This is an optimization exercise on Yosys and OpenROAD, whose aim is small area, not a production implementation. Where RTL was checked, it was by simulation tests only, not by an equivalence proof against the original. Not every run is shown, and edits may drop behaviour that the tests do not exercise. For runs 2 and 4, only the layout was checked, not whether the RTL still works. Power is estimated from default activity; no workload was simulated.

**Run 1: a small window of the routed layout**

The bar under the picture is 10 um long. Region (93, 303) to (118, 328) um. Cells in grey, sequential cells in the stronger grey; small squares are vias.
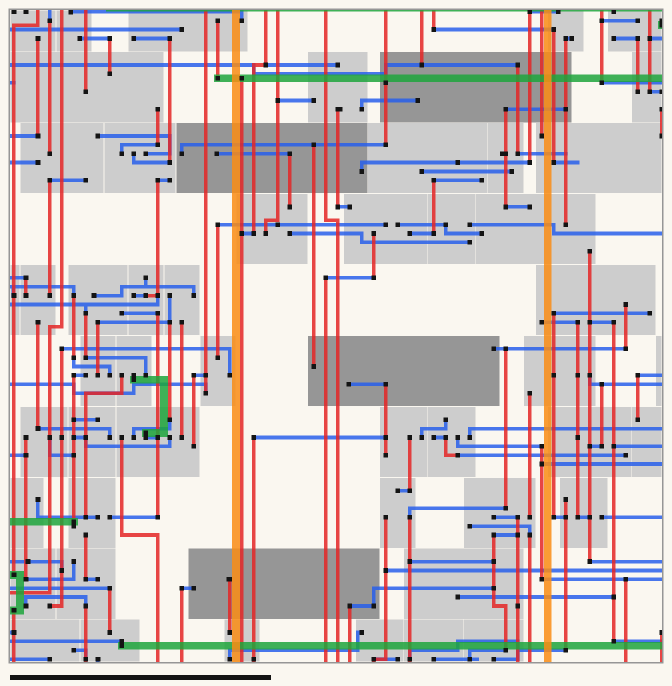
**Run 1: cell outlines without signal wires**

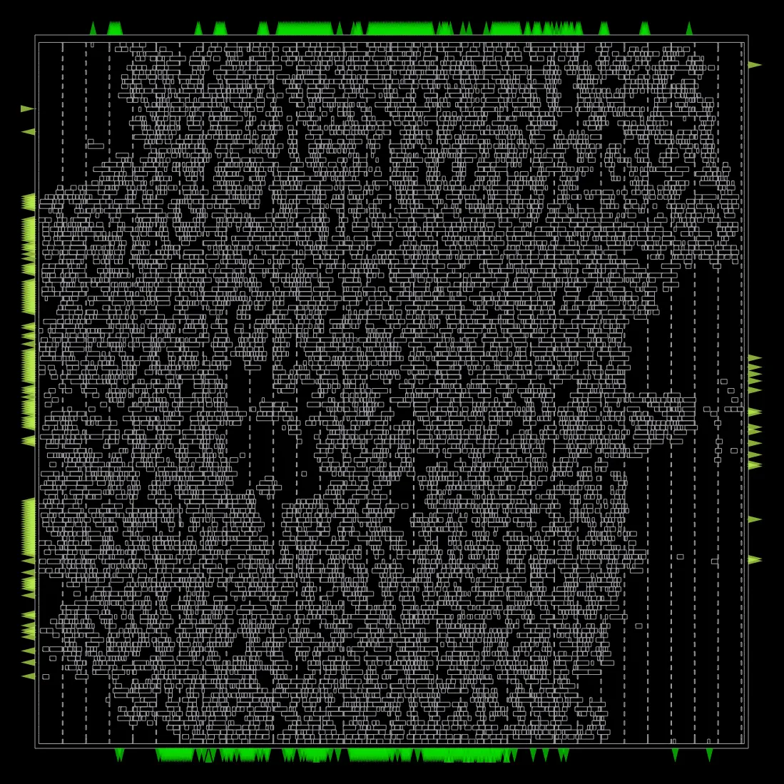
**Run 1: sizing map**

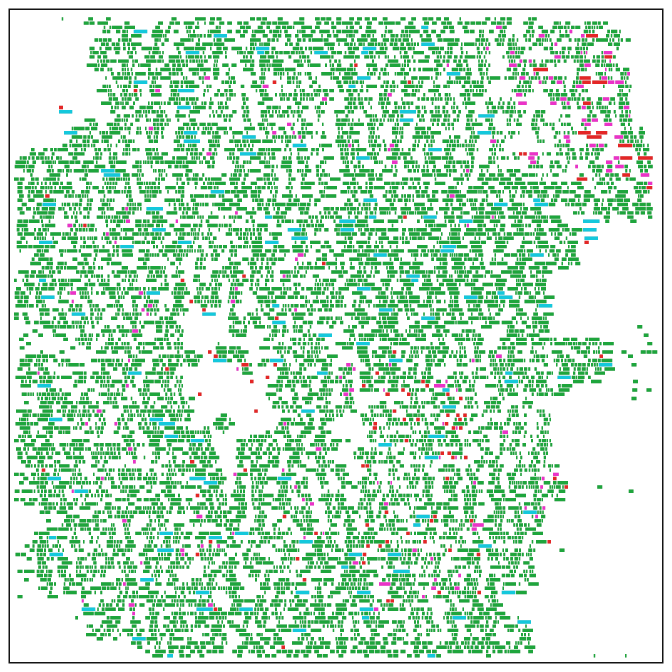
**Run 1: wires at chosen ports, followed through buffers**

The bar under the picture is 100 um long.
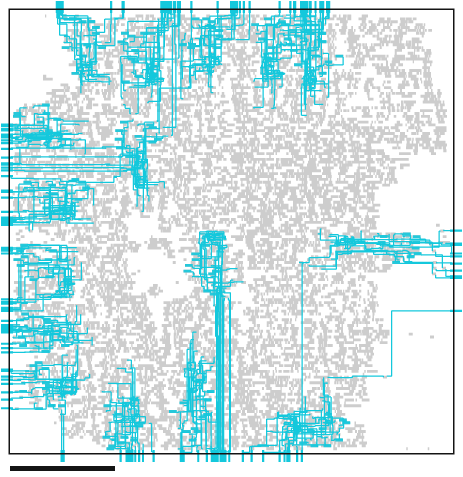
**run.sh**
```bash
#!/bin/bash
# synth_recipe.tcl (not shown) runs the flow's synth.tcl, then flattens the netlist and writes it again
# the make line also repeats each setting of config.mk as NAME=value (left out here)
make -C /OpenROAD-flow-scripts/flow DESIGN_CONFIG=/design/flow/config.mk WORK_HOME=/design/flow/orfs CLKGATE_MAP_FILE= SYNTH_SCRIPT=/design/flow/synth_recipe.tcl finish
```
**design.v**
```verilog
`timescale 1ns / 1ps
module rand_gen(
    input wire clk,
    input wire reset,
    input wire en,
    output reg [3:0] rand_out
    );
    always @ (posedge clk) begin
        if (reset) rand_out <= 4'd1;
        else if (en) rand_out <= rand_out * 4'd13 + 4'd9;
    end
endmodule
`timescale 1ns / 1ps
module barrel(
    input wire clk,
    input wire reset,
    input wire en,
    input wire rst,
    input wire start,
    input wire game_over,
    input wire rand_match,
    output reg [9:0] x,
    output reg [8:0] y,
    output reg [1:0] state,
    output wire [2:0] animation_state
    );
    localparam BARREL_INITIAL = 2'b00,
               BARREL_ROLLING = 2'b01,
               BARREL_FALLING = 2'b10;
    reg sx;          
    reg sy;          
    reg [4:0] animation_counter;
    reg [1:0] next_state;
    wire y90  = y == 9'd90;
    wire y91  = y == 9'd91;
    wire y173 = y == 9'd173;
    wire y262 = y == 9'd262;
    wire y352 = y == 9'd352;
    wire y437 = y == 9'd437;
    wire x_right = x >= 10'd591;
    wire x_left  = x <= 10'd7;
    wire lad1 = x >= 10'd539 & x <= 10'd549;
    wire lad2 = x >= 10'd46  & x <= 10'd56;
    wire lad3 = x >= 10'd544 & x <= 10'd554;
    wire lad4 = x >= 10'd51  & x <= 10'd61;
    wire COLLATION_DOWN = y437 | ((y91 | y262) & ~x_right) | ((y173 | y352) & ~x_left);
    wire EN_FALL = (y91 & lad1) | (y173 & lad2) | (y262 & lad3) | (y352 & lad4);
    wire land = COLLATION_DOWN & ~EN_FALL;
    wire over = game_over | (y437 & x == 10'd561);
    wire turn = sx ? (x <= 10'd5) : (x >= 10'd608);
    always @(posedge clk) begin
        if (reset) begin
            x <= 10'd203;
            y <= 9'd90;
            sx <= 1'b0;
            sy <= 1'b0;
            state <= BARREL_INITIAL;
            animation_counter <= 5'd0;
        end
        else if (en) begin
            state <= next_state;
            sy <= state == BARREL_FALLING;
            case (state)
                BARREL_INITIAL: begin
                    x <= 10'd203;
                    y <= 9'd90;
                    sx <= 1'b0;
                end
                BARREL_ROLLING: begin
                    if (turn) sx <= ~sx;
                    else x <= sx ? x - 10'd1 : x + 10'd1;
                    animation_counter <= animation_counter + 1'b1;
                end
                BARREL_FALLING: begin
                    y <= y + {8'd0, sy & ~land};
                    animation_counter <= animation_counter + 1'b1;
                end
                default: ;
            endcase
        end
    end
    assign animation_state = (state == BARREL_FALLING) ? {2'b10, ~animation_counter[4]}
                                                       : {1'b0, animation_counter[4:3]};
    always @(*) begin
        next_state = state;
        case (state)
            BARREL_INITIAL: if (start & ~rst) next_state = BARREL_ROLLING;
            BARREL_ROLLING: begin
                if (rst | over) next_state = BARREL_INITIAL;
                else if (~COLLATION_DOWN | (EN_FALL & rand_match)) next_state = BARREL_FALLING;
            end
            BARREL_FALLING: begin
                if (rst | over) next_state = BARREL_INITIAL;
                else if (land) next_state = BARREL_ROLLING;
            end
            default: ;
        endcase
    end
endmodule
`timescale 1ns / 1ps
module mario(
    input wire clk,   
    input wire reset,   
    input wire en,   
    input wire rst,   
    input wire start, 
    input wire over,  
    input wire [4:0] keydown,   
    output reg [9:0] x,   
    output reg [8:0] y,   
    output reg [2:0] state,   
    output reg [3:0] animation_state   
    );
    localparam MARIO_INITIAL  = 3'b000,   
               MARIO_FLYING   = 3'b001,
               MARIO_JUMPING  = 3'b010,
               MARIO_WALKING  = 3'b011,
               MARIO_STANDING = 3'b100,
               MARIO_DYING    = 3'b101,
               MARIO_CLAMPING = 3'b110;
    localparam MARIO_STAND       = 4'b0000,   
               MARIO_WALK_LEFT1  = 4'b0001,
               MARIO_WALK_LEFT2  = 4'b0010,
               MARIO_WALK_LEFT3  = 4'b0011,
               MARIO_WALK_RIGHT1 = 4'b0100,
               MARIO_WALK_RIGHT2 = 4'b0101,
               MARIO_WALK_RIGHT3 = 4'b1110,
               MARIO_FLY_LEFT    = 4'b0110,
               MARIO_FLY_RIGHT   = 4'b0111,
               MARIO_CLAMP1      = 4'b1000,
               MARIO_CLAMP2      = 4'b1001,
               MARIO_DIE1        = 4'b1010,
               MARIO_DIE2        = 4'b1011,
               MARIO_DIE3        = 4'b1100,
               MARIO_DIE4        = 4'b1101;
    localparam TOP_BOARD = 9'd5,   
               BOTTOM_BOARD = 9'd461,
               LEFT_BOARD = 10'd5,
               RIGHT_BOARD = 10'd640;
    localparam land0lx = 10'd250,   
               land0ly =  9'd53,
               land0rx = 10'd388,
               land0ry =  9'd70,
               land1lx = 10'd0,
               land1ly =  9'd115,
               land1rx = 10'd591,
               land1ry =  9'd131,
               land2lx = 10'd49,
               land2ly =  9'd197,
               land2rx = 10'd640,
               land2ry =  9'd213,
               land3lx = 10'd0,
               land3ly =  9'd286,
               land3rx = 10'd591,
               land3ry =  9'd302,
               land4lx = 10'd49,
               land4ly =  9'd376,
               land4rx = 10'd640,
               land4ry =  9'd393,
               land5lx = 10'd0,
               land5ly =  9'd461,
               land5rx = 10'd640,
               land5ry =  9'd479;
    localparam ladder0lx = 10'd339,   
               ladder0ly =  9'd15,
               ladder0rx = 10'd353,
               ladder0ry =  9'd81,
               ladder1lx = 10'd541,
               ladder1ly =  9'd77,
               ladder1rx = 10'd555,
               ladder1ry =  9'd163,
               ladder2lx = 10'd48,
               ladder2ly =  9'd159,
               ladder2rx = 10'd62,
               ladder2ry =  9'd252,
               ladder3lx = 10'd546,
               ladder3ly =  9'd248,
               ladder3rx = 10'd560,
               ladder3ry =  9'd342,
               ladder4lx = 10'd53,
               ladder4ly =  9'd338,
               ladder4rx = 10'd67,
               ladder4ry =  9'd427;
    localparam MARIO_INITIAL_X = 10'd450,   
               MARIO_INITIAL_Y = 9'd425;
    localparam MARIO_HEIGHT = 9'd36,   
	           MARIO_WIDTH  = 10'd34;
    localparam MOVSPEED_X = 3'd4,   
               MOVSPEED_Y = 6'd50,
               CLAMPSPEED = 3'd3,
               ACCELERATION_Y = 3'd3;
    wire COLLATION_LEFT, COLLATION_RIGHT, COLLATION_DOWN, COLLATION_UP;
    wire KEYUP, KEYDOWN, KEYLEFT, KEYRIGHT, KEYJUMP;
    wire EN_CLAMP_DOWN, EN_CLAMP_UP;
    assign COLLATION_RIGHT = (x + MARIO_WIDTH  >= RIGHT_BOARD) |
                             (y < land0ry & y + MARIO_HEIGHT > land0ly) & (x + MARIO_WIDTH >= land0lx & x + MARIO_WIDTH <= land0rx) |
                             (y < land1ry & y + MARIO_HEIGHT > land1ly) & (x + MARIO_WIDTH >= land1lx & x + MARIO_WIDTH <= land1rx) |
                             (y < land2ry & y + MARIO_HEIGHT > land2ly) & (x + MARIO_WIDTH >= land2lx & x + MARIO_WIDTH <= land2rx) |
                             (y < land3ry & y + MARIO_HEIGHT > land3ly) & (x + MARIO_WIDTH >= land3lx & x + MARIO_WIDTH <= land3rx) |
                             (y < land4ry & y + MARIO_HEIGHT > land4ly) & (x + MARIO_WIDTH >= land4lx & x + MARIO_WIDTH <= land4rx) |
                             (y < land5ry & y + MARIO_HEIGHT > land5ly) & (x + MARIO_WIDTH >= land5lx & x + MARIO_WIDTH <= land5rx);
    assign COLLATION_LEFT  = (x <= LEFT_BOARD) |
                             ((y < land0ry & y + MARIO_HEIGHT > land0ly) & (x >= land0lx & x <= land0rx)) |
                             ((y < land1ry & y + MARIO_HEIGHT > land1ly) & (x >= land1lx & x <= land1rx)) |
                             ((y < land2ry & y + MARIO_HEIGHT > land2ly) & (x >= land2lx & x <= land2rx)) |
                             ((y < land3ry & y + MARIO_HEIGHT > land3ly) & (x >= land3lx & x <= land3rx)) |
                             ((y < land4ry & y + MARIO_HEIGHT > land4ly) & (x >= land4lx & x <= land4rx)) |
                             ((y < land5ry & y + MARIO_HEIGHT > land5ly) & (x >= land5lx & x <= land5rx));
    assign COLLATION_DOWN  = (y + MARIO_HEIGHT >= BOTTOM_BOARD) | 
                             ((x < land0rx & x + MARIO_WIDTH > land0lx) & (y + MARIO_HEIGHT >= land0ly & y + MARIO_HEIGHT <= land0ry)) |
                             ((x < land1rx & x + MARIO_WIDTH > land1lx) & (y + MARIO_HEIGHT >= land1ly & y + MARIO_HEIGHT <= land1ry)) |
                             ((x < land2rx & x + MARIO_WIDTH > land2lx) & (y + MARIO_HEIGHT >= land2ly & y + MARIO_HEIGHT <= land2ry)) |
                             ((x < land3rx & x + MARIO_WIDTH > land3lx) & (y + MARIO_HEIGHT >= land3ly & y + MARIO_HEIGHT <= land3ry)) |
                             ((x < land4rx & x + MARIO_WIDTH > land4lx) & (y + MARIO_HEIGHT >= land4ly & y + MARIO_HEIGHT <= land4ry)) |
                             ((x < land5rx & x + MARIO_WIDTH > land5lx) & (y + MARIO_HEIGHT >= land5ly & y + MARIO_HEIGHT <= land5ry));
    assign COLLATION_UP    = (y <= TOP_BOARD) |
                             ((x < land0rx & x + MARIO_WIDTH > land0lx) & (y >= land0ly & y <= land0ry)) |
                             ((x < land1rx & x + MARIO_WIDTH > land1lx) & (y >= land1ly & y <= land1ry)) |
                             ((x < land2rx & x + MARIO_WIDTH > land2lx) & (y >= land2ly & y <= land2ry)) |
                             ((x < land3rx & x + MARIO_WIDTH > land3lx) & (y >= land3ly & y <= land3ry)) |
                             ((x < land4rx & x + MARIO_WIDTH > land4lx) & (y >= land4ly & y <= land4ry)) |
                             ((x < land5rx & x + MARIO_WIDTH > land5lx) & (y >= land5ly & y <= land5ry));
    assign KEYUP    = keydown[0];
    assign KEYLEFT  = keydown[1];
    assign KEYRIGHT = keydown[2];
    assign KEYDOWN  = keydown[3];
    assign KEYJUMP  = keydown[4];
    assign EN_CLAMP_UP   = (x > 300 && x < 400) | 
                           (x >= ladder0lx & x <= ladder0rx & y > ladder0ly & y < ladder0ry) |
                           (x >= ladder1lx & x <= ladder1rx & y > ladder1ly & y < ladder1ry) |
                           (x >= ladder2lx & x <= ladder2rx & y > ladder2ly & y < ladder2ry) |
                           (x >= ladder3lx & x <= ladder3rx & y > ladder3ly & y < ladder3ry) |
                           (x >= ladder4lx & x <= ladder4rx & y > ladder4ly & y < ladder4ry);
    assign EN_CLAMP_DOWN = (x > 300 && x < 400) |
                           (x >= ladder0lx & x <= ladder0rx & y > ladder0ly & y < ladder0ry) |
                           (x >= ladder1lx & x <= ladder1rx & y > ladder1ly & y < ladder1ry) |
                           (x >= ladder2lx & x <= ladder2rx & y > ladder2ly & y < ladder2ry) |
                           (x >= ladder3lx & x <= ladder3rx & y > ladder3ly & y < ladder3ry) |
                           (x >= ladder4lx & x <= ladder4rx & y > ladder4ly & y < ladder4ry);
    reg sx_nz, sx_neg;
    wire signed [9:0] SPEED_X = sx_nz ? (sx_neg ? -10'sd4 : 10'sd4) : 10'sd0;
    reg signed [9:0] vq;
    reg signed [4:0] vr;
    wire signed [12:0] SPEED_Y = {{3{vq[9]}}, vq};
    wire v_neg = vq[9] | vr[4];
    wire v_wrap = (vq == 10'sd409) & (vr >= 5'sd3);                        
    wire v_carry = v_neg ? (vq[9] & (vr >= -5'sd2) & (vr <= 5'sd0)) : (vr >= 5'sd7);
    wire signed [9:0] vq_acc = v_wrap ? -10'sd409 : (v_carry ? vq + 10'sd1 : vq);
    wire signed [4:0] vr_acc = v_wrap ? vr - 5'sd9 : (v_carry ? vr - 5'sd7 : vr + 5'sd3);
    reg [2:0] next_state;
    reg [4:0] animation_counter;
    reg last_direction;
    always@ (posedge clk) begin   
      if (reset) begin   
        x <= MARIO_INITIAL_X;
        y <= MARIO_INITIAL_Y;
        sx_nz <= 1'b0;
        sx_neg <= 1'b0;
        vq <= 10'sd0;
        vr <= 5'sd0;
        state <= MARIO_INITIAL;
        animation_counter <= 0;
        last_direction <= 1'b1;
      end
      else if (en) begin
        state <= next_state;
        case (state)
            MARIO_INITIAL: begin   
                x <= MARIO_INITIAL_X;
                y <= MARIO_INITIAL_Y;
            end
            MARIO_JUMPING: begin   
                vq <= -10'sd5;
                vr <= 5'sd0;
            end
            MARIO_FLYING: begin   
                animation_counter <= animation_counter + 1'b1;
                if(y + SPEED_Y < TOP_BOARD) begin   
                    y <= TOP_BOARD;
                end 
                else if((y + SPEED_Y > land0ly & y + SPEED_Y < land0ry) & (x + SPEED_X < land0rx & x + SPEED_X + MARIO_WIDTH > land0lx)) begin
                    y <= land0ry;
                end
                else if((y + SPEED_Y > land1ly & y + SPEED_Y < land1ry) & (x + SPEED_X < land1rx & x + SPEED_X + MARIO_WIDTH > land1lx)) begin
                    y <= land1ry;
                end
                else if((y + SPEED_Y > land2ly & y + SPEED_Y < land2ry) & (x + SPEED_X < land2rx & x + SPEED_X + MARIO_WIDTH > land2lx)) begin
                    y <= land2ry;
                end
                else if((y + SPEED_Y > land3ly & y + SPEED_Y < land3ry) & (x + SPEED_X < land3rx & x + SPEED_X + MARIO_WIDTH > land3lx)) begin
                    y <= land3ry;
                end
                else if((y + SPEED_Y > land4ly & y + SPEED_Y < land4ry) & (x + SPEED_X < land4rx & x + SPEED_X + MARIO_WIDTH > land4lx)) begin
                    y <= land4ry;
                end
                else if((y + SPEED_Y > land5ly & y + SPEED_Y < land5ry) & (x + SPEED_X < land5rx & x + SPEED_X + MARIO_WIDTH > land5lx)) begin
                    y <= land5ry;
                end 
                else if(y + MARIO_HEIGHT + SPEED_Y > BOTTOM_BOARD) begin
                    y <= BOTTOM_BOARD - MARIO_HEIGHT;
                end
                else if((y + MARIO_HEIGHT + SPEED_Y > land0ly & y + MARIO_HEIGHT + SPEED_Y < land0ry) & (x + SPEED_X < land0rx & x + SPEED_X + MARIO_WIDTH > land0lx)) begin
                    y <= land0ly - MARIO_HEIGHT;
                end
                else if((y + MARIO_HEIGHT + SPEED_Y > land1ly & y + MARIO_HEIGHT + SPEED_Y < land1ry) & (x + SPEED_X < land1rx & x + SPEED_X + MARIO_WIDTH > land1lx)) begin
                    y <= land1ly - MARIO_HEIGHT;
                end
                else if((y + MARIO_HEIGHT + SPEED_Y > land2ly & y + MARIO_HEIGHT + SPEED_Y < land2ry) & (x + SPEED_X < land2rx & x + SPEED_X + MARIO_WIDTH > land2lx)) begin
                    y <= land2ly - MARIO_HEIGHT;
                end
                else if((y + MARIO_HEIGHT + SPEED_Y > land3ly & y + MARIO_HEIGHT + SPEED_Y < land3ry) & (x + SPEED_X < land3rx & x + SPEED_X + MARIO_WIDTH > land3lx)) begin
                    y <= land3ly - MARIO_HEIGHT;
                end
                else if((y + MARIO_HEIGHT + SPEED_Y > land4ly & y + MARIO_HEIGHT + SPEED_Y < land4ry) & (x + SPEED_X < land4rx & x + SPEED_X + MARIO_WIDTH > land4lx)) begin
                    y <= land4ly - MARIO_HEIGHT;
                end
                else if((y + MARIO_HEIGHT + SPEED_Y > land5ly & y + MARIO_HEIGHT + SPEED_Y < land5ry) & (x + SPEED_X < land5rx & x + SPEED_X + MARIO_WIDTH > land5lx)) begin
                    y <= land5ly - MARIO_HEIGHT;
                end
                else y <= y + SPEED_Y;
                if(x + SPEED_X < LEFT_BOARD) begin
                    x <= LEFT_BOARD;
                    sx_nz <= 1'b0;
                end
                else if(x + MARIO_WIDTH + SPEED_X > RIGHT_BOARD) begin
                    x <= RIGHT_BOARD - MARIO_WIDTH;
                    sx_nz <= 1'b0;
                end
                else x <= x + SPEED_X;   
                vq <= vq_acc;
                vr <= vr_acc;
            end
            MARIO_WALKING: begin   
                animation_counter <= animation_counter + 1'b1;
                vq <= 10'sd0;
                vr <= 5'sd0;
                sx_nz <= 1'b1;
                sx_neg <= KEYLEFT;
                if(KEYLEFT) last_direction <= 1;
                else if(KEYRIGHT) last_direction <= 0;
                if(x + SPEED_X < LEFT_BOARD)  
                    x <= LEFT_BOARD;
                else if(x + MARIO_WIDTH + SPEED_X > RIGHT_BOARD)   
                    x <= RIGHT_BOARD - MARIO_WIDTH;
                else x <= x + SPEED_X;   
            end
            MARIO_STANDING: begin   
                sx_nz <= 1'b0;
                vq <= 10'sd0;
                vr <= 5'sd0;
            end
            MARIO_DYING: begin   
                animation_counter <= animation_counter + 1'b1;
                sx_nz <= 1'b0;
                vq <= 10'sd0;
                vr <= 5'sd0;
            end
            MARIO_CLAMPING: begin   
                sx_nz <= 1'b0;
                vq <= 10'sd0;
                vr <= 5'sd0;
                if(KEYUP | KEYDOWN) begin
                    animation_counter <= animation_counter + 1'b1;
                    if(KEYUP) begin   
                        if(y - CLAMPSPEED < TOP_BOARD)
                            y <= TOP_BOARD;
                        else y <= y - CLAMPSPEED;
                    end
                    else begin   
                        if(y + MARIO_HEIGHT + CLAMPSPEED > BOTTOM_BOARD)
                            y <= BOTTOM_BOARD - MARIO_HEIGHT;
                        else y <= y + CLAMPSPEED;
                    end
                end
            end
        endcase
      end
    end
    always@ (*) begin   
        case(state)
            MARIO_FLYING: begin   
                if(last_direction) animation_state = MARIO_FLY_LEFT;
                else animation_state = MARIO_FLY_RIGHT;
            end
            MARIO_WALKING: begin   
                if(SPEED_X > 0) begin
                    case (animation_counter[3:2])
                        2'b00: animation_state = MARIO_WALK_RIGHT1;
                        2'b01: animation_state = MARIO_WALK_RIGHT3;
                        2'b10: animation_state = MARIO_WALK_RIGHT2;
                        2'b11: animation_state = MARIO_WALK_RIGHT3;
                    endcase
                end
                else begin
                    case (animation_counter[3:2])
                        2'b00: animation_state = MARIO_WALK_LEFT1;
                        2'b01: animation_state = MARIO_WALK_LEFT3;
                        2'b10: animation_state = MARIO_WALK_LEFT2;
                        2'b11: animation_state = MARIO_WALK_LEFT3;
                    endcase
                end
            end
            MARIO_DYING: begin   
                case (animation_counter[4:3])
                    2'b00: animation_state = MARIO_DIE1;
                    2'b01: animation_state = MARIO_DIE2;
                    2'b10: animation_state = MARIO_DIE3;
                    2'b11: animation_state = MARIO_DIE4;
                endcase
            end
            MARIO_CLAMPING: begin   
                if(KEYDOWN | KEYUP) begin
                    case (animation_counter[2:1])
                        2'b00: animation_state = MARIO_CLAMP1;
                        2'b01: animation_state = MARIO_CLAMP1;
                        2'b10: animation_state = MARIO_CLAMP2;
                        2'b11: animation_state = MARIO_CLAMP2;
                    endcase
                end
                else animation_state = MARIO_CLAMP1;
            end
            default: animation_state = last_direction ? MARIO_WALK_LEFT3 : MARIO_WALK_RIGHT3;
        endcase
    end
    always@ (*) begin  
        next_state = state;
        case(state)
            MARIO_INITIAL: begin
                if(start & (~rst)) next_state = MARIO_STANDING;
                else next_state = MARIO_INITIAL;
            end
            MARIO_JUMPING: begin
                if(rst) next_state = MARIO_INITIAL;
                else if(over) next_state = MARIO_DYING;
                else next_state = MARIO_FLYING;
            end
            MARIO_FLYING: begin
                if(rst) next_state = MARIO_INITIAL;
                else if(over) next_state = MARIO_DYING;
                else if(COLLATION_DOWN & ~v_neg) next_state = MARIO_STANDING;   
                else next_state = MARIO_FLYING;
            end
            MARIO_WALKING: begin
                if(rst) next_state = MARIO_INITIAL;
                else if(over) next_state = MARIO_DYING;
                else if(~COLLATION_DOWN) next_state = MARIO_FLYING;
                else if(KEYJUMP) next_state = MARIO_JUMPING;   
                else if(KEYUP & EN_CLAMP_UP) next_state = MARIO_CLAMPING;
                else if(KEYDOWN & EN_CLAMP_DOWN) next_state = MARIO_CLAMPING;
                else if((~KEYLEFT) & (~KEYRIGHT)) next_state = MARIO_STANDING;
                else next_state = MARIO_WALKING;
            end
            MARIO_STANDING: begin
                if(rst) begin
                    next_state = MARIO_INITIAL;
                end
                else if(over) begin
                    next_state = MARIO_DYING;
                end
                else if(~COLLATION_DOWN) begin
                    next_state = MARIO_FLYING;
                end
                else if(KEYJUMP) begin   
                    next_state = MARIO_JUMPING;
                end
                else if(KEYUP & EN_CLAMP_UP) begin
                    next_state = MARIO_CLAMPING;
                end
                else if(KEYDOWN & EN_CLAMP_DOWN) begin
                    next_state = MARIO_CLAMPING;
                end
                else if(KEYLEFT | KEYRIGHT) begin
                    next_state = MARIO_WALKING;
                end
                else next_state = MARIO_STANDING;
            end
            MARIO_DYING: begin
                if(rst) begin
                    next_state = MARIO_INITIAL;
                end
                else next_state = MARIO_DYING;
            end
            MARIO_CLAMPING: begin
                if(rst) begin
                    next_state = MARIO_INITIAL;
                end
                else if(over) begin
                    next_state = MARIO_DYING;
                end
                else if(COLLATION_DOWN & KEYJUMP) begin
                    next_state = MARIO_JUMPING;
                end
                else if(KEYLEFT & (~COLLATION_LEFT)) begin   
                    next_state = MARIO_WALKING;
                end
                else if(KEYRIGHT & (~COLLATION_RIGHT)) begin   
                    next_state = MARIO_WALKING;
                end
                else if(EN_CLAMP_UP | EN_CLAMP_DOWN) begin
                    next_state = MARIO_CLAMPING;
                end
                else begin
                    next_state = MARIO_STANDING;
                end
            end
        endcase
    end
endmodule
`timescale 1ns / 1ps
module kong(
    input wire clk,
    input wire reset,
    input wire en,
    input wire rst,
    input wire start,
    input wire over,
    output reg [3:0] drop_count,   
    output reg state,
    output reg [1:0] animation_state
    );
    localparam KONG_INITIAL = 1'b0,
               KONG_PLAYING = 1'b1;
    localparam KONG_NORMAL = 2'b00,
               KONG_GET    = 2'b01,
               KONG_HOLD   = 2'b10,
               KONG_DROP   = 2'b11;
    reg [2:0] animation_counter;   
    reg [5:0] clk_div;             
    always @(posedge clk) begin
      if (reset) begin
        state <= KONG_INITIAL;
        clk_div <= 6'd0;
      end
      else if (en) begin
        state <= state ? ~(rst | over) : (start & ~rst);
        clk_div <= clk_div + 1'b1;
      end
    end
    always @(posedge clk) begin
      if (reset) begin
        animation_state <= KONG_NORMAL;
        drop_count <= 4'd0;
        animation_counter <= 3'd0;
      end
      else if (en && clk_div == 6'b011111) begin
        if (state == KONG_INITIAL) animation_state <= KONG_NORMAL;
        else begin
            case (animation_state)
                KONG_GET: animation_state <= KONG_HOLD;
                KONG_HOLD: animation_state <= KONG_DROP;
                KONG_DROP: begin
                    animation_state <= KONG_NORMAL;
                    drop_count <= drop_count + 1'b1;
                end
                KONG_NORMAL: begin
                    if (animation_counter == 3'b101) begin
                        animation_counter <= 3'd0;
                        animation_state <= KONG_GET;
                    end
                    else animation_counter <= animation_counter + 1'b1;
                end
            endcase
        end
      end
    end
endmodule
`timescale 1ns / 1ps
module queue(
    input wire clk,
    input wire reset,
    input wire en,
    input wire state,
    output reg animation_state
    );
    reg [4:0] animation_counter;
    always @(posedge clk) begin
      if (reset) begin
        animation_state <= 1'b1;
        animation_counter <= 5'd0;
      end
      else if (en) begin
        if (state) begin
            animation_state <= ~animation_counter[4];
            animation_counter <= animation_counter + 1'b1;
        end
        else animation_state <= 1'b1;
      end
    end
endmodule
`timescale 1ns / 1ps
module state_fsm(
    input wire clk,
    input wire reset,
    input wire start,
    input wire restart,
    input wire over,
    input wire success,
    output reg [1:0] state
    );
    localparam GAME_INITIAL = 2'b00,   
               GAME_RUNNING = 2'b01,
               GAME_OVER    = 2'b10,
               GAME_SUCCESS = 2'b11;
    reg [1:0] next_state;
    always @ (posedge clk) begin
        if (reset) state <= GAME_INITIAL;   
        else state <= next_state;
    end
    always@ (*) begin   
        next_state = state;
        case (state)
            GAME_INITIAL: begin
                if (start & ~restart)
                    next_state = GAME_RUNNING;
            end
            GAME_RUNNING: begin
                if (over) begin
                    next_state = GAME_OVER;
                end
                else if (restart) begin
                    next_state = GAME_INITIAL;
                end
                else if (success) begin
                    next_state = GAME_SUCCESS;
                end
            end
            GAME_OVER: begin
                if (restart) begin
                    next_state = GAME_INITIAL;
                end
            end
            GAME_SUCCESS: begin
                if(restart) begin
                    next_state = GAME_INITIAL;
                end
            end
        endcase
    end
endmodule
`timescale 1ns / 1ps
module WelStateControl(
	 input wire clk,
	 input wire reset,
	 input wire start,
	 input wire [4:0] movement,
    output reg [1:0] state
    );
	localparam Welcome_choice1 = 2'b00,
              Welcome_choice2 = 2'b01,
              Acknowledge   =   2'b10,
				  StartRunning  =   2'b11; 
	reg [1:0] next_state;
	always @ (posedge clk) begin
        if (reset) state <= 2'b00;
        else state <= next_state;
   end
	always@ (*) begin
		if(start == 1)begin 
			  next_state = state;
			  case (state)
					Welcome_choice1: 
					begin
						 if (movement[4]) next_state = StartRunning;
						 else if(movement[3]) next_state = Welcome_choice2; 
					end
					Welcome_choice2:
					begin
						 if (movement[4]) next_state = Acknowledge;
						 else if (movement[0]) next_state = Welcome_choice1;
					end
					Acknowledge: 
					begin
						 if (movement[1]) next_state = Welcome_choice2;
					end
			  endcase
		 end
		 else next_state = Welcome_choice1;
    end
endmodule
`timescale 1ns / 1ps
module score(
    input wire clk,
    input wire rst,             
    input wire same_floor,
    input wire intersection,
    input wire mario_jumping,
    output wire goal,           
    output wire wrap            
);
    localparam [1:0] S_IDLE = 2'd0, S_OVER = 2'd1, S_GOAL = 2'd2;
    reg [1:0] state;
    reg [10:0] cnt;             
    wire fb = cnt[10] ^ cnt[8] ^ (cnt[9:0] == 10'd0);
    wire [10:0] cnt_next = {cnt[9:0], fb};
    assign goal = state == S_GOAL;
    assign wrap = goal & (cnt == 11'b10000000000);
    always @(posedge clk) begin
        if (rst) begin
            state <= S_IDLE;
            cnt <= 11'd0;
        end
        else begin
            if (goal) cnt <= cnt_next;
            case (state)
                S_OVER: state <= ~same_floor ? S_IDLE :
                                 intersection ? S_OVER :
                                 mario_jumping ? S_GOAL : S_IDLE;
                S_GOAL: state <= S_IDLE;
                default: state <= (same_floor & intersection) ? S_OVER : S_IDLE;
            endcase
        end
    end
endmodule
`timescale 1ns / 1ps
module dk_core(
	input wire clk,
	input wire reset,
	input wire tick_fast,
	input wire tick_slow,
	input wire [4:0] keys,
	input wire [1:0] SW,
	output wire [1:0] game_state,
	output wire [1:0] menu_state,
	output wire [9:0] mario_x,
	output wire [8:0] mario_y,
	output wire [2:0] mario_state,
	output wire [3:0] mario_anim,
	output wire kong_state,
	output wire [1:0] kong_anim,
	output wire queue_state,
	output wire queue_anim,
	output wire [159:0] barrel_x_all,
	output wire [143:0] barrel_y_all,
	output wire [31:0] barrel_state_all,
	output wire [47:0] barrel_anim_all,
	output wire collision,
	output wire [23:0] score_bcd
    );
	localparam GAME_INITIAL = 2'b00,
	           GAME_RUNNING = 2'b01,
	           GAME_OVER    = 2'b10,
	           GAME_SUCCESS = 2'b11;
	wire over, success;
	wire [1:0] cur_state;
	wire [1:0] W_state;
	wire g_init = cur_state == GAME_INITIAL;
	wire g_run  = cur_state == GAME_RUNNING;
	wire g_over = cur_state == GAME_OVER;
	assign success = mario_y < 30 && (mario_x > 250 && mario_x < 350) && mario_state == 3'b100;
	state_fsm StateControl(.clk(clk), .reset(reset), .start(W_state[0] & W_state[1]), .restart(SW[1]),
	                       .over(over), .success(success), .state(cur_state));
	WelStateControl Wel00(.clk(clk), .reset(reset), .start(g_init), .movement(keys), .state(W_state));
	assign game_state = cur_state;
	assign menu_state = W_state;
	mario myMario(.clk(clk), .reset(reset), .en(tick_slow),
	              .rst(g_init), .start(g_run), .over(g_over),
	              .keydown(keys),
	              .x(mario_x), .y(mario_y),
	              .state(mario_state),
	              .animation_state(mario_anim));
	wire [3:0] drop_count;
	kong myKong(.clk(clk), .reset(reset), .en(tick_slow),
	            .rst(g_init), .start(g_run), .over(g_over),
	            .drop_count(drop_count),
	            .state(kong_state),
	            .animation_state(kong_anim));
	assign queue_state = kong_state;
	queue myQueue(.clk(clk), .reset(reset), .en(tick_slow),
	              .state(kong_state),
	              .animation_state(queue_anim));
	wire [3:0] rnd;
	rand_gen rg(.clk(clk), .reset(reset), .en(tick_fast), .rand_out(rnd));
	wire rand_match = rnd[3:2] == 2'b10;
	localparam BARREL_NUM_MAX = 16;
	wire score_rst = reset | g_init;
	wire mario_jumping = mario_state == 3'b001;
	wire mario_low_ok = mario_y < 9'd476;
	wire [15:0] barrel_collision;
	wire [15:0] goal;
	wire [15:0] wrap;
	generate
		genvar i;
		for (i = 0; i < BARREL_NUM_MAX; i = i + 1) begin: barrel_generator
			wire [9:0] bx;
			wire [8:0] by;
			wire [1:0] bs;
			wire [2:0] ba;
			barrel myBarrel(.clk(clk), .reset(reset), .en(tick_fast),
			                .rst(g_init),
			                .start(g_run & (drop_count == i)),
			                .game_over(g_over),
			                .rand_match(rand_match),
			                .x(bx), .y(by), .state(bs), .animation_state(ba));
			wire signed [10:0] dx = {1'b0, bx} - {1'b0, mario_x};
			wire signed [9:0]  dy = {1'b0, by} - {1'b0, mario_y};
			wire falling = bs == 2'b10;
			wire rolling = bs == 2'b01;
			wire y_hit = dy >= -10'sd23 && dy <= 10'sd35;
			wire x_roll = dx >= -11'sd31 && dx <= 11'sd33;
			wire x_fall = (dx >= -11'sd41 && dx <= -11'sd9) || (dx >= 11'sd1 && dx <= 11'sd33);
			assign barrel_collision[i] = y_hit & ((rolling & x_roll) | (falling & x_fall));
			wire same_floor = mario_low_ok && dy >= 10'sd8 && dy <= 10'sd72;
			wire intersection = dx <= 11'sd33 && (falling ? dx >= -11'sd41 : dx >= -11'sd31);
			score myScore(.clk(clk), .rst(score_rst),
			              .same_floor(same_floor), .intersection(intersection),
			              .mario_jumping(mario_jumping),
			              .goal(goal[i]), .wrap(wrap[i]));
			assign barrel_x_all[10*i +: 10] = bx;
			assign barrel_y_all[9*i +: 9] = by;
			assign barrel_state_all[2*i +: 2] = bs;
			assign barrel_anim_all[3*i +: 3] = ba;
		end
	endgenerate
	reg [14:0] total;
	reg [4:0] n_goal, n_wrap;
	integer k;
	always @(*) begin
		n_goal = 5'd0;
		n_wrap = 5'd0;
		for (k = 0; k < BARREL_NUM_MAX; k = k + 1) begin
			n_goal = n_goal + goal[k];
			n_wrap = n_wrap + wrap[k];
		end
	end
	always @(posedge clk) begin
		if (score_rst) total <= 15'd0;
		else total <= total + {10'd0, n_goal} - {n_wrap[3:0], 11'd0};
	end
	reg [19:0] bcd;
	integer b, d;
	always @(*) begin
		bcd = 20'd0;
		for (b = 14; b >= 0; b = b - 1) begin
			for (d = 0; d < 5; d = d + 1)
				if (bcd[4*d +: 4] >= 4'd5) bcd[4*d +: 4] = bcd[4*d +: 4] + 4'd3;
			bcd = {bcd[18:0], total[b]};
		end
	end
	assign score_bcd = {4'd0, bcd};
	assign collision = |barrel_collision;
	reg [7:0] coll_run;
	always @(posedge clk) begin
		if (reset) coll_run <= 8'd0;
		else if (tick_slow) coll_run <= ~collision ? 8'd0 : (coll_run[7] ? coll_run : coll_run + 8'd1);
	end
	assign over = (~SW[0]) & (coll_run[7] | (mario_x < 183 && mario_y < 114));
endmodule
```
**constraint.sdc**
```tcl
create_clock -name core_clock -period 30.0 [get_ports {clk}]
set_input_delay 6.0000 -clock core_clock [delete_from_list [all_inputs] [get_ports {clk}]]
set_output_delay 6.0000 -clock core_clock [all_outputs]
set_load 0.01 [all_outputs]
```
**config.mk**
```make
export PLATFORM = sky130hd
export DESIGN_NAME = dk_core
export DESIGN_NICKNAME = dk_core
export VERILOG_FILES = /design/flow/design.v
export SDC_FILE = /design/flow/constraint.sdc
export NUM_CORES = 4
export LEC_CHECK = 0
export CAP_MARGIN = 20
export CORE_MARGIN = 2
export CORE_UTILIZATION = 40
export SLEW_MARGIN = 20
```
==> notes.md, run 1 <==
outcome=complete, no violations; CTS tree=yes; Synth Area per Inst=7.58 um^2; Die Area=177000 um^2; clock buffer depth=3; fmax=54.3 MHz; pwr dens=30.8 nW/um^2; Final min period=18.43 ns; placed cells=11.6k; DRT iter0 DRCs=5229; antenna violations before repair=4; Fin. Hold Viols=0; first-pass GRT wire length=366000 um; Nets=10.2k; CTS Sinks=754; TritonCTS buffer count=97; vias in the first global route=64.5k; main flop type after synthesis=dfxtp_1; post-DP HPWL=175000 um; grt ovf=0; hold slack=0.456 ns; H-tree levels=3; Initial Util=40.4%; worst r2r path cells=21; wire per inst=20.2 um; worst ir drop on vdd=0.0000550 V; Final setup viols=0; Slew @ Worst Pin=1.16 ns; DRT Pass-1 Iters=6; Netlist cell types=127; worst r2r dst=coll_run[3]; EDFF count, synth=0; P_leak=30.9 nW; GPL Wtd Cong=0.931; Worst slew margin=20.5%; Data arrival, critical path=12.43 ns; Crit-path slowest cell=clkdlybuf4s50_1; # DRC=0; post-route ant nets=0; worst hold-check path type=reg -> reg; Syn. warnings=9; Worst Setup SP=total[13]; Max stage delay on crit path=0.57 ns; R2R Setup Slk=22.75 ns; clock tree root buffer cell=clkbuf_16; hold_buf cts=0; CP most frequent cell=ha_1; post-CTS resize count=0; layout cells sized above 1=4.30%; CP endpoint kind=output pin; cell count after synthesis=9161; vias per cell=5.80; Yosys reg bits=754; pre-CTS setup slack=12.48 ns; RSZ-0062 raised after global routing=false; ys async rst share=0%; worst r2r src=myMario.x[2]; width of the chip=421 um; worst skew pair latency=0.76 ns; pin count of the biggest net entering global routing=176; Final Max Tran Viols=0; clk slew on worst S/H paths=0.06 ns; Final Non-Filler Cells=11.8k; # Post-CTS Setup Buffers=0; Mapped Area=69400 um^2
-- 'a small window of the routed layout' (at the start) --
legend:
  M1:
    colour: blue
  M2:
    colour: red
  M4:
    colour: orange
  M3:
    colour: green
most frequent: nand2_1 (6), ha_1 (6), a21oi_1 (5)
sequential cells in the window: 4
cells with their middle in the window: 49
netlist names of flops here include: barrel_generator.myBarrel.x (2), barrel_generator.myScore.state (2)

-- 'cell outlines without signal wires' (at the start) --
final core occ: 46.1%
fill count: 17.1k

-- 'sizing map' (at the start) --
legend:
  x3 and x4:
    colour: red
    cells: 106
    share: 1.1%
    most_used: buf_4
  x2:
    colour: magenta
    cells: 168
    share: 1.8%
    most_used: or2_2
  x1 and smaller:
    colour: green
    cells: 9062
    share: 96%
    most_used: nor2_1
  x6 and larger:
    colour: cyan
    cells: 133
    share: 1.4%
    most_used: clkbuf_16
bufs w/o clock: 526
layout overhead on the synthesized area: 14.1%
worst setup margin: 11.57 ns
Finished Cell Area: 79200 um^2

-- 'wires at chosen ports, followed through buffers' (at the start) --
legend:
  barrel_x_all:
    colour: cyan
    bits: 160
    direction: output
    edge: 54 left, 54 top, 42 bottom, 10 right
    end_cells: 160
    wire: 24.5 mm
boundary pin count: 455
I/O Buffers: 449

run 1: state kept, by name, indices dropped and copies added (netlist names), 6 cells and up:
name and count:
barrel_generator.myBarrel.animation_counter 80, barrel_generator.myBarrel.state 32, barrel_generator.myBarrel.sx 16, barrel_generator.myBarrel.sy 16
barrel_generator.myBarrel.x 160, barrel_generator.myBarrel.y 144, barrel_generator.myScore.cnt 176, barrel_generator.myScore.state 32
coll_run 8, myKong.clk_div 6, myMario.vq 10, myMario.x 10
myMario.y 9, total 15
run 1: per-layer routing:
metal / up-vias / wire length (um) / part of all wire (%) / track usage, %
met5: - / 0 / 0 / 0
met4: 0 / 14600 / 6.1 / 14.8
met3: 523 / 14400 / 6.0 / 4.29
met2: 2025 / 109000 / 46 / 43.1
met1: 32400 / 100000 / 42 / 31.8
li1: 33400 / - / - / -
run 1: stage by stage:
stage	utilization, %	power [mW]
after global routing	46.1	2.52
after detailed placement	44.1	1.21
after CTS	46.1	2.47
after floorplan	-	1.15
final	46.1	2.44
after global placement	44.1	1.21
run 1: cell usage in the layout (no fill, tap or decap), types with 249 or more instances in the layout:
master / count
nand2_1: 611
clkdlybuf4s50_1: 447
o21ai_0: 517
nor2_1: 1051
mux2i_1: 249
xnor2_1: 300
inv_1: 605
dfxtp_1: 751
ha_1: 741
a21oi_1: 726
nand3_1: 365
run 1: Yosys cell counts (63+ instances only):
cell,number,area [um^2]
and3_1,115,719
a21oi_1,726,3630
a21o_1,174,1310
clkbuf_1,337,1260
o22ai_1,72,450
mux2i_1,249,2490
or3_1,71,444
inv_1,620,2330
nand2_1,611,2290
xnor2_1,300,2630
a31oi_1,87,544
nor2_1,1052,3950
nor4_1,121,757
fa_1,73,1460
nor2b_1,138,863
nand3_1,365,1830
nand4_1,129,807
dfxtp_1,754,15100
nand2b_1,221,1380
ha_1,741,9270
xor2_1,192,1680
o31ai_1,63,473
a22oi_1,75,563
o21ai_0,517,2590
a211oi_1,68,510
nor3_1,172,861
o21bai_1,130,976
run 1: area by class of cell:
type | instances | area (um^2)
clock buffers | 134 | 2740
well taps | 2310 | 2890
inverters | 635 | 2390
fillers | 17100 | 92700
clock inverters | 46 | 668
multi-input cells | 7374 | 50300
flip-flops and latches | 754 | 15100
diodes | 3 | 7.51
repair buffers | 526 | 5090
run 1: report_power, final:
group | internal [mW] | leakage, nW | switching (mW) | total, mW
Sequential | 1.00 | 6.08 | 0.00507 | 1.01
Clock | 0.724 | 1.64 | 0.523 | 1.25
Combinational | 0.0591 | 23.1 | 0.123 | 0.182
run 1: critical path, delay by kind of cell (launching register included):
| family | cells | cell delay, ns |
|---|---|---|
| DFF | 1 | 0.36 |
| xor gates and xnor gates | 3 | 1.03 |
| and+or+nand+nor | 9 | 2.09 |
| adders and majority gates | 8 | 2.11 |
| AOI/OAI and AO/OA | 16 | 4.65 |
| muxes | 1 | 0.20 |
| buffers and inverters | 7 | 1.22 |
run 1: worst min-delay path by stage:
stage                                          start                               end  slack [ns]  cells after the start
floorplan                                coll_run[6]                       coll_run[6]        0.44                      2
global placement     barrel_generator[7].myBarrel.sy   barrel_generator[7].myBarrel.sy        0.45                      2
detailed placement   barrel_generator[2].myBarrel.sy   barrel_generator[2].myBarrel.sy        0.45                      2
CTS                  barrel_generator[2].myBarrel.sy   barrel_generator[2].myBarrel.sy        0.46                      2
global route        barrel_generator[15].myBarrel.sy  barrel_generator[15].myBarrel.sy        0.48                      2
finish               barrel_generator[1].myBarrel.sy   barrel_generator[1].myBarrel.sy        0.46                      2
run 1: logic make-up after synthesis:
kind of cell	synth area share, %
xor gates and xnor gates	6.37
AOI/OAI and AO/OA	22.4
DFF	21.7
buffers and inverters	5.77
and+or+nand+nor	24.2
other	0.00540
adders and majority gates	15.5
muxes	4.02
==> run 2: a larger rewrite; changed files in full <==
removed: run.sh
==> design.v <==
`timescale 1ns / 1ps
module rand_gen(
    input wire clk,
    input wire reset,
    input wire en,
    output reg [3:0] rand_out
    );
    function [3:0] lcg4(input [3:0] r);
        case (r)
            4'd0: lcg4 = 4'd9;    4'd1: lcg4 = 4'd6;    4'd2: lcg4 = 4'd3;    4'd3: lcg4 = 4'd0;
            4'd4: lcg4 = 4'd13;   4'd5: lcg4 = 4'd10;   4'd6: lcg4 = 4'd7;    4'd7: lcg4 = 4'd4;
            4'd8: lcg4 = 4'd1;    4'd9: lcg4 = 4'd14;   4'd10: lcg4 = 4'd11;  4'd11: lcg4 = 4'd8;
            4'd12: lcg4 = 4'd5;   4'd13: lcg4 = 4'd2;   4'd14: lcg4 = 4'd15;  default: lcg4 = 4'd12;
        endcase
    endfunction
    always @ (posedge clk) begin
        if (reset) rand_out <= 4'd1;
        else if (en) rand_out <= lcg4(rand_out);
    end
endmodule
`timescale 1ns / 1ps
module barrel(
    input wire clk,
    input wire reset,
    input wire en,
    input wire rst,
    input wire start,
    input wire game_over,
    input wire rand_match,
    output reg [9:0] x,
    output reg [8:0] y,
    output reg [1:0] state,
    output wire [2:0] animation_state
    );
    localparam BARREL_INITIAL = 2'b00,
               BARREL_ROLLING = 2'b01,
               BARREL_FALLING = 2'b10;
    reg sx;          
    reg sy;          
    reg [4:0] animation_counter;
    reg [1:0] next_state;
    wire y90  = y == 9'd90;
    wire y91  = y == 9'd91;
    wire y173 = y == 9'd173;
    wire y262 = y == 9'd262;
    wire y352 = y == 9'd352;
    wire y437 = y == 9'd437;
    wire x_right = x >= 10'd591;
    wire x_left  = x <= 10'd7;
    wire lad1 = x >= 10'd539 & x <= 10'd549;
    wire lad2 = x >= 10'd46  & x <= 10'd56;
    wire lad3 = x >= 10'd544 & x <= 10'd554;
    wire lad4 = x >= 10'd51  & x <= 10'd61;
    wire COLLATION_DOWN = y437 | ((y91 | y262) & ~x_right) | ((y173 | y352) & ~x_left);
    wire EN_FALL = (y91 & lad1) | (y173 & lad2) | (y262 & lad3) | (y352 & lad4);
    wire land = COLLATION_DOWN & ~EN_FALL;
    wire over = game_over | (y437 & x == 10'd561);
    wire turn = sx ? (x <= 10'd5) : (x >= 10'd608);
    wire st_init = state == BARREL_INITIAL;
    wire st_roll = state == BARREL_ROLLING;
    wire st_fall = state == BARREL_FALLING;
    wire load = reset | (en & st_init);
    wire x_step = en & st_roll & ~turn;
    wire y_step = en & st_fall & sy & ~land;
    wire a_step = en & (st_roll | st_fall);
    reg [9:0] x_next;
    reg [8:0] y_next;
    reg [4:0] a_next;
    reg c;
    integer i;
    always @(*) begin
        c = x_step;
        for (i = 0; i < 10; i = i + 1) begin
            x_next[i] = x[i] ^ c;
            c = c & (x[i] ^ sx);
        end
        c = y_step;
        for (i = 0; i < 9; i = i + 1) begin
            y_next[i] = y[i] ^ c;
            c = c & y[i];
        end
        c = a_step;
        for (i = 0; i < 5; i = i + 1) begin
            a_next[i] = animation_counter[i] ^ c;
            c = c & animation_counter[i];
        end
    end
    always @(posedge clk) begin
        x <= load ? 10'd203 : x_next;
        y <= load ? 9'd90 : y_next;
        animation_counter <= reset ? 5'd0 : a_next;
        if (reset) begin
            sx <= 1'b0;
            sy <= 1'b0;
            state <= BARREL_INITIAL;
        end
        else if (en) begin
            state <= next_state;
            sy <= st_fall;
            if (st_init) sx <= 1'b0;
            else if (st_roll & turn) sx <= ~sx;
        end
    end
    assign animation_state = (state == BARREL_FALLING) ? {2'b10, ~animation_counter[4]}
                                                       : {1'b0, animation_counter[4:3]};
    always @(*) begin
        next_state = state;
        case (state)
            BARREL_INITIAL: if (start & ~rst) next_state = BARREL_ROLLING;
            BARREL_ROLLING: begin
                if (rst | over) next_state = BARREL_INITIAL;
                else if (~COLLATION_DOWN | (EN_FALL & rand_match)) next_state = BARREL_FALLING;
            end
            BARREL_FALLING: begin
                if (rst | over) next_state = BARREL_INITIAL;
                else if (land) next_state = BARREL_ROLLING;
            end
            default: ;
        endcase
    end
endmodule
`timescale 1ns / 1ps
module mario(
    input wire clk,
    input wire reset,
    input wire en,
    input wire rst,
    input wire start,
    input wire over,
    input wire [4:0] keydown,   
    output reg [9:0] x,
    output reg [8:0] y,
    output reg [2:0] state,
    output reg [3:0] animation_state
    );
    localparam MARIO_INITIAL  = 3'b000,
               MARIO_FLYING   = 3'b001,
               MARIO_JUMPING  = 3'b010,
               MARIO_WALKING  = 3'b011,
               MARIO_STANDING = 3'b100,
               MARIO_DYING    = 3'b101,
               MARIO_CLAMPING = 3'b110;
    localparam MARIO_STAND       = 4'b0000,
               MARIO_WALK_LEFT1  = 4'b0001,
               MARIO_WALK_LEFT2  = 4'b0010,
               MARIO_WALK_LEFT3  = 4'b0011,
               MARIO_WALK_RIGHT1 = 4'b0100,
               MARIO_WALK_RIGHT2 = 4'b0101,
               MARIO_WALK_RIGHT3 = 4'b1110,
               MARIO_FLY_LEFT    = 4'b0110,
               MARIO_FLY_RIGHT   = 4'b0111,
               MARIO_CLAMP1      = 4'b1000,
               MARIO_CLAMP2      = 4'b1001,
               MARIO_DIE1        = 4'b1010,
               MARIO_DIE2        = 4'b1011,
               MARIO_DIE3        = 4'b1100,
               MARIO_DIE4        = 4'b1101;
    wire KEYUP    = keydown[0];
    wire KEYLEFT  = keydown[1];
    wire KEYRIGHT = keydown[2];
    wire KEYDOWN  = keydown[3];
    wire KEYJUMP  = keydown[4];
    function [12:0] add13(input [12:0] a, input [12:0] b);
        integer i;
        reg c;
        begin
            c = 1'b0;
            for (i = 0; i < 13; i = i + 1) begin
                add13[i] = a[i] ^ b[i] ^ c;
                c = (a[i] & b[i]) | (c & (a[i] ^ b[i]));
            end
        end
    endfunction
    function [9:0] add10(input [9:0] a, input [9:0] b);
        integer i;
        reg c;
        begin
            c = 1'b0;
            for (i = 0; i < 10; i = i + 1) begin
                add10[i] = a[i] ^ b[i] ^ c;
                c = (a[i] & b[i]) | (c & (a[i] ^ b[i]));
            end
        end
    endfunction
    function [4:0] inc5(input [4:0] v);
        integer i;
        reg c;
        begin
            c = 1'b1;
            for (i = 0; i < 5; i = i + 1) begin
                inc5[i] = v[i] ^ c;
                c = c & v[i];
            end
        end
    endfunction
    reg sx_nz, sx_neg;
    wire [9:0] SPEED_X = sx_nz ? (sx_neg ? 10'h3fc : 10'd4) : 10'd0;
    wire speed_x_pos = sx_nz & ~sx_neg;
    reg signed [9:0] vq;
    reg signed [4:0] vr;
    wire v_neg = vq[9] | vr[4];
    wire v_wrap = (vq == 10'sd409) & (vr >= 5'sd3);                        
    wire v_carry = v_neg ? (vq[9] & (vr >= -5'sd2) & (vr <= 5'sd0)) : (vr >= 5'sd7);
    wire [9:0] vq_inc = add10(vq, 10'd1);
    wire signed [9:0] vq_acc = v_wrap ? -10'sd409 : (v_carry ? vq_inc : vq);
    wire signed [4:0] vr_acc = v_wrap ? vr - 5'sd9 : (v_carry ? vr - 5'sd7 : vr + 5'sd3);
    wire [12:0] ys = add13({4'd0, y}, {{3{vq[9]}}, vq});
    wire [9:0]  xs = add10(x, SPEED_X);
    wire ys_hi0 = ys[12:9] == 4'd0;
    wire [8:0] ysl = ys[8:0];
    wire xs_l0 = xs >= 10'd217 && xs <= 10'd387;
    wire xs_l1 = xs < 10'd591;    
    wire xs_l2 = xs >= 10'd16;    
    wire COLLATION_DOWN = (y >= 9'd425 && y <= 9'd475) |
                          (x >= 10'd217 && x <= 10'd387 && y >= 9'd17 && y <= 9'd34) |
                          (x <= 10'd590 && y >= 9'd79  && y <= 9'd95) |
                          (x >= 10'd16  && y >= 9'd161 && y <= 9'd177) |
                          (x <= 10'd590 && y >= 9'd250 && y <= 9'd266) |
                          (x >= 10'd16  && y >= 9'd340 && y <= 9'd357);
    wire COLLATION_LEFT  = (x <= 10'd5) |
                           (x >= 10'd250 && x <= 10'd388 && y >= 9'd18  && y <= 9'd69) |
                           (x <= 10'd591 && y >= 9'd80  && y <= 9'd130) |
                           (x >= 10'd49  && y >= 9'd162 && y <= 9'd212) |
                           (x <= 10'd591 && y >= 9'd251 && y <= 9'd301) |
                           (x >= 10'd49  && y >= 9'd341 && y <= 9'd392) |
                           (y >= 9'd426 && y <= 9'd475);
    wire COLLATION_RIGHT = (x >= 10'd606) |
                           (x >= 10'd216 && x <= 10'd354 && y >= 9'd18  && y <= 9'd69) |
                           (x <= 10'd557 && y >= 9'd80  && y <= 9'd130) |
                           (x >= 10'd15  && y >= 9'd162 && y <= 9'd212) |
                           (x <= 10'd557 && y >= 9'd251 && y <= 9'd301) |
                           (x >= 10'd15  && y >= 9'd341 && y <= 9'd392) |
                           (y >= 9'd426 && y <= 9'd475);
    wire EN_CLAMP = (x >= 10'd301 && x <= 10'd399) |
                    (x >= 10'd541 && x <= 10'd555 && y >= 9'd78  && y <= 9'd162) |
                    (x >= 10'd48  && x <= 10'd62  && y >= 9'd160 && y <= 9'd251) |
                    (x >= 10'd546 && x <= 10'd560 && y >= 9'd249 && y <= 9'd341) |
                    (x >= 10'd53  && x <= 10'd67  && y >= 9'd339 && y <= 9'd426);
    wire [9:0] x_move = (xs < 10'd5) ? 10'd5 : (xs > 10'd606) ? 10'd606 : xs;
    wire x_stop = (xs < 10'd5) | (xs > 10'd606);
    reg [8:0] y_fly;
    always @(*) begin
        if (ys < 13'd5) y_fly = 9'd5;
        else if (ys_hi0 && ysl > 9'd53  && ysl < 9'd70  && xs_l0) y_fly = 9'd70;
        else if (ys_hi0 && ysl > 9'd115 && ysl < 9'd131 && xs_l1) y_fly = 9'd131;
        else if (ys_hi0 && ysl > 9'd197 && ysl < 9'd213 && xs_l2) y_fly = 9'd213;
        else if (ys_hi0 && ysl > 9'd286 && ysl < 9'd302 && xs_l1) y_fly = 9'd302;
        else if (ys_hi0 && ysl > 9'd376 && ysl < 9'd393 && xs_l2) y_fly = 9'd393;
        else if (ys_hi0 && ysl > 9'd461 && ysl < 9'd479) y_fly = 9'd479;
        else if (ys > 13'd425 && ys < 13'd8156) y_fly = 9'd425;
        else if (ys_hi0 && ysl > 9'd17  && ysl < 9'd34  && xs_l0) y_fly = 9'd17;
        else if (ys_hi0 && ysl > 9'd79  && ysl < 9'd95  && xs_l1) y_fly = 9'd79;
        else if (ys_hi0 && ysl > 9'd161 && ysl < 9'd177 && xs_l2) y_fly = 9'd161;
        else if (ys_hi0 && ysl > 9'd250 && ysl < 9'd266 && xs_l1) y_fly = 9'd250;
        else if (ys_hi0 && ysl > 9'd340 && ysl < 9'd357 && xs_l2) y_fly = 9'd340;
        else y_fly = ysl;
    end
    wire [8:0] y_up   = (y >= 9'd3 && y <= 9'd7) ? 9'd5 : y - 9'd3;
    wire [8:0] y_down = (y >= 9'd423 && y <= 9'd472) ? 9'd425 : y + 9'd3;
    reg [2:0] next_state;
    reg [4:0] animation_counter;
    reg last_direction;
    always @(posedge clk) begin
      if (reset) begin
        x <= 10'd450;
        y <= 9'd425;
        sx_nz <= 1'b0;
        sx_neg <= 1'b0;
        vq <= 10'sd0;
        vr <= 5'sd0;
        state <= MARIO_INITIAL;
        animation_counter <= 5'd0;
        last_direction <= 1'b1;
      end
      else if (en) begin
        state <= next_state;
        case (state)
            MARIO_INITIAL: begin
                x <= 10'd450;
                y <= 9'd425;
            end
            MARIO_JUMPING: begin
                vq <= -10'sd5;
                vr <= 5'sd0;
            end
            MARIO_FLYING: begin
                animation_counter <= inc5(animation_counter);
                y <= y_fly;
                x <= x_move;
                if (x_stop) sx_nz <= 1'b0;
                vq <= vq_acc;
                vr <= vr_acc;
            end
            MARIO_WALKING: begin
                animation_counter <= inc5(animation_counter);
                vq <= 10'sd0;
                vr <= 5'sd0;
                sx_nz <= 1'b1;
                sx_neg <= KEYLEFT;
                if (KEYLEFT) last_direction <= 1'b1;
                else if (KEYRIGHT) last_direction <= 1'b0;
                x <= x_move;
            end
            MARIO_STANDING: begin
                sx_nz <= 1'b0;
                vq <= 10'sd0;
                vr <= 5'sd0;
            end
            MARIO_DYING: begin
                animation_counter <= inc5(animation_counter);
                sx_nz <= 1'b0;
                vq <= 10'sd0;
                vr <= 5'sd0;
            end
            MARIO_CLAMPING: begin
                sx_nz <= 1'b0;
                vq <= 10'sd0;
                vr <= 5'sd0;
                if (KEYUP | KEYDOWN) begin
                    animation_counter <= inc5(animation_counter);
                    y <= KEYUP ? y_up : y_down;
                end
            end
            default: ;
        endcase
      end
    end
    always @(*) begin
        case (state)
            MARIO_FLYING: animation_state = last_direction ? MARIO_FLY_LEFT : MARIO_FLY_RIGHT;
            MARIO_WALKING: begin
                if (speed_x_pos) animation_state = animation_counter[2] ? MARIO_WALK_RIGHT3 :
                                                   animation_counter[3] ? MARIO_WALK_RIGHT2 : MARIO_WALK_RIGHT1;
                else animation_state = animation_counter[2] ? MARIO_WALK_LEFT3 :
                                       animation_counter[3] ? MARIO_WALK_LEFT2 : MARIO_WALK_LEFT1;
            end
            MARIO_DYING: case (animation_counter[4:3])
                2'b00: animation_state = MARIO_DIE1;
                2'b01: animation_state = MARIO_DIE2;
                2'b10: animation_state = MARIO_DIE3;
                default: animation_state = MARIO_DIE4;
            endcase
            MARIO_CLAMPING: animation_state = ((KEYDOWN | KEYUP) & animation_counter[2]) ? MARIO_CLAMP2 : MARIO_CLAMP1;
            default: animation_state = last_direction ? MARIO_WALK_LEFT3 : MARIO_WALK_RIGHT3;
        endcase
    end
    always @(*) begin
        next_state = state;
        case (state)
            MARIO_INITIAL: next_state = (start & ~rst) ? MARIO_STANDING : MARIO_INITIAL;
            MARIO_JUMPING: next_state = rst ? MARIO_INITIAL : over ? MARIO_DYING : MARIO_FLYING;
            MARIO_FLYING: begin
                if (rst) next_state = MARIO_INITIAL;
                else if (over) next_state = MARIO_DYING;
                else if (COLLATION_DOWN & ~v_neg) next_state = MARIO_STANDING;
            end
            MARIO_WALKING: begin
                if (rst) next_state = MARIO_INITIAL;
                else if (over) next_state = MARIO_DYING;
                else if (~COLLATION_DOWN) next_state = MARIO_FLYING;
                else if (KEYJUMP) next_state = MARIO_JUMPING;
                else if ((KEYUP | KEYDOWN) & EN_CLAMP) next_state = MARIO_CLAMPING;
                else if (~KEYLEFT & ~KEYRIGHT) next_state = MARIO_STANDING;
            end
            MARIO_STANDING: begin
                if (rst) next_state = MARIO_INITIAL;
                else if (over) next_state = MARIO_DYING;
                else if (~COLLATION_DOWN) next_state = MARIO_FLYING;
                else if (KEYJUMP) next_state = MARIO_JUMPING;
                else if ((KEYUP | KEYDOWN) & EN_CLAMP) next_state = MARIO_CLAMPING;
                else if (KEYLEFT | KEYRIGHT) next_state = MARIO_WALKING;
            end
            MARIO_DYING: if (rst) next_state = MARIO_INITIAL;
            MARIO_CLAMPING: begin
                if (rst) next_state = MARIO_INITIAL;
                else if (over) next_state = MARIO_DYING;
                else if (COLLATION_DOWN & KEYJUMP) next_state = MARIO_JUMPING;
                else if (KEYLEFT & ~COLLATION_LEFT) next_state = MARIO_WALKING;
                else if (KEYRIGHT & ~COLLATION_RIGHT) next_state = MARIO_WALKING;
                else if (~EN_CLAMP) next_state = MARIO_STANDING;
            end
            default: ;
        endcase
    end
endmodule
`timescale 1ns / 1ps
module kong(
    input wire clk,
    input wire reset,
    input wire en,
    input wire rst,
    input wire start,
    input wire over,
    output reg [3:0] drop_count,   
    output reg state,
    output reg [1:0] animation_state
    );
    localparam KONG_INITIAL = 1'b0,
               KONG_PLAYING = 1'b1;
    localparam KONG_NORMAL = 2'b00,
               KONG_GET    = 2'b01,
               KONG_HOLD   = 2'b10,
               KONG_DROP   = 2'b11;
    reg [2:0] animation_counter;   
    reg [5:0] clk_div;             
    always @(posedge clk) begin
      if (reset) begin
        state <= KONG_INITIAL;
        clk_div <= 6'd0;
      end
      else if (en) begin
        state <= state ? ~(rst | over) : (start & ~rst);
        clk_div <= clk_div + 1'b1;
      end
    end
    always @(posedge clk) begin
      if (reset) begin
        animation_state <= KONG_NORMAL;
        drop_count <= 4'd0;
        animation_counter <= 3'd0;
      end
      else if (en && clk_div == 6'b011111) begin
        if (state == KONG_INITIAL) animation_state <= KONG_NORMAL;
        else begin
            case (animation_state)
                KONG_GET: animation_state <= KONG_HOLD;
                KONG_HOLD: animation_state <= KONG_DROP;
                KONG_DROP: begin
                    animation_state <= KONG_NORMAL;
                    drop_count <= drop_count + 1'b1;
                end
                KONG_NORMAL: begin
                    if (animation_counter == 3'b101) begin
                        animation_counter <= 3'd0;
                        animation_state <= KONG_GET;
                    end
                    else animation_counter <= animation_counter + 1'b1;
                end
            endcase
        end
      end
    end
endmodule
`timescale 1ns / 1ps
module queue(
    input wire clk,
    input wire reset,
    input wire en,
    input wire state,
    output reg animation_state
    );
    reg [4:0] animation_counter;
    always @(posedge clk) begin
      if (reset) begin
        animation_state <= 1'b1;
        animation_counter <= 5'd0;
      end
      else if (en) begin
        if (state) begin
            animation_state <= ~animation_counter[4];
            animation_counter <= animation_counter + 1'b1;
        end
        else animation_state <= 1'b1;
      end
    end
endmodule
`timescale 1ns / 1ps
module state_fsm(
    input wire clk,
    input wire reset,
    input wire start,
    input wire restart,
    input wire over,
    input wire success,
    output reg [1:0] state
    );
    localparam GAME_INITIAL = 2'b00,   
               GAME_RUNNING = 2'b01,
               GAME_OVER    = 2'b10,
               GAME_SUCCESS = 2'b11;
    reg [1:0] next_state;
    always @ (posedge clk) begin
        if (reset) state <= GAME_INITIAL;   
        else state <= next_state;
    end
    always@ (*) begin   
        next_state = state;
        case (state)
            GAME_INITIAL: begin
                if (start & ~restart)
                    next_state = GAME_RUNNING;
            end
            GAME_RUNNING: begin
                if (over) begin
                    next_state = GAME_OVER;
                end
                else if (restart) begin
                    next_state = GAME_INITIAL;
                end
                else if (success) begin
                    next_state = GAME_SUCCESS;
                end
            end
            GAME_OVER: begin
                if (restart) begin
                    next_state = GAME_INITIAL;
                end
            end
            GAME_SUCCESS: begin
                if(restart) begin
                    next_state = GAME_INITIAL;
                end
            end
        endcase
    end
endmodule
`timescale 1ns / 1ps
module WelStateControl(
	 input wire clk,
	 input wire reset,
	 input wire start,
	 input wire [4:0] movement,
    output reg [1:0] state
    );
	localparam Welcome_choice1 = 2'b00,
              Welcome_choice2 = 2'b01,
              Acknowledge   =   2'b10,
				  StartRunning  =   2'b11; 
	reg [1:0] next_state;
	always @ (posedge clk) begin
        if (reset) state <= 2'b00;
        else state <= next_state;
   end
	always@ (*) begin
		if(start == 1)begin 
			  next_state = state;
			  case (state)
					Welcome_choice1: 
					begin
						 if (movement[4]) next_state = StartRunning;
						 else if(movement[3]) next_state = Welcome_choice2; 
					end
					Welcome_choice2:
					begin
						 if (movement[4]) next_state = Acknowledge;
						 else if (movement[0]) next_state = Welcome_choice1;
					end
					Acknowledge: 
					begin
						 if (movement[1]) next_state = Welcome_choice2;
					end
			  endcase
		 end
		 else next_state = Welcome_choice1;
    end
endmodule
`timescale 1ns / 1ps
module score(
    input wire clk,
    input wire rst,             
    input wire same_floor,
    input wire intersection,
    input wire mario_jumping,
    output wire goal,           
    output wire wrap            
);
    localparam [1:0] S_IDLE = 2'd0, S_OVER = 2'd1, S_GOAL = 2'd2;
    reg [1:0] state;
    reg [10:0] cnt;             
    wire fb = cnt[10] ^ cnt[8] ^ (cnt[9:0] == 10'd0);
    wire [10:0] cnt_next = {cnt[9:0], fb};
    assign goal = state == S_GOAL;
    assign wrap = goal & (cnt == 11'b10000000000);
    always @(posedge clk) begin
        if (rst) begin
            state <= S_IDLE;
            cnt <= 11'd0;
        end
        else begin
            if (goal) cnt <= cnt_next;
            case (state)
                S_OVER: state <= ~same_floor ? S_IDLE :
                                 intersection ? S_OVER :
                                 mario_jumping ? S_GOAL : S_IDLE;
                S_GOAL: state <= S_IDLE;
                default: state <= (same_floor & intersection) ? S_OVER : S_IDLE;
            endcase
        end
    end
endmodule
module score_total(
    input wire clk,
    input wire rst,
    input wire [15:0] goal,
    input wire [15:0] wrap,
    output reg [19:0] score_dec     
);
    function [4:0] add5(input [4:0] a, input [4:0] b);
        integer j;
        reg c;
        begin
            c = 1'b0;
            for (j = 0; j < 5; j = j + 1) begin
                add5[j] = a[j] ^ b[j] ^ c;
                c = (a[j] & b[j]) | (c & (a[j] ^ b[j]));
            end
        end
    endfunction
    function [4:0] pop16(input [15:0] v);
        reg [4:0] p0, p1, p2, p3, p4, p5, p6, p7, q0, q1, q2, q3;
        begin
            p0 = add5({4'd0, v[0]}, {4'd0, v[1]});   p1 = add5({4'd0, v[2]}, {4'd0, v[3]});
            p2 = add5({4'd0, v[4]}, {4'd0, v[5]});   p3 = add5({4'd0, v[6]}, {4'd0, v[7]});
            p4 = add5({4'd0, v[8]}, {4'd0, v[9]});   p5 = add5({4'd0, v[10]}, {4'd0, v[11]});
            p6 = add5({4'd0, v[12]}, {4'd0, v[13]}); p7 = add5({4'd0, v[14]}, {4'd0, v[15]});
            q0 = add5(p0, p1); q1 = add5(p2, p3); q2 = add5(p4, p5); q3 = add5(p6, p7);
            pop16 = add5(add5(q0, q1), add5(q2, q3));
        end
    endfunction
    function [19:0] wrap_nines(input [4:0] w);
        case (w)
            5'd0:  wrap_nines = 20'h99999; 5'd1:  wrap_nines = 20'h97951; 5'd2:  wrap_nines = 20'h95903; 5'd3:  wrap_nines = 20'h93855;
            5'd4:  wrap_nines = 20'h91807; 5'd5:  wrap_nines = 20'h89759; 5'd6:  wrap_nines = 20'h87711; 5'd7:  wrap_nines = 20'h85663;
            5'd8:  wrap_nines = 20'h83615; 5'd9:  wrap_nines = 20'h81567; 5'd10: wrap_nines = 20'h79519; 5'd11: wrap_nines = 20'h77471;
            5'd12: wrap_nines = 20'h75423; 5'd13: wrap_nines = 20'h73375; 5'd14: wrap_nines = 20'h71327; 5'd15: wrap_nines = 20'h69279;
            default: wrap_nines = 20'h67231;
        endcase
    endfunction
    wire [4:0] n_goal = pop16(goal);
    wire [4:0] n_wrap = pop16(wrap);
    wire [19:0] wk = wrap_nines(n_wrap);
    reg [19:0] sum_dec, next_dec;
    reg [4:0] ds;
    reg dc;
    reg [3:0] ng_u;
    reg ng_t;
    integer k;
    always @(*) begin
        ng_t = n_goal >= 5'd10;
        ng_u = ng_t ? n_goal[3:0] - 4'd10 : n_goal[3:0];
        ds = add5({1'b0, score_dec[3:0]}, {1'b0, ng_u});
        dc = ds >= 5'd10;
        sum_dec[3:0] = dc ? ds[3:0] - 4'd10 : ds[3:0];
        ds = add5(add5({1'b0, score_dec[7:4]}, {4'd0, ng_t}), {4'd0, dc});
        dc = ds >= 5'd10;
        sum_dec[7:4] = dc ? ds[3:0] - 4'd10 : ds[3:0];
        for (k = 2; k < 5; k = k + 1) begin
            ds = add5({1'b0, score_dec[4*k +: 4]}, {4'd0, dc});
            dc = ds >= 5'd10;
            sum_dec[4*k +: 4] = dc ? 4'd0 : ds[3:0];
        end
        dc = 1'b1;
        for (k = 0; k < 5; k = k + 1) begin
            ds = add5(add5({1'b0, sum_dec[4*k +: 4]}, {1'b0, wk[4*k +: 4]}), {4'd0, dc});
            dc = ds >= 5'd10;
            next_dec[4*k +: 4] = dc ? ds[3:0] - 4'd10 : ds[3:0];
        end
    end
    always @(posedge clk) begin
        if (rst) score_dec <= 20'd0;
        else score_dec <= next_dec;
    end
endmodule
`timescale 1ns / 1ps
module dk_core(
	input wire clk,
	input wire reset,
	input wire tick_fast,
	input wire tick_slow,
	input wire [4:0] keys,
	input wire [1:0] SW,
	output wire [1:0] game_state,
	output wire [1:0] menu_state,
	output wire [9:0] mario_x,
	output wire [8:0] mario_y,
	output wire [2:0] mario_state,
	output wire [3:0] mario_anim,
	output wire kong_state,
	output wire [1:0] kong_anim,
	output wire queue_state,
	output wire queue_anim,
	output wire [159:0] barrel_x_all,
	output wire [143:0] barrel_y_all,
	output wire [31:0] barrel_state_all,
	output wire [47:0] barrel_anim_all,
	output wire collision,
	output wire [23:0] score_bcd
    );
	localparam GAME_INITIAL = 2'b00,
	           GAME_RUNNING = 2'b01,
	           GAME_OVER    = 2'b10,
	           GAME_SUCCESS = 2'b11;
	wire over, success;
	wire [1:0] cur_state;
	wire [1:0] W_state;
	wire g_init = cur_state == GAME_INITIAL;
	wire g_run  = cur_state == GAME_RUNNING;
	wire g_over = cur_state == GAME_OVER;
	assign success = mario_y < 30 && (mario_x > 250 && mario_x < 350) && mario_state == 3'b100;
	state_fsm StateControl(.clk(clk), .reset(reset), .start(W_state[0] & W_state[1]), .restart(SW[1]),
	                       .over(over), .success(success), .state(cur_state));
	WelStateControl Wel00(.clk(clk), .reset(reset), .start(g_init), .movement(keys), .state(W_state));
	assign game_state = cur_state;
	assign menu_state = W_state;
	mario myMario(.clk(clk), .reset(reset), .en(tick_slow),
	              .rst(g_init), .start(g_run), .over(g_over),
	              .keydown(keys),
	              .x(mario_x), .y(mario_y),
	              .state(mario_state),
	              .animation_state(mario_anim));
	wire [3:0] drop_count;
	kong myKong(.clk(clk), .reset(reset), .en(tick_slow),
	            .rst(g_init), .start(g_run), .over(g_over),
	            .drop_count(drop_count),
	            .state(kong_state),
	            .animation_state(kong_anim));
	assign queue_state = kong_state;
	queue myQueue(.clk(clk), .reset(reset), .en(tick_slow),
	              .state(kong_state),
	              .animation_state(queue_anim));
	wire [3:0] rnd;
	rand_gen rg(.clk(clk), .reset(reset), .en(tick_fast), .rand_out(rnd));
	wire rand_match = rnd[3:2] == 2'b10;
	localparam BARREL_NUM_MAX = 16;
	wire score_rst = reset | g_init;
	wire mario_jumping = mario_state == 3'b001;
	wire mario_low_ok = mario_y < 9'd476;
	function [10:0] add11(input [10:0] a, input [10:0] b);
		integer j;
		reg c;
		begin
			c = 1'b0;
			for (j = 0; j < 11; j = j + 1) begin
				add11[j] = a[j] ^ b[j] ^ c;
				c = (a[j] & b[j]) | (c & (a[j] ^ b[j]));
			end
		end
	endfunction
	wire [10:0] mx_off = 11'd41 - {1'b0, mario_x};
	wire [9:0]  my_off = 10'd23 - {1'b0, mario_y};
	wire [15:0] barrel_collision;
	wire [15:0] goal;
	wire [15:0] wrap;
	generate
		genvar i;
		for (i = 0; i < BARREL_NUM_MAX; i = i + 1) begin: barrel_generator
			wire [9:0] bx;
			wire [8:0] by;
			wire [1:0] bs;
			wire [2:0] ba;
			barrel myBarrel(.clk(clk), .reset(reset), .en(tick_fast),
			                .rst(g_init),
			                .start(g_run & (drop_count == i)),
			                .game_over(g_over),
			                .rand_match(rand_match),
			                .x(bx), .y(by), .state(bs), .animation_state(ba));
			wire [10:0] ex = add11({1'b0, bx}, mx_off);
			wire [10:0] ey11 = add11({2'b0, by}, {my_off[9], my_off});
			wire [9:0]  ey = ey11[9:0];
			wire ex_in = ex[10:7] == 4'd0;      
			wire ey_in = ey[9:7] == 3'd0;       
			wire falling = bs == 2'b10;
			wire rolling = bs == 2'b01;
			wire y_hit = ey_in && ey[6:0] <= 7'd58;
			wire x_roll = ex_in && ex[6:0] >= 7'd10 && ex[6:0] <= 7'd74;
			wire x_fall = ex_in && (ex[6:0] <= 7'd32 || (ex[6:0] >= 7'd42 && ex[6:0] <= 7'd74));
			assign barrel_collision[i] = y_hit & ((rolling & x_roll) | (falling & x_fall));
			wire same_floor = mario_low_ok && ey_in && ey[6:0] >= 7'd31 && ey[6:0] <= 7'd95;
			wire intersection = ex_in && ex[6:0] <= 7'd74 && (falling || ex[6:0] >= 7'd10);
			score myScore(.clk(clk), .rst(score_rst),
			              .same_floor(same_floor), .intersection(intersection),
			              .mario_jumping(mario_jumping),
			              .goal(goal[i]), .wrap(wrap[i]));
			assign barrel_x_all[10*i +: 10] = bx;
			assign barrel_y_all[9*i +: 9] = by;
			assign barrel_state_all[2*i +: 2] = bs;
			assign barrel_anim_all[3*i +: 3] = ba;
		end
	endgenerate
	wire [19:0] score_dec;
	score_total myTotal(.clk(clk), .rst(score_rst), .goal(goal), .wrap(wrap), .score_dec(score_dec));
	assign score_bcd = {4'd0, score_dec};
	assign collision = |barrel_collision;
	reg [6:0] coll_run;
	reg coll_full;
	always @(posedge clk) begin
		if (reset) begin
			coll_run <= 7'd0;
			coll_full <= 1'b0;
		end
		else if (tick_slow) begin
			if (~collision) begin
				coll_run <= 7'd0;
				coll_full <= 1'b0;
			end
			else begin
				coll_run <= {coll_run[5:0], coll_run[6] ^ coll_run[5] ^ (coll_run[5:0] == 6'd0)};
				if (coll_run == 7'b1000000) coll_full <= 1'b1;   
			end
		end
	end
	assign over = (~SW[0]) & (coll_full | (mario_x < 183 && mario_y < 114));
endmodule
==> flow/run.sh <==
#!/bin/bash
# Layout flow: the standard flow (standard synthesis unchanged), with the
# port buffers made from the smallest buffer cell instead of the one
# buffer_ports picks by default. The make output goes to flow_make.log here.
set -euo pipefail
bash standard.sh "BUFFER_PORTS_ARGS=-buffer_cell sky130_fd_sc_hd__buf_1" finish > flow_make.log 2>&1
==> standard.sh <==
#!/bin/bash
# synth_recipe.tcl (not shown) runs the flow's synth.tcl, then flattens the netlist and writes it again
# the make line also repeats each setting of config.mk as NAME=value (left out here)
make -C /OpenROAD-flow-scripts/flow DESIGN_CONFIG=/design/flow/config.mk WORK_HOME=/design/flow/orfs CLKGATE_MAP_FILE= SYNTH_SCRIPT=/design/flow/synth_recipe.tcl "${@:-finish}"
==> config.mk <==
export PLATFORM = sky130hd
export DESIGN_NAME = dk_core
export DESIGN_NICKNAME = dk_core
export VERILOG_FILES = /design/flow/design.v
export SDC_FILE = /design/flow/constraint.sdc
export NUM_CORES = 4
export LEC_CHECK = 0
export CAP_MARGIN = 20
export CORE_MARGIN = 2
export CORE_UTILIZATION = 65
export SLEW_MARGIN = 20
==> run 2 against run 1 <==
Synthesized cell count decreased by 27%. Area after synthesis decreased by 19%. Worst hold slack improved by 0.022 ns. Critical path type is now reg -> reg. Still clean on timing, DRC and antenna. Worst setup slack improved by 4.5 ns. Total power decreased by 8.4%. Clock skew decreased by 0.0095 ns.
==> notes.md, run 2 <==
Final min period=13.94 ns; P_leak=24.6 nW; post-CTS resize count=0; worst hold-check path type=reg -> reg; antenna violations before repair=4; Worst slew margin=24.0%; R2R Setup Slk=16.06 ns; worst skew pair latency=0.70 ns; Mapped Area=56500 um^2; largest fanout on the critical path=13; wire per inst=22.0 um; CP endpoint kind=flip-flop; Fin. Hold Viols=0; commonest non-fill, non-tap cell in the layout=dfxtp_1; # DRC=0; fmax=71.7 MHz; Final setup viols=0; clock buffer depth=3; Post-Route WL=180000 um; clock tree root buffer cell=clkbuf_16; boundary pin count=455; most flop-heavy register=barrel_generator.myScore.cnt; CP Depth=62; pwr dens=36.1 nW/um^2; Vias=51.3k; Initial Util=65.4%; Synth area leaders=dfxtp_1 (27%), fa_1 (12%), ha_1 (10%); post-DP HPWL=132000 um; setup_tns=0 ns; CP Launch Type=flip-flop; WP data required=30.53 ns; number of flip-flops under the largest register name=176; crit share post-route=46.5%; Core Box Area=86500 um^2; global-route usage over all layers=39.2%; Post-synth top cells=dfxtp_1 (759), nor2_1 (662), inv_1 (566); H-tree levels=3; area leader, netlist=dfxtp_1; Syn. warnings=10; Crit-path slowest cell=ha_1; Slew @ Worst Pin=1.14 ns; # Post-CTS Setup Buffers=0; Netlist cell types=98; vias per cell=6.29; top-count cell post-synth=dfxtp_1; RSZ-0062 raised after global routing=false; Yosys top cell area share=26.9%; first-pass GRT wire length=276000 um; CP most frequent cell=ha_1; Worst path top cell family by delay=adder cells; GPL Wtd Cong=0.978; Final Max Tran Viols=0; DRT iter0 DRCs=4937; worst r2r path cells=62; vias in the first global route=48.1k; clk slew on worst S/H paths=0.06 ns; outcome=complete, no violations; TritonCTS buffer count=86; post-route ant nets=0; CTS tree=yes; grt ovf=0; worst r2r dst=myTotal.score_dec[18]; Die Area=89400 um^2; crit path capture=myTotal.score_dec[18]; Nets=7737; largest registers=barrel_generator.myScore.cnt x176, barrel_generator.myBarrel.x x160, barrel_generator.myBarrel.y x144; width of the chip=299 um; CTS Sinks=759; Placed Area=58900 um^2; Rows=108; WP buf/inv=13; Seq/Total Area, Yosys=26.9%; cell count after synthesis=6676; crit path kind=reg -> reg; leading cell types in the layout, fill and taps excluded=dfxtp_1 (758), nor2_1 (660), inv_1 (559); EDFF count, synth=0; Synth Area per Inst=8.47 um^2; Data arrival, critical path=14.47 ns; main flop type after synthesis=dfxtp_1; Max-cap violations=0; pin count of the biggest net entering global routing=106; Die H=299 um; Yosys reg bits=759; Max stage delay on crit path=0.65 ns; Worst Setup SP=barrel_generator[7].myScore.state[0]; DRT Pass-1 Iters=16; layout cells sized above 1=4.31%; ys async rst share=0%; hold_buf cts=0; worst r2r src=barrel_generator[7].myScore.state[0]; skew final=0.0346 ns; worst ir drop on vdd=0.0000543 V
[run 2: cell count changes after synthesis, moves of 85 or more]
cell / before / now
a21oi_1: 726 / 318
nor2_1: 1052 / 662
ha_1: 741 / 464
fa_1: 73 / 327
o21ai_0: 517 / 302
nand3_1: 365 / 207
a21o_1: 174 / 17
xor2_1: 192 / 60
o21bai_1: 130 / 6
nand2b_1: 221 / 130
xnor2_1: 300 / 211
nand2_1: 611 / 526
[run 2: cells by family (layout without fill, tap and decap cells)]
family                     count (synthesis)  in the layout  synth area share (%)
and+or+nand+nor                         2529           2529                  22.9
AOI/OAI and AO/OA                       1160           1160                  13.3
buffers and inverters                    915           1237                  6.32
adders and majority gates                791            791                  21.8
DFF                                      759            759                  26.9
xor gates and xnor gates                 274            274                  4.28
muxes                                    247            247                  4.42
other                                      1              5               0.00663
[run 2: how the worst min path moves through the flow]
| stage | from | end | slack (ns) | depth (start not counted) |
|---|---|---|---|---|
| after floorplan | myMario.sx_neg | myMario.sx_neg | 0.44 | 2 |
| after global placement | barrel_generator[0].myBarrel.sy | barrel_generator[0].myBarrel.sy | 0.46 | 2 |
| after detailed placement | myQueue.animation_counter[1] | myQueue.animation_counter[1] | 0.47 | 2 |
| after CTS | myQueue.animation_counter[1] | myQueue.animation_counter[1] | 0.48 | 2 |
| after global routing | myQueue.animation_counter[1] | myQueue.animation_counter[1] | 0.50 | 2 |
| final | myQueue.animation_counter[1] | myQueue.animation_counter[1] | 0.48 | 2 |
[run 2: worst register-to-register path, delay by kind of cell, from the launching register on]
family	cells	cell delay [ns]
flip-flops	1	0.31
XOR/XNOR	2	0.35
adder cells (fa/ha/maj)	31	9.90
AO/OA/AOI/OAI	9	1.61
buffers and inverters	13	0.94
AND/OR/NAND/NOR	7	0.69
[run 2: power breakdown]
| part | switching, mW | leakage [nW] | internal (mW) | total (mW) |
|---|---|---|---|---|
| Sequential | 0.00448 | 6.12 | 1.01 | 1.02 |
| Clock | 0.462 | 1.45 | 0.647 | 1.11 |
| Combinational | 0.0778 | 17.0 | 0.0313 | 0.109 |
[run 2: cell type report]
class | instances | area [um^2]
antenna | 1 | 2.50
clock buffer | 119 | 2510
clock inverter | 35 | 432
fill | 7013 | 24600
inverter | 572 | 2150
multi-input combinational | 5005 | 38000
sequential | 759 | 15200
tap | 1155 | 1450
timing repair buffer | 511 | 2160
[run 2: metal layers]
metal / vias up / global-route usage (%) / part of all wire (%)
met5: - / 0 / 0.029
met4: 8 / 18.5 / 5.2
met3: 516 / 10.1 / 11
met2: 2406 / 61.1 / 44
met1: 24700 / 50.8 / 40
li1: 23700 / - / -
[run 2: stage by stage]
stage	instances	util [%]	total power [mW]	hold WS, ns	setup WS, ns
finish	8157	71.5	2.23	0.477	16.06
global route	8156	71.5	2.29	0.504	15.16
CTS	8154	71.5	2.24	0.477	16.16
detailed placement	8000	68.1	1.14	0.469	16.19
global placement	7999	68.1	1.14	0.464	16.64
floorplan	6679	-	1.10	0.444	17.22
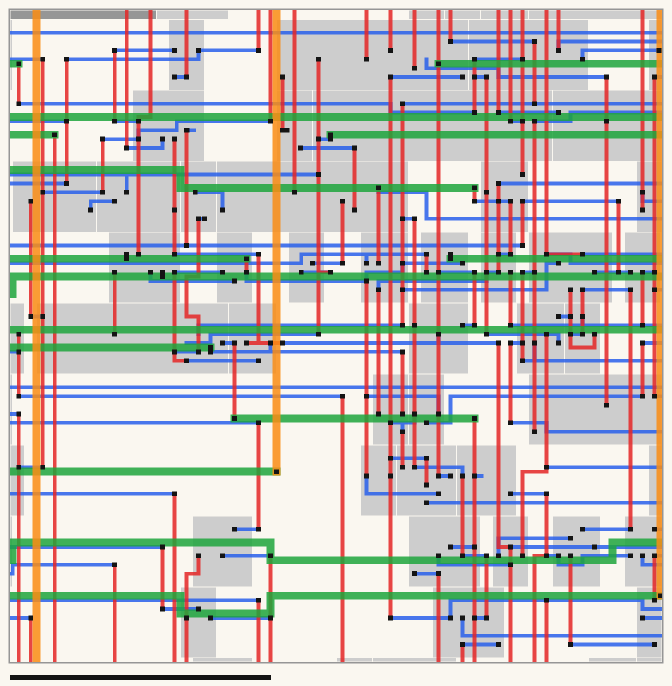
**Above:** run 2 (a small window of the routed layout).
The bar under the picture is 10 um long. Region (62, 212) to (87, 237) um. Cells in grey, sequential cells in the stronger grey; small squares are vias.

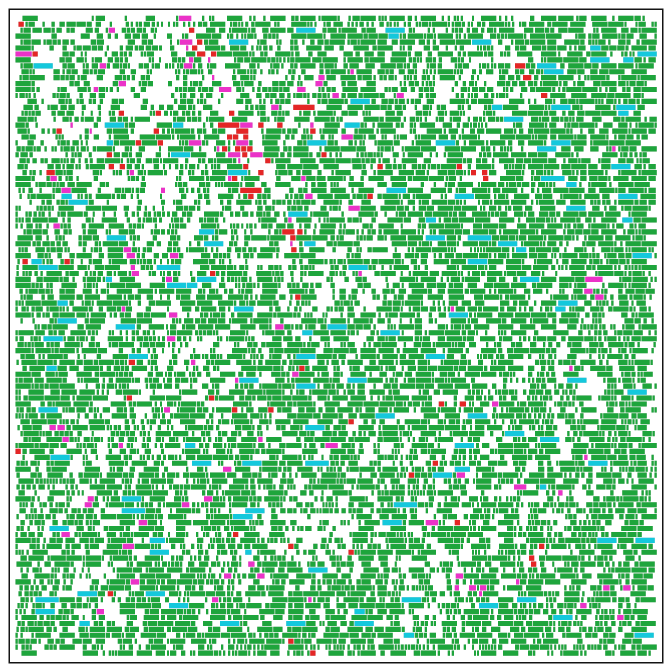
**Above:** run 2 (sizing map).
legend:
  x3 and x4:
    colour: red
    cells: 78
    share: 1.1%
    most_used: buf_4
  x6 and larger:
    colour: cyan
    cells: 124
    share: 1.8%
    most_used: clkbuf_16
  x1 and smaller:
    colour: green
    cells: 6699
    share: 96%
    most_used: dfxtp_1
  x2:
    colour: magenta
    cells: 100
    share: 1.4%
    most_used: clkinv_2
layout overhead on the synthesized area: 9.41%
bufs w/o clock: 511
worst setup margin: 16.06 ns
Finished Cell Area: 61900 um^2

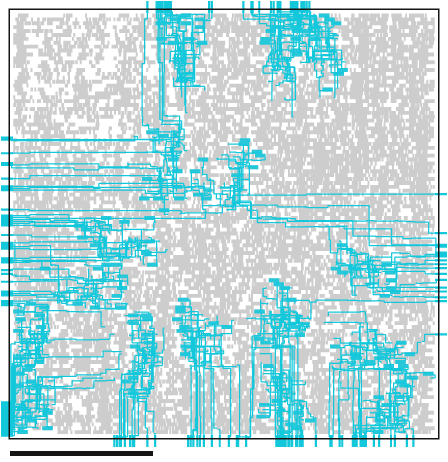
**Above:** run 2 (wires at chosen ports, followed through buffers).
The bar under the picture is 100 um long.
I/O Buffers: 450

==> run 3, diff against run 2 <==
--- a/design.v
+++ b/design.v
@@ -55,50 +55,69 @@
     wire EN_FALL = (y91 & lad1) | (y173 & lad2) | (y262 & lad3) | (y352 & lad4);
     wire land = COLLATION_DOWN & ~EN_FALL;
     wire over = game_over | (y437 & x == 10'd561);
-    wire turn = sx ? (x <= 10'd5) : (x >= 10'd608);
-    wire st_init = state == BARREL_INITIAL;
-    wire st_roll = state == BARREL_ROLLING;
-    wire st_fall = state == BARREL_FALLING;
-    wire load = reset | (en & st_init);
-    wire x_step = en & st_roll & ~turn;
-    wire y_step = en & st_fall & sy & ~land;
-    wire a_step = en & (st_roll | st_fall);
-    reg [9:0] x_next;
-    reg [8:0] y_next;
-    reg [4:0] a_next;
-    reg c;
-    integer i;
-    always @(*) begin
-        c = x_step;
-        for (i = 0; i < 10; i = i + 1) begin
-            x_next[i] = x[i] ^ c;
-            c = c & (x[i] ^ sx);
+    function [9:0] step10(input [9:0] v, input dir);
+        integer i;
+        reg c;
+        begin
+            c = 1'b1;
+            for (i = 0; i < 10; i = i + 1) begin
+                step10[i] = v[i] ^ c;
+                c = c & (v[i] ^ dir);
+            end
         end
-        c = y_step;
-        for (i = 0; i < 9; i = i + 1) begin
-            y_next[i] = y[i] ^ c;
-            c = c & y[i];
+    endfunction
+    function [8:0] inc9(input [8:0] v, input ci);
+        integer i;
+        reg c;
+        begin
+            c = ci;
+            for (i = 0; i < 9; i = i + 1) begin
+                inc9[i] = v[i] ^ c;
+                c = c & v[i];
+            end
         end
-        c = a_step;
-        for (i = 0; i < 5; i = i + 1) begin
-            a_next[i] = animation_counter[i] ^ c;
-            c = c & animation_counter[i];
+    endfunction
+    function [4:0] inc5(input [4:0] v);
+        integer i;
+        reg c;
+        begin
+            c = 1'b1;
+            for (i = 0; i < 5; i = i + 1) begin
+                inc5[i] = v[i] ^ c;
+                c = c & v[i];
+            end
         end
-    end
+    endfunction
+    wire turn = sx ? (x <= 10'd5) : (x >= 10'd608);
     always @(posedge clk) begin
-        x <= load ? 10'd203 : x_next;
-        y <= load ? 9'd90 : y_next;
-        animation_counter <= reset ? 5'd0 : a_next;
         if (reset) begin
+            x <= 10'd203;
+            y <= 9'd90;
             sx <= 1'b0;
             sy <= 1'b0;
             state <= BARREL_INITIAL;
+            animation_counter <= 5'd0;
         end
         else if (en) begin
             state <= next_state;
-            sy <= st_fall;
-            if (st_init) sx <= 1'b0;
-            else if (st_roll & turn) sx <= ~sx;
+            sy <= state == BARREL_FALLING;
+            case (state)
+                BARREL_INITIAL: begin
+                    x <= 10'd203;
+                    y <= 9'd90;
+                    sx <= 1'b0;
+                end
+                BARREL_ROLLING: begin
+                    if (turn) sx <= ~sx;
+                    else x <= step10(x, sx);
+                    animation_counter <= inc5(animation_counter);
+                end
+                BARREL_FALLING: begin
+                    y <= inc9(y, sy & ~land);
+                    animation_counter <= inc5(animation_counter);
+                end
+                default: ;
+            endcase
         end
     end
     assign animation_state = (state == BARREL_FALLING) ? {2'b10, ~animation_counter[4]}
==> run.sh (new file) <==
#!/bin/bash
# synth_recipe.tcl (not shown) runs the flow's synth.tcl, then flattens the netlist and writes it again
# the make line also repeats each setting of config.mk as NAME=value (left out here)
make -C /OpenROAD-flow-scripts/flow DESIGN_CONFIG=/design/flow/config.mk WORK_HOME=/design/flow/orfs CLKGATE_MAP_FILE= SYNTH_SCRIPT=/design/flow/synth_recipe.tcl finish
--- a/config.mk
+++ b/config.mk
@@ -7,5 +7,5 @@
 export LEC_CHECK = 0
 export CAP_MARGIN = 20
 export CORE_MARGIN = 2
-export CORE_UTILIZATION = 65
+export CORE_UTILIZATION = 40
 export SLEW_MARGIN = 20
removed: flow/run.sh
removed: standard.sh
==> run 3 against run 2 <==
Total power rose by 8.1%. Non-clock buffer count grew 21. Synthesized cell count rose by 6.0%. Fmax down 3.7%. Global-route usage shrank 13 points.
==> notes.md, run 3 <==
outcome=complete, no violations; CP most frequent cell=fa_1; # DRC=0; Tot Pwr=2.41 mW; CTS tree=yes; fill count=13.9k; vias per cell=5.77; Final Non-Filler Cells=9315; post-route ant nets=0; fmax=69.1 MHz; worst ir drop on vdd=0.0000377 V; most flop-heavy register=barrel_generator.myScore.cnt; hold slack=0.457 ns; TritonCTS buffer count=95; largest registers=barrel_generator.myScore.cnt x176, barrel_generator.myBarrel.x x160, barrel_generator.myBarrel.y x144; Data arrival, critical path=8.47 ns; DRT Pass-1 Iters=8; DRT iter0 DRCs=4649; Post-synth top cells=dfxtp_1 (759), nor2_1 (734), nand2_1 (677); Final min period=14.47 ns; I/O Buffers=450; first-pass GRT wire length=306000 um; leading cell types in the layout, fill and taps excluded=dfxtp_1 (759), nor2_1 (733), nand2_1 (676); Worst Setup SP=myMario.x[1]; pin count of the biggest net entering global routing=106; largest fanout on the critical path=18; Max stage delay on crit path=0.76 ns; # Post-CTS Setup Buffers=0; clk slew on worst S/H paths=0.06 ns; worst skew pair latency=0.72 ns; skew final=0.0428 ns; cell count after synthesis=7076; Mapped Area=58100 um^2; boundary pin count=455; layout overhead on the synthesized area=16.4%; Syn. warnings=10; crit path kind=reg -> out; clock tree root buffer cell=clkbuf_16; Seq/Total Area, Yosys=26.2%; setup_tns=0 ns; placed cells=9138; CP endpoint kind=output pin; Worst slew margin=27.9%; Post-Route WL=202000 um; number of flip-flops under the largest register name=176; diode count=0; CTS Sinks=759; crit share post-route=48.2%; grt ovf=0; hold_buf cts=0; Final setup viols=0; Max-cap violations=0; GPL Wtd Cong=0.926; pwr dens=35.7 nW/um^2; antenna violations before repair=2; P_leak=26.1 nW; Die H=385 um; global-route usage over all layers=26.5%; commonest non-fill, non-tap cell in the layout=dfxtp_1; H-tree levels=3; Nets=8115; ys async rst share=0%; pre-CTS setup slack=15.66 ns; Yosys top cell area share=26.2%; Synth area leaders=dfxtp_1 (26%), fa_1 (11%), ha_1 (9.6%); EDFF count, synth=0; worst setup margin=15.53 ns; Vias=53.8k; post-DP HPWL=149000 um; wire per inst=21.6 um; vias in the first global route=50.6k; Final Max Tran Viols=0; worst hold-check path type=reg -> reg; Initial Util=40.4%; layout cells sized above 1=4.47%; WP data required=24.00 ns; Placed Area=64200 um^2; Crit-path slowest cell=xor2_4; Sequential cell area=15200 um^2; CP Launch Type=flip-flop; area leader, netlist=dfxtp_1; Netlist cell types=100; width of the chip=385 um; area occupied by multi-input gates=39300 um^2; main flop type after synthesis=dfxtp_1; Die Area=148000 um^2; top-count cell post-synth=dfxtp_1; worst r2r src=barrel_generator[2].myScore.state[0]; Yosys reg bits=759
[run 3: cells by family (layout without fill, tap and decap cells)]
kind of cell / Yosys count / in the layout / synth area share [%]
compound gates: 1410 / 1410 / 15.7
xor+xnor: 285 / 285 / 4.30
other cells: 1 / 4 / 0.00646
simple gates: 2661 / 2661 / 22.7
mux: 226 / 226 / 3.94
fa+ha+maj: 773 / 773 / 20.9
buf+inv: 961 / 1294 / 6.37
flops: 759 / 759 / 26.2
[run 3: worst paths after layout]
| check | to | slack [ns] | depth (start not counted) |
|---|---|---|---|
| worst max register to register | myTotal.score_dec[17] | 16.22 | 62 |
| worst min register to register | flip-flop | 0.46 | 2 |
| worst min-delay path | flip-flop | 0.46 | 2 |
| worst max-delay path | collision | 15.53 | 21 |
[run 3: worst max-delay path: cells and delay by family (launching register included)]
kind | cells | cell delay, ns
XOR/XNOR | 1 | 0.76
flip-flops | 1 | 0.50
AND/OR/NAND/NOR | 4 | 1.80
AO/OA/AOI/OAI | 1 | 0.14
adder cells (fa/ha/maj) | 8 | 2.71
buffers and inverters | 7 | 1.83
[run 3: layer usage]
| layer | vias up | routed length, um | global-route usage, % |
|---|---|---|---|
| li1 | 25300 | - | - |
| met1 | 26200 | 88000 | 35.9 |
| met2 | 2004 | 90700 | 42.2 |
| met3 | 307 | 16200 | 5.17 |
| met4 | 0 | 6690 | 8.32 |
| met5 | - | 0 | 0 |
[run 3: where the power goes]
group	internal, mW	total [mW]	switching (mW)
Combinational	0.0482	0.146	0.0980
Clock	0.741	1.24	0.498
Sequential	1.01	1.03	0.0148
Total	1.80	2.41	0.611
[run 3: area by class of cell]
type                            instances  share of cell area, %
Clock inverter                         46                  0.898
Clock buffer                          131                   4.08
Multi-Input combinational cell       5359                   58.2
Sequential cell                       759                   22.5
Timing Repair Buffer                  532                   7.59
Inverter                              585                   3.26
Tap cell                             1903                   3.52
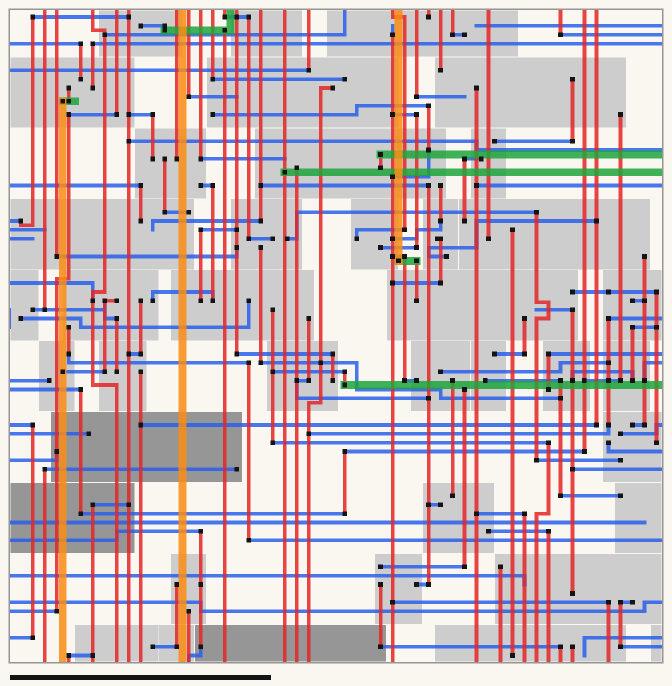
**Above:** run 3 (a small window of the routed layout).
The bar under the picture is 10 um long. Region (84, 276) to (109, 301) um. Cells in grey, sequential cells in the stronger grey; small squares are vias.

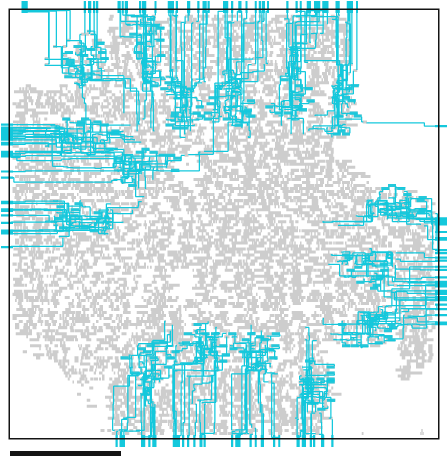
**Above:** run 3 (wires at chosen ports, followed through buffers).
The bar under the picture is 100 um long.

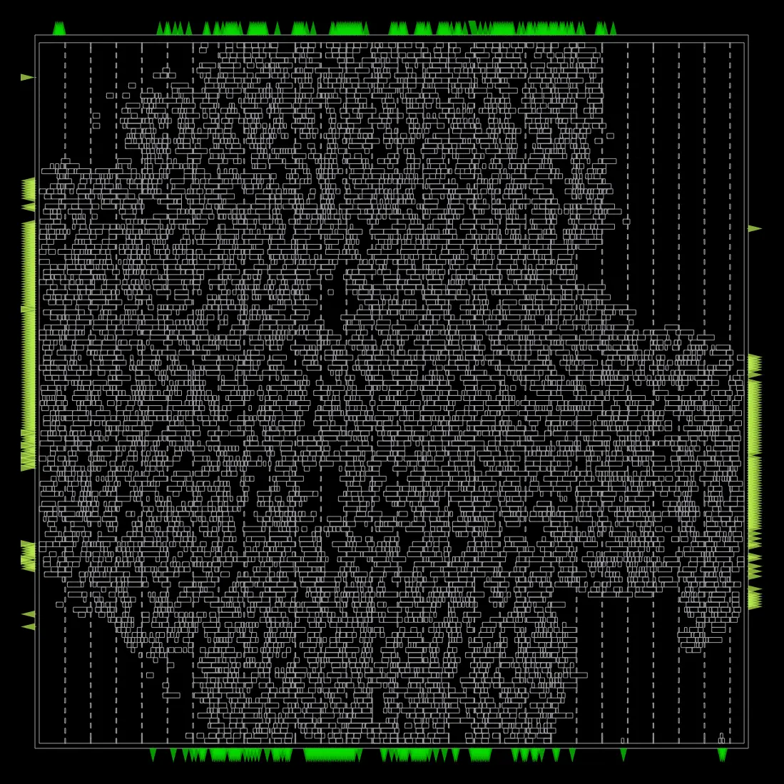
**Above:** run 3 (cell outlines without signal wires).
Core Box Area: 144000 um^2
number of flip-flops and latches: 759
final core occ: 47.0%
Rows: 139

==> run 4, diff against run 3 <==
--- a/design.v
+++ b/design.v
@@ -55,69 +55,50 @@
     wire EN_FALL = (y91 & lad1) | (y173 & lad2) | (y262 & lad3) | (y352 & lad4);
     wire land = COLLATION_DOWN & ~EN_FALL;
     wire over = game_over | (y437 & x == 10'd561);
-    function [9:0] step10(input [9:0] v, input dir);
-        integer i;
-        reg c;
-        begin
-            c = 1'b1;
-            for (i = 0; i < 10; i = i + 1) begin
-                step10[i] = v[i] ^ c;
-                c = c & (v[i] ^ dir);
-            end
-        end
-    endfunction
-    function [8:0] inc9(input [8:0] v, input ci);
-        integer i;
-        reg c;
-        begin
-            c = ci;
-            for (i = 0; i < 9; i = i + 1) begin
-                inc9[i] = v[i] ^ c;
-                c = c & v[i];
-            end
-        end
-    endfunction
-    function [4:0] inc5(input [4:0] v);
-        integer i;
-        reg c;
-        begin
-            c = 1'b1;
-            for (i = 0; i < 5; i = i + 1) begin
-                inc5[i] = v[i] ^ c;
-                c = c & v[i];
-            end
-        end
-    endfunction
     wire turn = sx ? (x <= 10'd5) : (x >= 10'd608);
+    wire st_init = state == BARREL_INITIAL;
+    wire st_roll = state == BARREL_ROLLING;
+    wire st_fall = state == BARREL_FALLING;
+    wire load = reset | (en & st_init);
+    wire x_step = en & st_roll & ~turn;
+    wire y_step = en & st_fall & sy & ~land;
+    wire a_step = en & (st_roll | st_fall);
+    reg [9:0] x_next;
+    reg [8:0] y_next;
+    reg [4:0] a_next;
+    reg c;
+    integer i;
+    always @(*) begin
+        c = 1'b0;
+        for (i = 0; i < 10; i = i + 1) begin
+            x_next[i] = x[i] ^ ((i == 0) ? x_step : (x_step & sx)) ^ c;
+            c = (x[i] & ((i == 0) ? x_step : (x_step & sx))) | (c & (x[i] ^ ((i == 0) ? x_step : (x_step & sx))));
+        end
+        c = y_step;
+        for (i = 0; i < 9; i = i + 1) begin
+            y_next[i] = y[i] ^ c;
+            c = c & y[i];
+        end
+        c = a_step;
+        for (i = 0; i < 5; i = i + 1) begin
+            a_next[i] = animation_counter[i] ^ c;
+            c = c & animation_counter[i];
+        end
+    end
     always @(posedge clk) begin
+        x <= load ? 10'd203 : x_next;
+        y <= load ? 9'd90 : y_next;
+        animation_counter <= reset ? 5'd0 : a_next;
         if (reset) begin
-            x <= 10'd203;
-            y <= 9'd90;
             sx <= 1'b0;
             sy <= 1'b0;
             state <= BARREL_INITIAL;
-            animation_counter <= 5'd0;
         end
         else if (en) begin
             state <= next_state;
-            sy <= state == BARREL_FALLING;
-            case (state)
-                BARREL_INITIAL: begin
-                    x <= 10'd203;
-                    y <= 9'd90;
-                    sx <= 1'b0;
-                end
-                BARREL_ROLLING: begin
-                    if (turn) sx <= ~sx;
-                    else x <= step10(x, sx);
-                    animation_counter <= inc5(animation_counter);
-                end
-                BARREL_FALLING: begin
-                    y <= inc9(y, sy & ~land);
-                    animation_counter <= inc5(animation_counter);
-                end
-                default: ;
-            endcase
+            sy <= st_fall;
+            if (st_init) sx <= 1'b0;
+            else if (st_roll & turn) sx <= ~sx;
         end
     end
     assign animation_state = (state == BARREL_FALLING) ? {2'b10, ~animation_counter[4]}
@@ -614,26 +595,46 @@
     input wire [15:0] wrap,
     output reg [19:0] score_dec     
 );
-    function [4:0] add5(input [4:0] a, input [4:0] b);
-        integer j;
-        reg c;
+    function [1:0] fa(input a, input b, input c);
+        fa = {(a & b) | (c & (a ^ b)), a ^ b ^ c};
+    endfunction
+    function [4:0] pop16(input [15:0] v);
+        reg [1:0] a0, a1, a2, a3, a4, b0, b1, b2, d0, d1, d2, e0, e1, e2;
         begin
-            c = 1'b0;
-            for (j = 0; j < 5; j = j + 1) begin
-                add5[j] = a[j] ^ b[j] ^ c;
-                c = (a[j] & b[j]) | (c & (a[j] ^ b[j]));
-            end
+            a0 = fa(v[0], v[1], v[2]);     a1 = fa(v[3], v[4], v[5]);
+            a2 = fa(v[6], v[7], v[8]);     a3 = fa(v[9], v[10], v[11]);
+            a4 = fa(v[12], v[13], v[14]);
+            b0 = fa(a0[0], a1[0], a2[0]);  b1 = fa(a3[0], a4[0], v[15]);
+            b2 = fa(a0[1], a1[1], a2[1]);
+            d0 = fa(b0[0], b1[0], 1'b0);
+            d1 = fa(b0[1], b1[1], b2[0]);
+            d2 = fa(a3[1], a4[1], d0[1]);
+            e0 = fa(d1[0], d2[0], 1'b0);
+            e1 = fa(b2[1], d1[1], d2[1]);
+            e2 = fa(e1[0], e0[1], 1'b0);
+            pop16 = {e1[1] & e2[1], e1[1] ^ e2[1], e2[0], e0[0], d0[0]};
         end
     endfunction
-    function [4:0] pop16(input [15:0] v);
-        reg [4:0] p0, p1, p2, p3, p4, p5, p6, p7, q0, q1, q2, q3;
+    function [4:0] dadd(input [3:0] a, input [3:0] b, input ci);
+        reg [1:0] f0, f1, f2, f3;
+        reg [3:0] s;
+        reg z;
+        begin
+            f0 = fa(a[0], b[0], ci);
+            f1 = fa(a[1], b[1], f0[1]);
+            f2 = fa(a[2], b[2], f1[1]);
+            f3 = fa(a[3], b[3], f2[1]);
+            s = {f3[0], f2[0], f1[0], f0[0]};
+            z = f3[1] | (s[3] & (s[2] | s[1]));    
+            dadd = {z, s[3] ^ (z & (s[2] | s[1])), s[2] ^ (z & ~s[1]), s[1] ^ z, s[0]};
+        end
+    endfunction
+    function [4:0] dinc(input [3:0] a, input ci);
+        reg nine;
         begin
-            p0 = add5({4'd0, v[0]}, {4'd0, v[1]});   p1 = add5({4'd0, v[2]}, {4'd0, v[3]});
-            p2 = add5({4'd0, v[4]}, {4'd0, v[5]});   p3 = add5({4'd0, v[6]}, {4'd0, v[7]});
-            p4 = add5({4'd0, v[8]}, {4'd0, v[9]});   p5 = add5({4'd0, v[10]}, {4'd0, v[11]});
-            p6 = add5({4'd0, v[12]}, {4'd0, v[13]}); p7 = add5({4'd0, v[14]}, {4'd0, v[15]});
-            q0 = add5(p0, p1); q1 = add5(p2, p3); q2 = add5(p4, p5); q3 = add5(p6, p7);
-            pop16 = add5(add5(q0, q1), add5(q2, q3));
+            nine = a[3] & a[0];    
+            if (ci & nine) dinc = 5'b10000;
+            else dinc = {1'b0, a[3] ^ (ci & a[2] & a[1] & a[0]), a[2] ^ (ci & a[1] & a[0]), a[1] ^ (ci & a[0]), a[0] ^ ci};
         end
     endfunction
     function [19:0] wrap_nines(input [4:0] w);
@@ -645,39 +646,30 @@
             default: wrap_nines = 20'h67231;
         endcase
     endfunction
+    function [4:0] bin_dec(input [4:0] n);
+        case (n)
+            5'd10: bin_dec = 5'h10; 5'd11: bin_dec = 5'h11; 5'd12: bin_dec = 5'h12; 5'd13: bin_dec = 5'h13;
+            5'd14: bin_dec = 5'h14; 5'd15: bin_dec = 5'h15; 5'd16: bin_dec = 5'h16;
+            default: bin_dec = n;
+        endcase
+    endfunction
     wire [4:0] n_goal = pop16(goal);
     wire [4:0] n_wrap = pop16(wrap);
     wire [19:0] wk = wrap_nines(n_wrap);
-    reg [19:0] sum_dec, next_dec;
-    reg [4:0] ds;
-    reg dc;
-    reg [3:0] ng_u;
-    reg ng_t;
-    integer k;
-    always @(*) begin
-        ng_t = n_goal >= 5'd10;
-        ng_u = ng_t ? n_goal[3:0] - 4'd10 : n_goal[3:0];
-        ds = add5({1'b0, score_dec[3:0]}, {1'b0, ng_u});
-        dc = ds >= 5'd10;
-        sum_dec[3:0] = dc ? ds[3:0] - 4'd10 : ds[3:0];
-        ds = add5(add5({1'b0, score_dec[7:4]}, {4'd0, ng_t}), {4'd0, dc});
-        dc = ds >= 5'd10;
-        sum_dec[7:4] = dc ? ds[3:0] - 4'd10 : ds[3:0];
-        for (k = 2; k < 5; k = k + 1) begin
-            ds = add5({1'b0, score_dec[4*k +: 4]}, {4'd0, dc});
-            dc = ds >= 5'd10;
-            sum_dec[4*k +: 4] = dc ? 4'd0 : ds[3:0];
-        end
-        dc = 1'b1;
-        for (k = 0; k < 5; k = k + 1) begin
-            ds = add5(add5({1'b0, sum_dec[4*k +: 4]}, {1'b0, wk[4*k +: 4]}), {4'd0, dc});
-            dc = ds >= 5'd10;
-            next_dec[4*k +: 4] = dc ? ds[3:0] - 4'd10 : ds[3:0];
-        end
-    end
+    wire [4:0] ng = bin_dec(n_goal);
+    wire [4:0] s0 = dadd(score_dec[3:0], ng[3:0], 1'b0);
+    wire [4:0] s1 = dadd(score_dec[7:4], {3'd0, ng[4]}, s0[4]);
+    wire [4:0] s2 = dinc(score_dec[11:8], s1[4]);
+    wire [4:0] s3 = dinc(score_dec[15:12], s2[4]);
+    wire [4:0] s4 = dinc(score_dec[19:16], s3[4]);
+    wire [4:0] t0 = dadd(s0[3:0], wk[3:0], 1'b1);
+    wire [4:0] t1 = dadd(s1[3:0], wk[7:4], t0[4]);
+    wire [4:0] t2 = dadd(s2[3:0], wk[11:8], t1[4]);
+    wire [4:0] t3 = dadd(s3[3:0], wk[15:12], t2[4]);
+    wire [4:0] t4 = dadd(s4[3:0], wk[19:16], t3[4]);
     always @(posedge clk) begin
         if (rst) score_dec <= 20'd0;
-        else score_dec <= next_dec;
+        else score_dec <= {t4[3:0], t3[3:0], t2[3:0], t1[3:0], t0[3:0]};
     end
 endmodule
 `timescale 1ns / 1ps
==> flow/run.sh (new file) <==
#!/bin/bash
# Layout flow: the standard flow (standard synthesis unchanged), with
#  - the port buffers made from the smallest buffer cell instead of the one
#    buffer_ports picks by default;
#  - a clock tree of smaller clock buffers in larger clusters, without dummy
#    loads.
# The make output goes to flow_make.log here.
set -euo pipefail
bash standard.sh \
  "BUFFER_PORTS_ARGS=-buffer_cell sky130_fd_sc_hd__buf_1" \
  "CTS_ARGS=-sink_clustering_enable -repair_clock_nets -dont_use_dummy_load -buf_list {sky130_fd_sc_hd__clkbuf_8} -sink_clustering_size 20 -sink_clustering_max_diameter 60" \
  finish > flow_make.log 2>&1
==> standard.sh (new file) <==
#!/bin/bash
# synth_recipe.tcl (not shown) runs the flow's synth.tcl, then flattens the netlist and writes it again
# the make line also repeats each setting of config.mk as NAME=value (left out here)
make -C /OpenROAD-flow-scripts/flow DESIGN_CONFIG=/design/flow/config.mk WORK_HOME=/design/flow/orfs CLKGATE_MAP_FILE= SYNTH_SCRIPT=/design/flow/synth_recipe.tcl "${@:-finish}"
--- a/config.mk
+++ b/config.mk
@@ -7,5 +7,5 @@
 export LEC_CHECK = 0
 export CAP_MARGIN = 20
 export CORE_MARGIN = 2
-export CORE_UTILIZATION = 40
+export CORE_UTILIZATION = 55
 export SLEW_MARGIN = 20
removed: run.sh
==> run 4 against run 3 <==
Still clean on timing, DRC and antenna. Core utilization up 13 points. Sequential cell count unchanged. Sequential power about the same. Synthesized cell count down 13%. Routed wire length down 14%. Die area down 30%. Via count down 14%. Critical path type is now reg -> reg. Critical endpoint is now myTotal.score_dec[18]. Highest routed layer is now met5.
==> notes.md, run 4 <==
DRT Pass-1 Iters=6; worst ir drop on vdd=0.0000307 V; Netlist cell types=94; # Post-CTS Setup Buffers=0; hold slack=0.449 ns; Initial Util=55.6%; pre-CTS setup slack=14.96 ns; Core Box Area=100000 um^2; DRT iter0 DRCs=3812; met2 usage=52.2%; skew final=0.106 ns; cell count after synthesis=6147; met1 GRT Util=44.3%; post-DP HPWL=128000 um; ys async rst share=0%; antenna violations before repair=7; width of the chip=322 um; clock buffer depth=3; Worst slew margin=26.3%; Mapped Area=55700 um^2; area leader, netlist=dfxtp_1; Vias=46.5k; worst skew pair latency=0.79 ns; RSZ-0062 raised after global routing=false; largest registers=barrel_generator.myScore.cnt x176, barrel_generator.myBarrel.x x160, barrel_generator.myBarrel.y x144; Crit-path slowest cell=or4b_2; Syn. warnings=10; fmax=66.4 MHz; outcome=complete, no violations; P_leak=24.1 nW; GPL Wtd Cong=0.954; Rows=116; clock tree root buffer cell=clkbuf_8; first-pass GRT wire length=263000 um; post-CTS resize count=0; vias in the first global route=43.7k; global-route usage over all layers=32.9%; main flop type after synthesis=dfxtp_1; Post-Route WL=172000 um; pin count of the biggest net entering global routing=103; # DRC=0; Max stage delay on crit path=0.62 ns; Fin. Hold Viols=0; Die H=322 um; CTS tree=yes; Max-cap violations=0; Synth Area per Inst=9.07 um^2; Placed Area=58800 um^2; Synth area leaders=dfxtp_1 (27%), fa_1 (16%), ha_1 (9.4%); CP Launch Type=flip-flop; commonest non-fill, non-tap cell in the layout=dfxtp_1; hold_buf cts=0; Tot Pwr=1.72 mW; largest fanout on the critical path=13; most flop-heavy register=barrel_generator.myScore.cnt; Slew @ Worst Pin=1.10 ns; TritonCTS buffer count=81; Post-synth top cells=dfxtp_1 (759), inv_1 (611), nor2_1 (509); CTS Sinks=759; top-count cell post-synth=dfxtp_1; Data arrival, critical path=15.64 ns; Die Area=104000 um^2; placed cells=7775; Nets=7388; boundary pin count=455; worst hold-check path type=reg -> reg; Yosys reg bits=759; crit share post-route=50.2%; crit path kind=reg -> reg; vias per cell=5.91; setup_tns=0 ns; Yosys top cell area share=27.3%; Final Max Tran Viols=0; final core occ=59.8%; CP endpoint kind=flip-flop; met3 GRT Util=6.72%; wire per inst=21.9 um; fill count=9130; Final min period=15.06 ns; H-tree levels=3; pwr dens=28.7 nW/um^2; gr busiest metal=met2; I/O Buffers=450; Finished Cell Area=60000 um^2; grt ovf=0; EDFF count, synth=0; post-route ant nets=0; Final Non-Filler Cells=7859; WP data required=30.59 ns; Final setup viols=0; clk slew on worst S/H paths=0.12 ns; Seq/Total Area, Yosys=27.3%; CP most frequent cell=fa_1; number of flip-flops under the largest register name=176; leading cell types in the layout, fill and taps excluded=dfxtp_1 (758), inv_1 (602), nor2_1 (506); layout cells sized above 1=3.83%
-- run 4: cell count changes after synthesis, moves of 37 or more --
| cell | previous run | this run |
|---|---|---|
| a21oi_1 | 348 | 228 |
| a32oi_1 | 71 | 6 |
| and2_1 | 28 | 201 |
| clkbuf_1 | 317 | 203 |
| fa_1 | 327 | 457 |
| nand2_1 | 677 | 330 |
| nand2b_1 | 84 | 219 |
| nand3_1 | 250 | 150 |
| nor2_1 | 734 | 509 |
| o21ai_0 | 353 | 196 |
| o22ai_1 | 82 | 18 |
| or3_1 | 74 | 37 |
| xnor2_1 | 190 | 76 |
-- run 4: where the power goes --
| group | internal (mW) | total (mW) | switching (mW) | leakage [nW] |
|---|---|---|---|---|
| logic | 0.0294 | 0.0994 | 0.0700 | 17.3 |
| registers | 1.01 | 1.02 | 0.00690 | 6.12 |
| clock network | 0.239 | 0.601 | 0.362 | 0.582 |
| total | 1.28 | 1.72 | 0.439 | 24.1 |
-- run 4: metal layers --
layer	wire length, um	up-vias	part of all wire (%)
met1	73800	22600	43
met4	6740	4	3.9
met2	78400	1677	45
li1	-	21900	-
met3	13400	300	7.8
met5	34	-	0.020
-- run 4: worst max-delay path, delay by kind of cell (launching register included) --
kind                     cells  cell delay [ns]
adder cells (fa/ha/maj)     31            11.04
AO/OA/AOI/OAI                7             1.50
buffers and inverters       16             1.11
AND/OR/NAND/NOR              2             0.67
flip-flops                   1             0.32
XOR/XNOR                     2             0.20
-- run 4: final cells by class --
| class | instances | area [um^2] | share of cell area [%] |
|---|---|---|---|
| Antenna cell | 3 | 7.51 | 0.0125 |
| Tap cell | 1357 | 1700 | 2.83 |
| Multi-Input combinational cell | 4515 | 37300 | 62.3 |
| Clock buffer | 81 | 1110 | 1.86 |
| Sequential cell | 759 | 15200 | 25.3 |
| Inverter | 613 | 2300 | 3.84 |
| Timing Repair Buffer | 531 | 2300 | 3.84 |
-- run 4: cells by family (layout without fill, tap and decap cells) --
logic type / after synthesis / after routing / share of synthesized area (%)
simple gates: 2256 / 2256 / 22.1
compound gates: 984 / 984 / 11.9
fa+ha+maj: 876 / 876 / 25.8
buf+inv: 876 / 1225 / 6.06
flops: 759 / 759 / 27.3
mux: 256 / 256 / 4.66
xor+xnor: 139 / 139 / 2.18
other cells: 1 / 7 / 0.00673
-- run 4: path summary, 6_finish.rpt --
kind,startpoint,endpoint,slack [ns],depth (start not counted)
hold / removal,barrel_generator[11].myScore.cnt[2],barrel_generator[11].myScore.cnt[3],0.45,2
hold reg to reg,barrel_generator[11].myScore.cnt[2],barrel_generator[11].myScore.cnt[3],0.45,2
setup / recovery,barrel_generator[3].myScore.state[0],myTotal.score_dec[18],14.94,58
setup reg to reg,barrel_generator[3].myScore.state[0],myTotal.score_dec[18],14.94,58
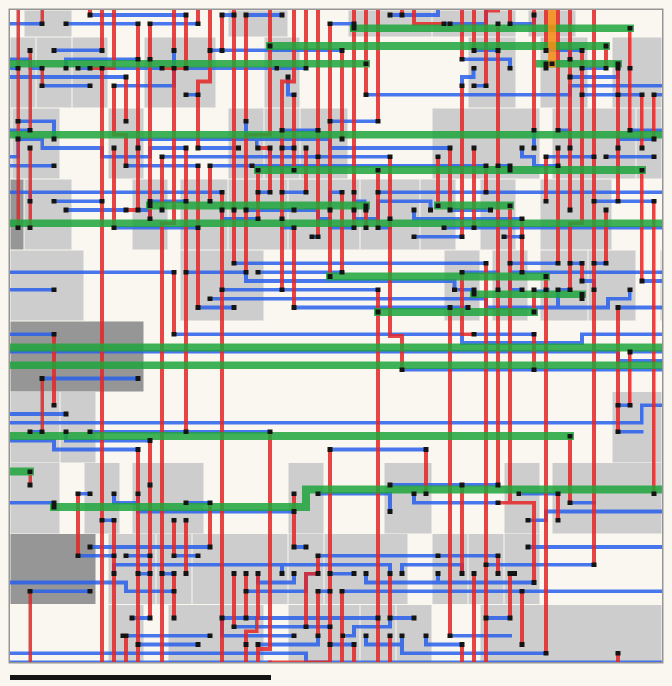
**Above:** run 4 (a small window of the routed layout).
The bar under the picture is 10 um long. Region (68, 229) to (93, 254) um. Cells in grey, sequential cells in the stronger grey; small squares are vias.
legend:
  M2:
    colour: red
  M3:
    colour: green
  M4:
    colour: orange
  M1:
    colour: blue
netlist names of flops here include: barrel_generator.myBarrel.animation_counter (1)
most frequent: nand2_1 (10), inv_1 (8), nor2_1 (6)
sequential cells in the window: 1
cells with their middle in the window: 52

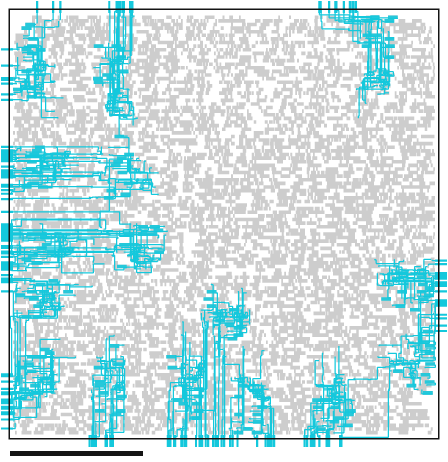
**Above:** run 4 (wires at chosen ports, followed through buffers).
The bar under the picture is 100 um long.
legend:
  barrel_x_all:
    colour: cyan
    bits: 160
    direction: output
    edge: 67 left, 52 bottom, 23 top, 18 right
    end_cells: 160
    wire: 17400 um

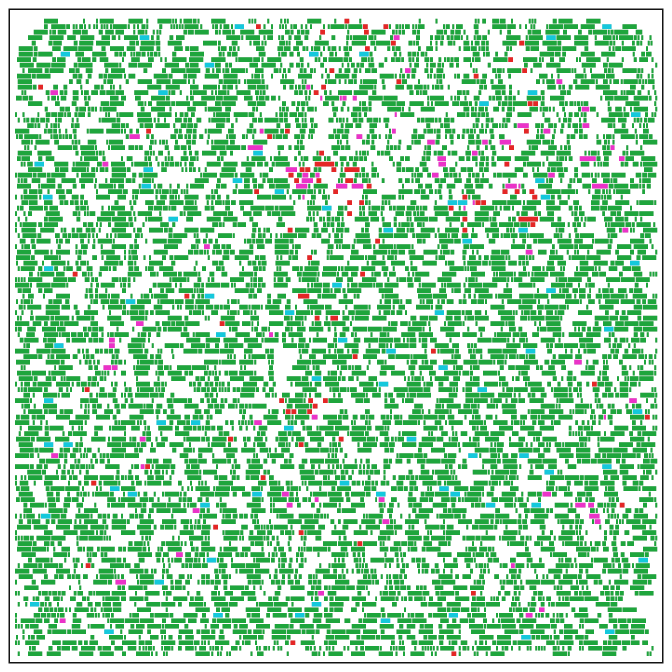
**Above:** run 4 (sizing map).
legend:
  x2:
    colour: magenta
    cells: 79
    share: 1.2%
    most_used: or3b_2
  x3 and x4:
    colour: red
    cells: 89
    share: 1.4%
    most_used: buf_4
  x6 and larger:
    colour: cyan
    cells: 81
    share: 1.2%
    most_used: clkbuf_8
  x1 and smaller:
    colour: green
    cells: 6250
    share: 96%
    most_used: dfxtp_1
worst setup margin: 14.94 ns
layout overhead on the synthesized area: 7.58%


==> gallery <==
Cells coloured by class.
shot_01.png
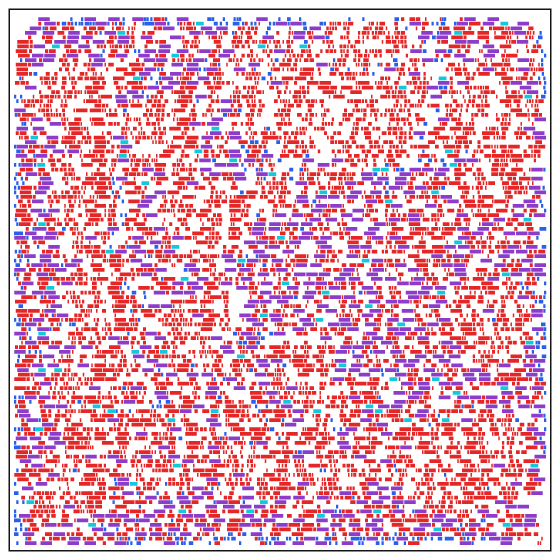
shot_02.png
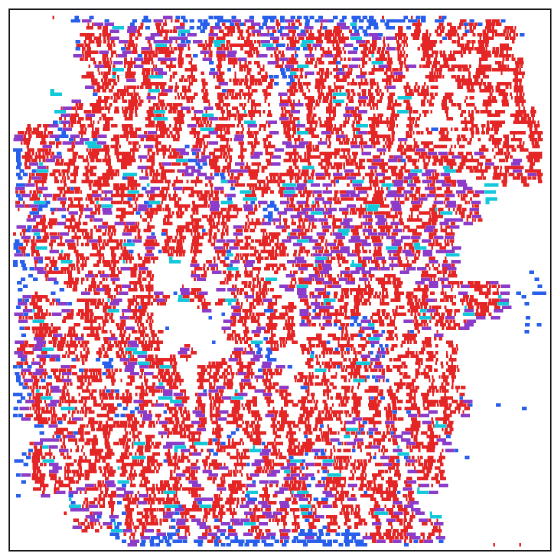
shot_03.png
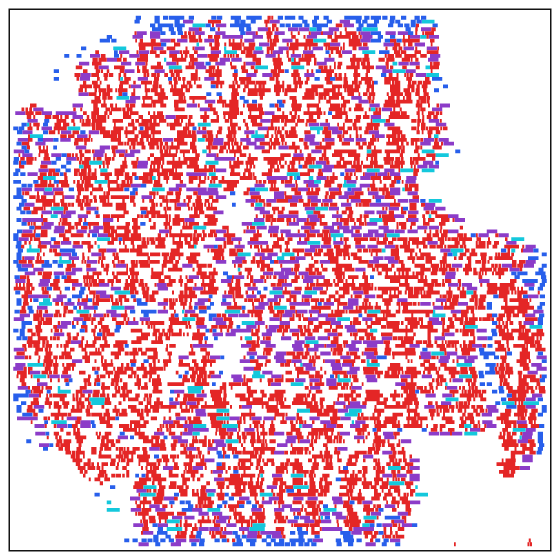
shot_04.png
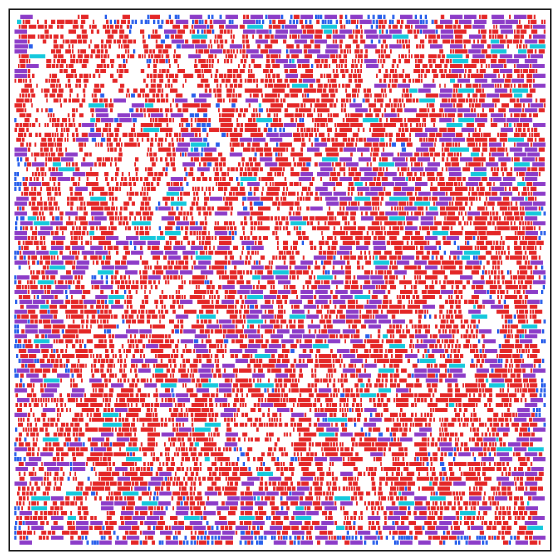
The one with the most cells is shot_02.png.
The one with the highest utilization is shot_04.png.
shot_03.png -> run 3
shot_02.png -> run 1
shot_04.png -> run 2
shot_01.png -> run 4

Key to shot_02.png:
legend:
  remaining logic cells:
    colour: red
    cells: 8009
    share_of_their_area: 69%
  remaining buffers and delay cells:
    colour: blue
    cells: 526
    share_of_their_area: 6.7%
  registers:
    colour: purple
    cells: 754
    share_of_their_area: 20%
  clock drivers and dummy loads:
    colour: cyan
    cells: 180
    share_of_their_area: 4.5%

[separate check: timing with driven ports]
In the flow no input, the clock included, has a driving cell. The finished layouts below were timed again as built, in two steps. Step 1 assumes that a clkbuf_16 drives the clock port and a buf_2 every other input. Step 2 also shifts input and output timing later by t, the mid clock arrival at the registers, as if the neighbouring blocks saw the same clock. Three values: no drivers, after step 1, after step 2; two values: the first two.
| run | t (ns) | setup slack, ns | clock arrival spread, ns |
|---|---|---|---|
| run 1 | 0.827 | 11.570 / 11.487 / 12.314 | 0.049 / 0.048 |
| run 2 | 0.762 | 16.063 / 16.063 / 16.063 | 0.035 / 0.035 |
| run 3 | 0.776 | 15.526 / 15.444 / 15.596 | 0.044 / 0.044 |
| run 4 | 0.802 | 14.943 / 14.943 / 14.943 | 0.106 / 0.105 |
After both steps every run listed still meets setup and hold.
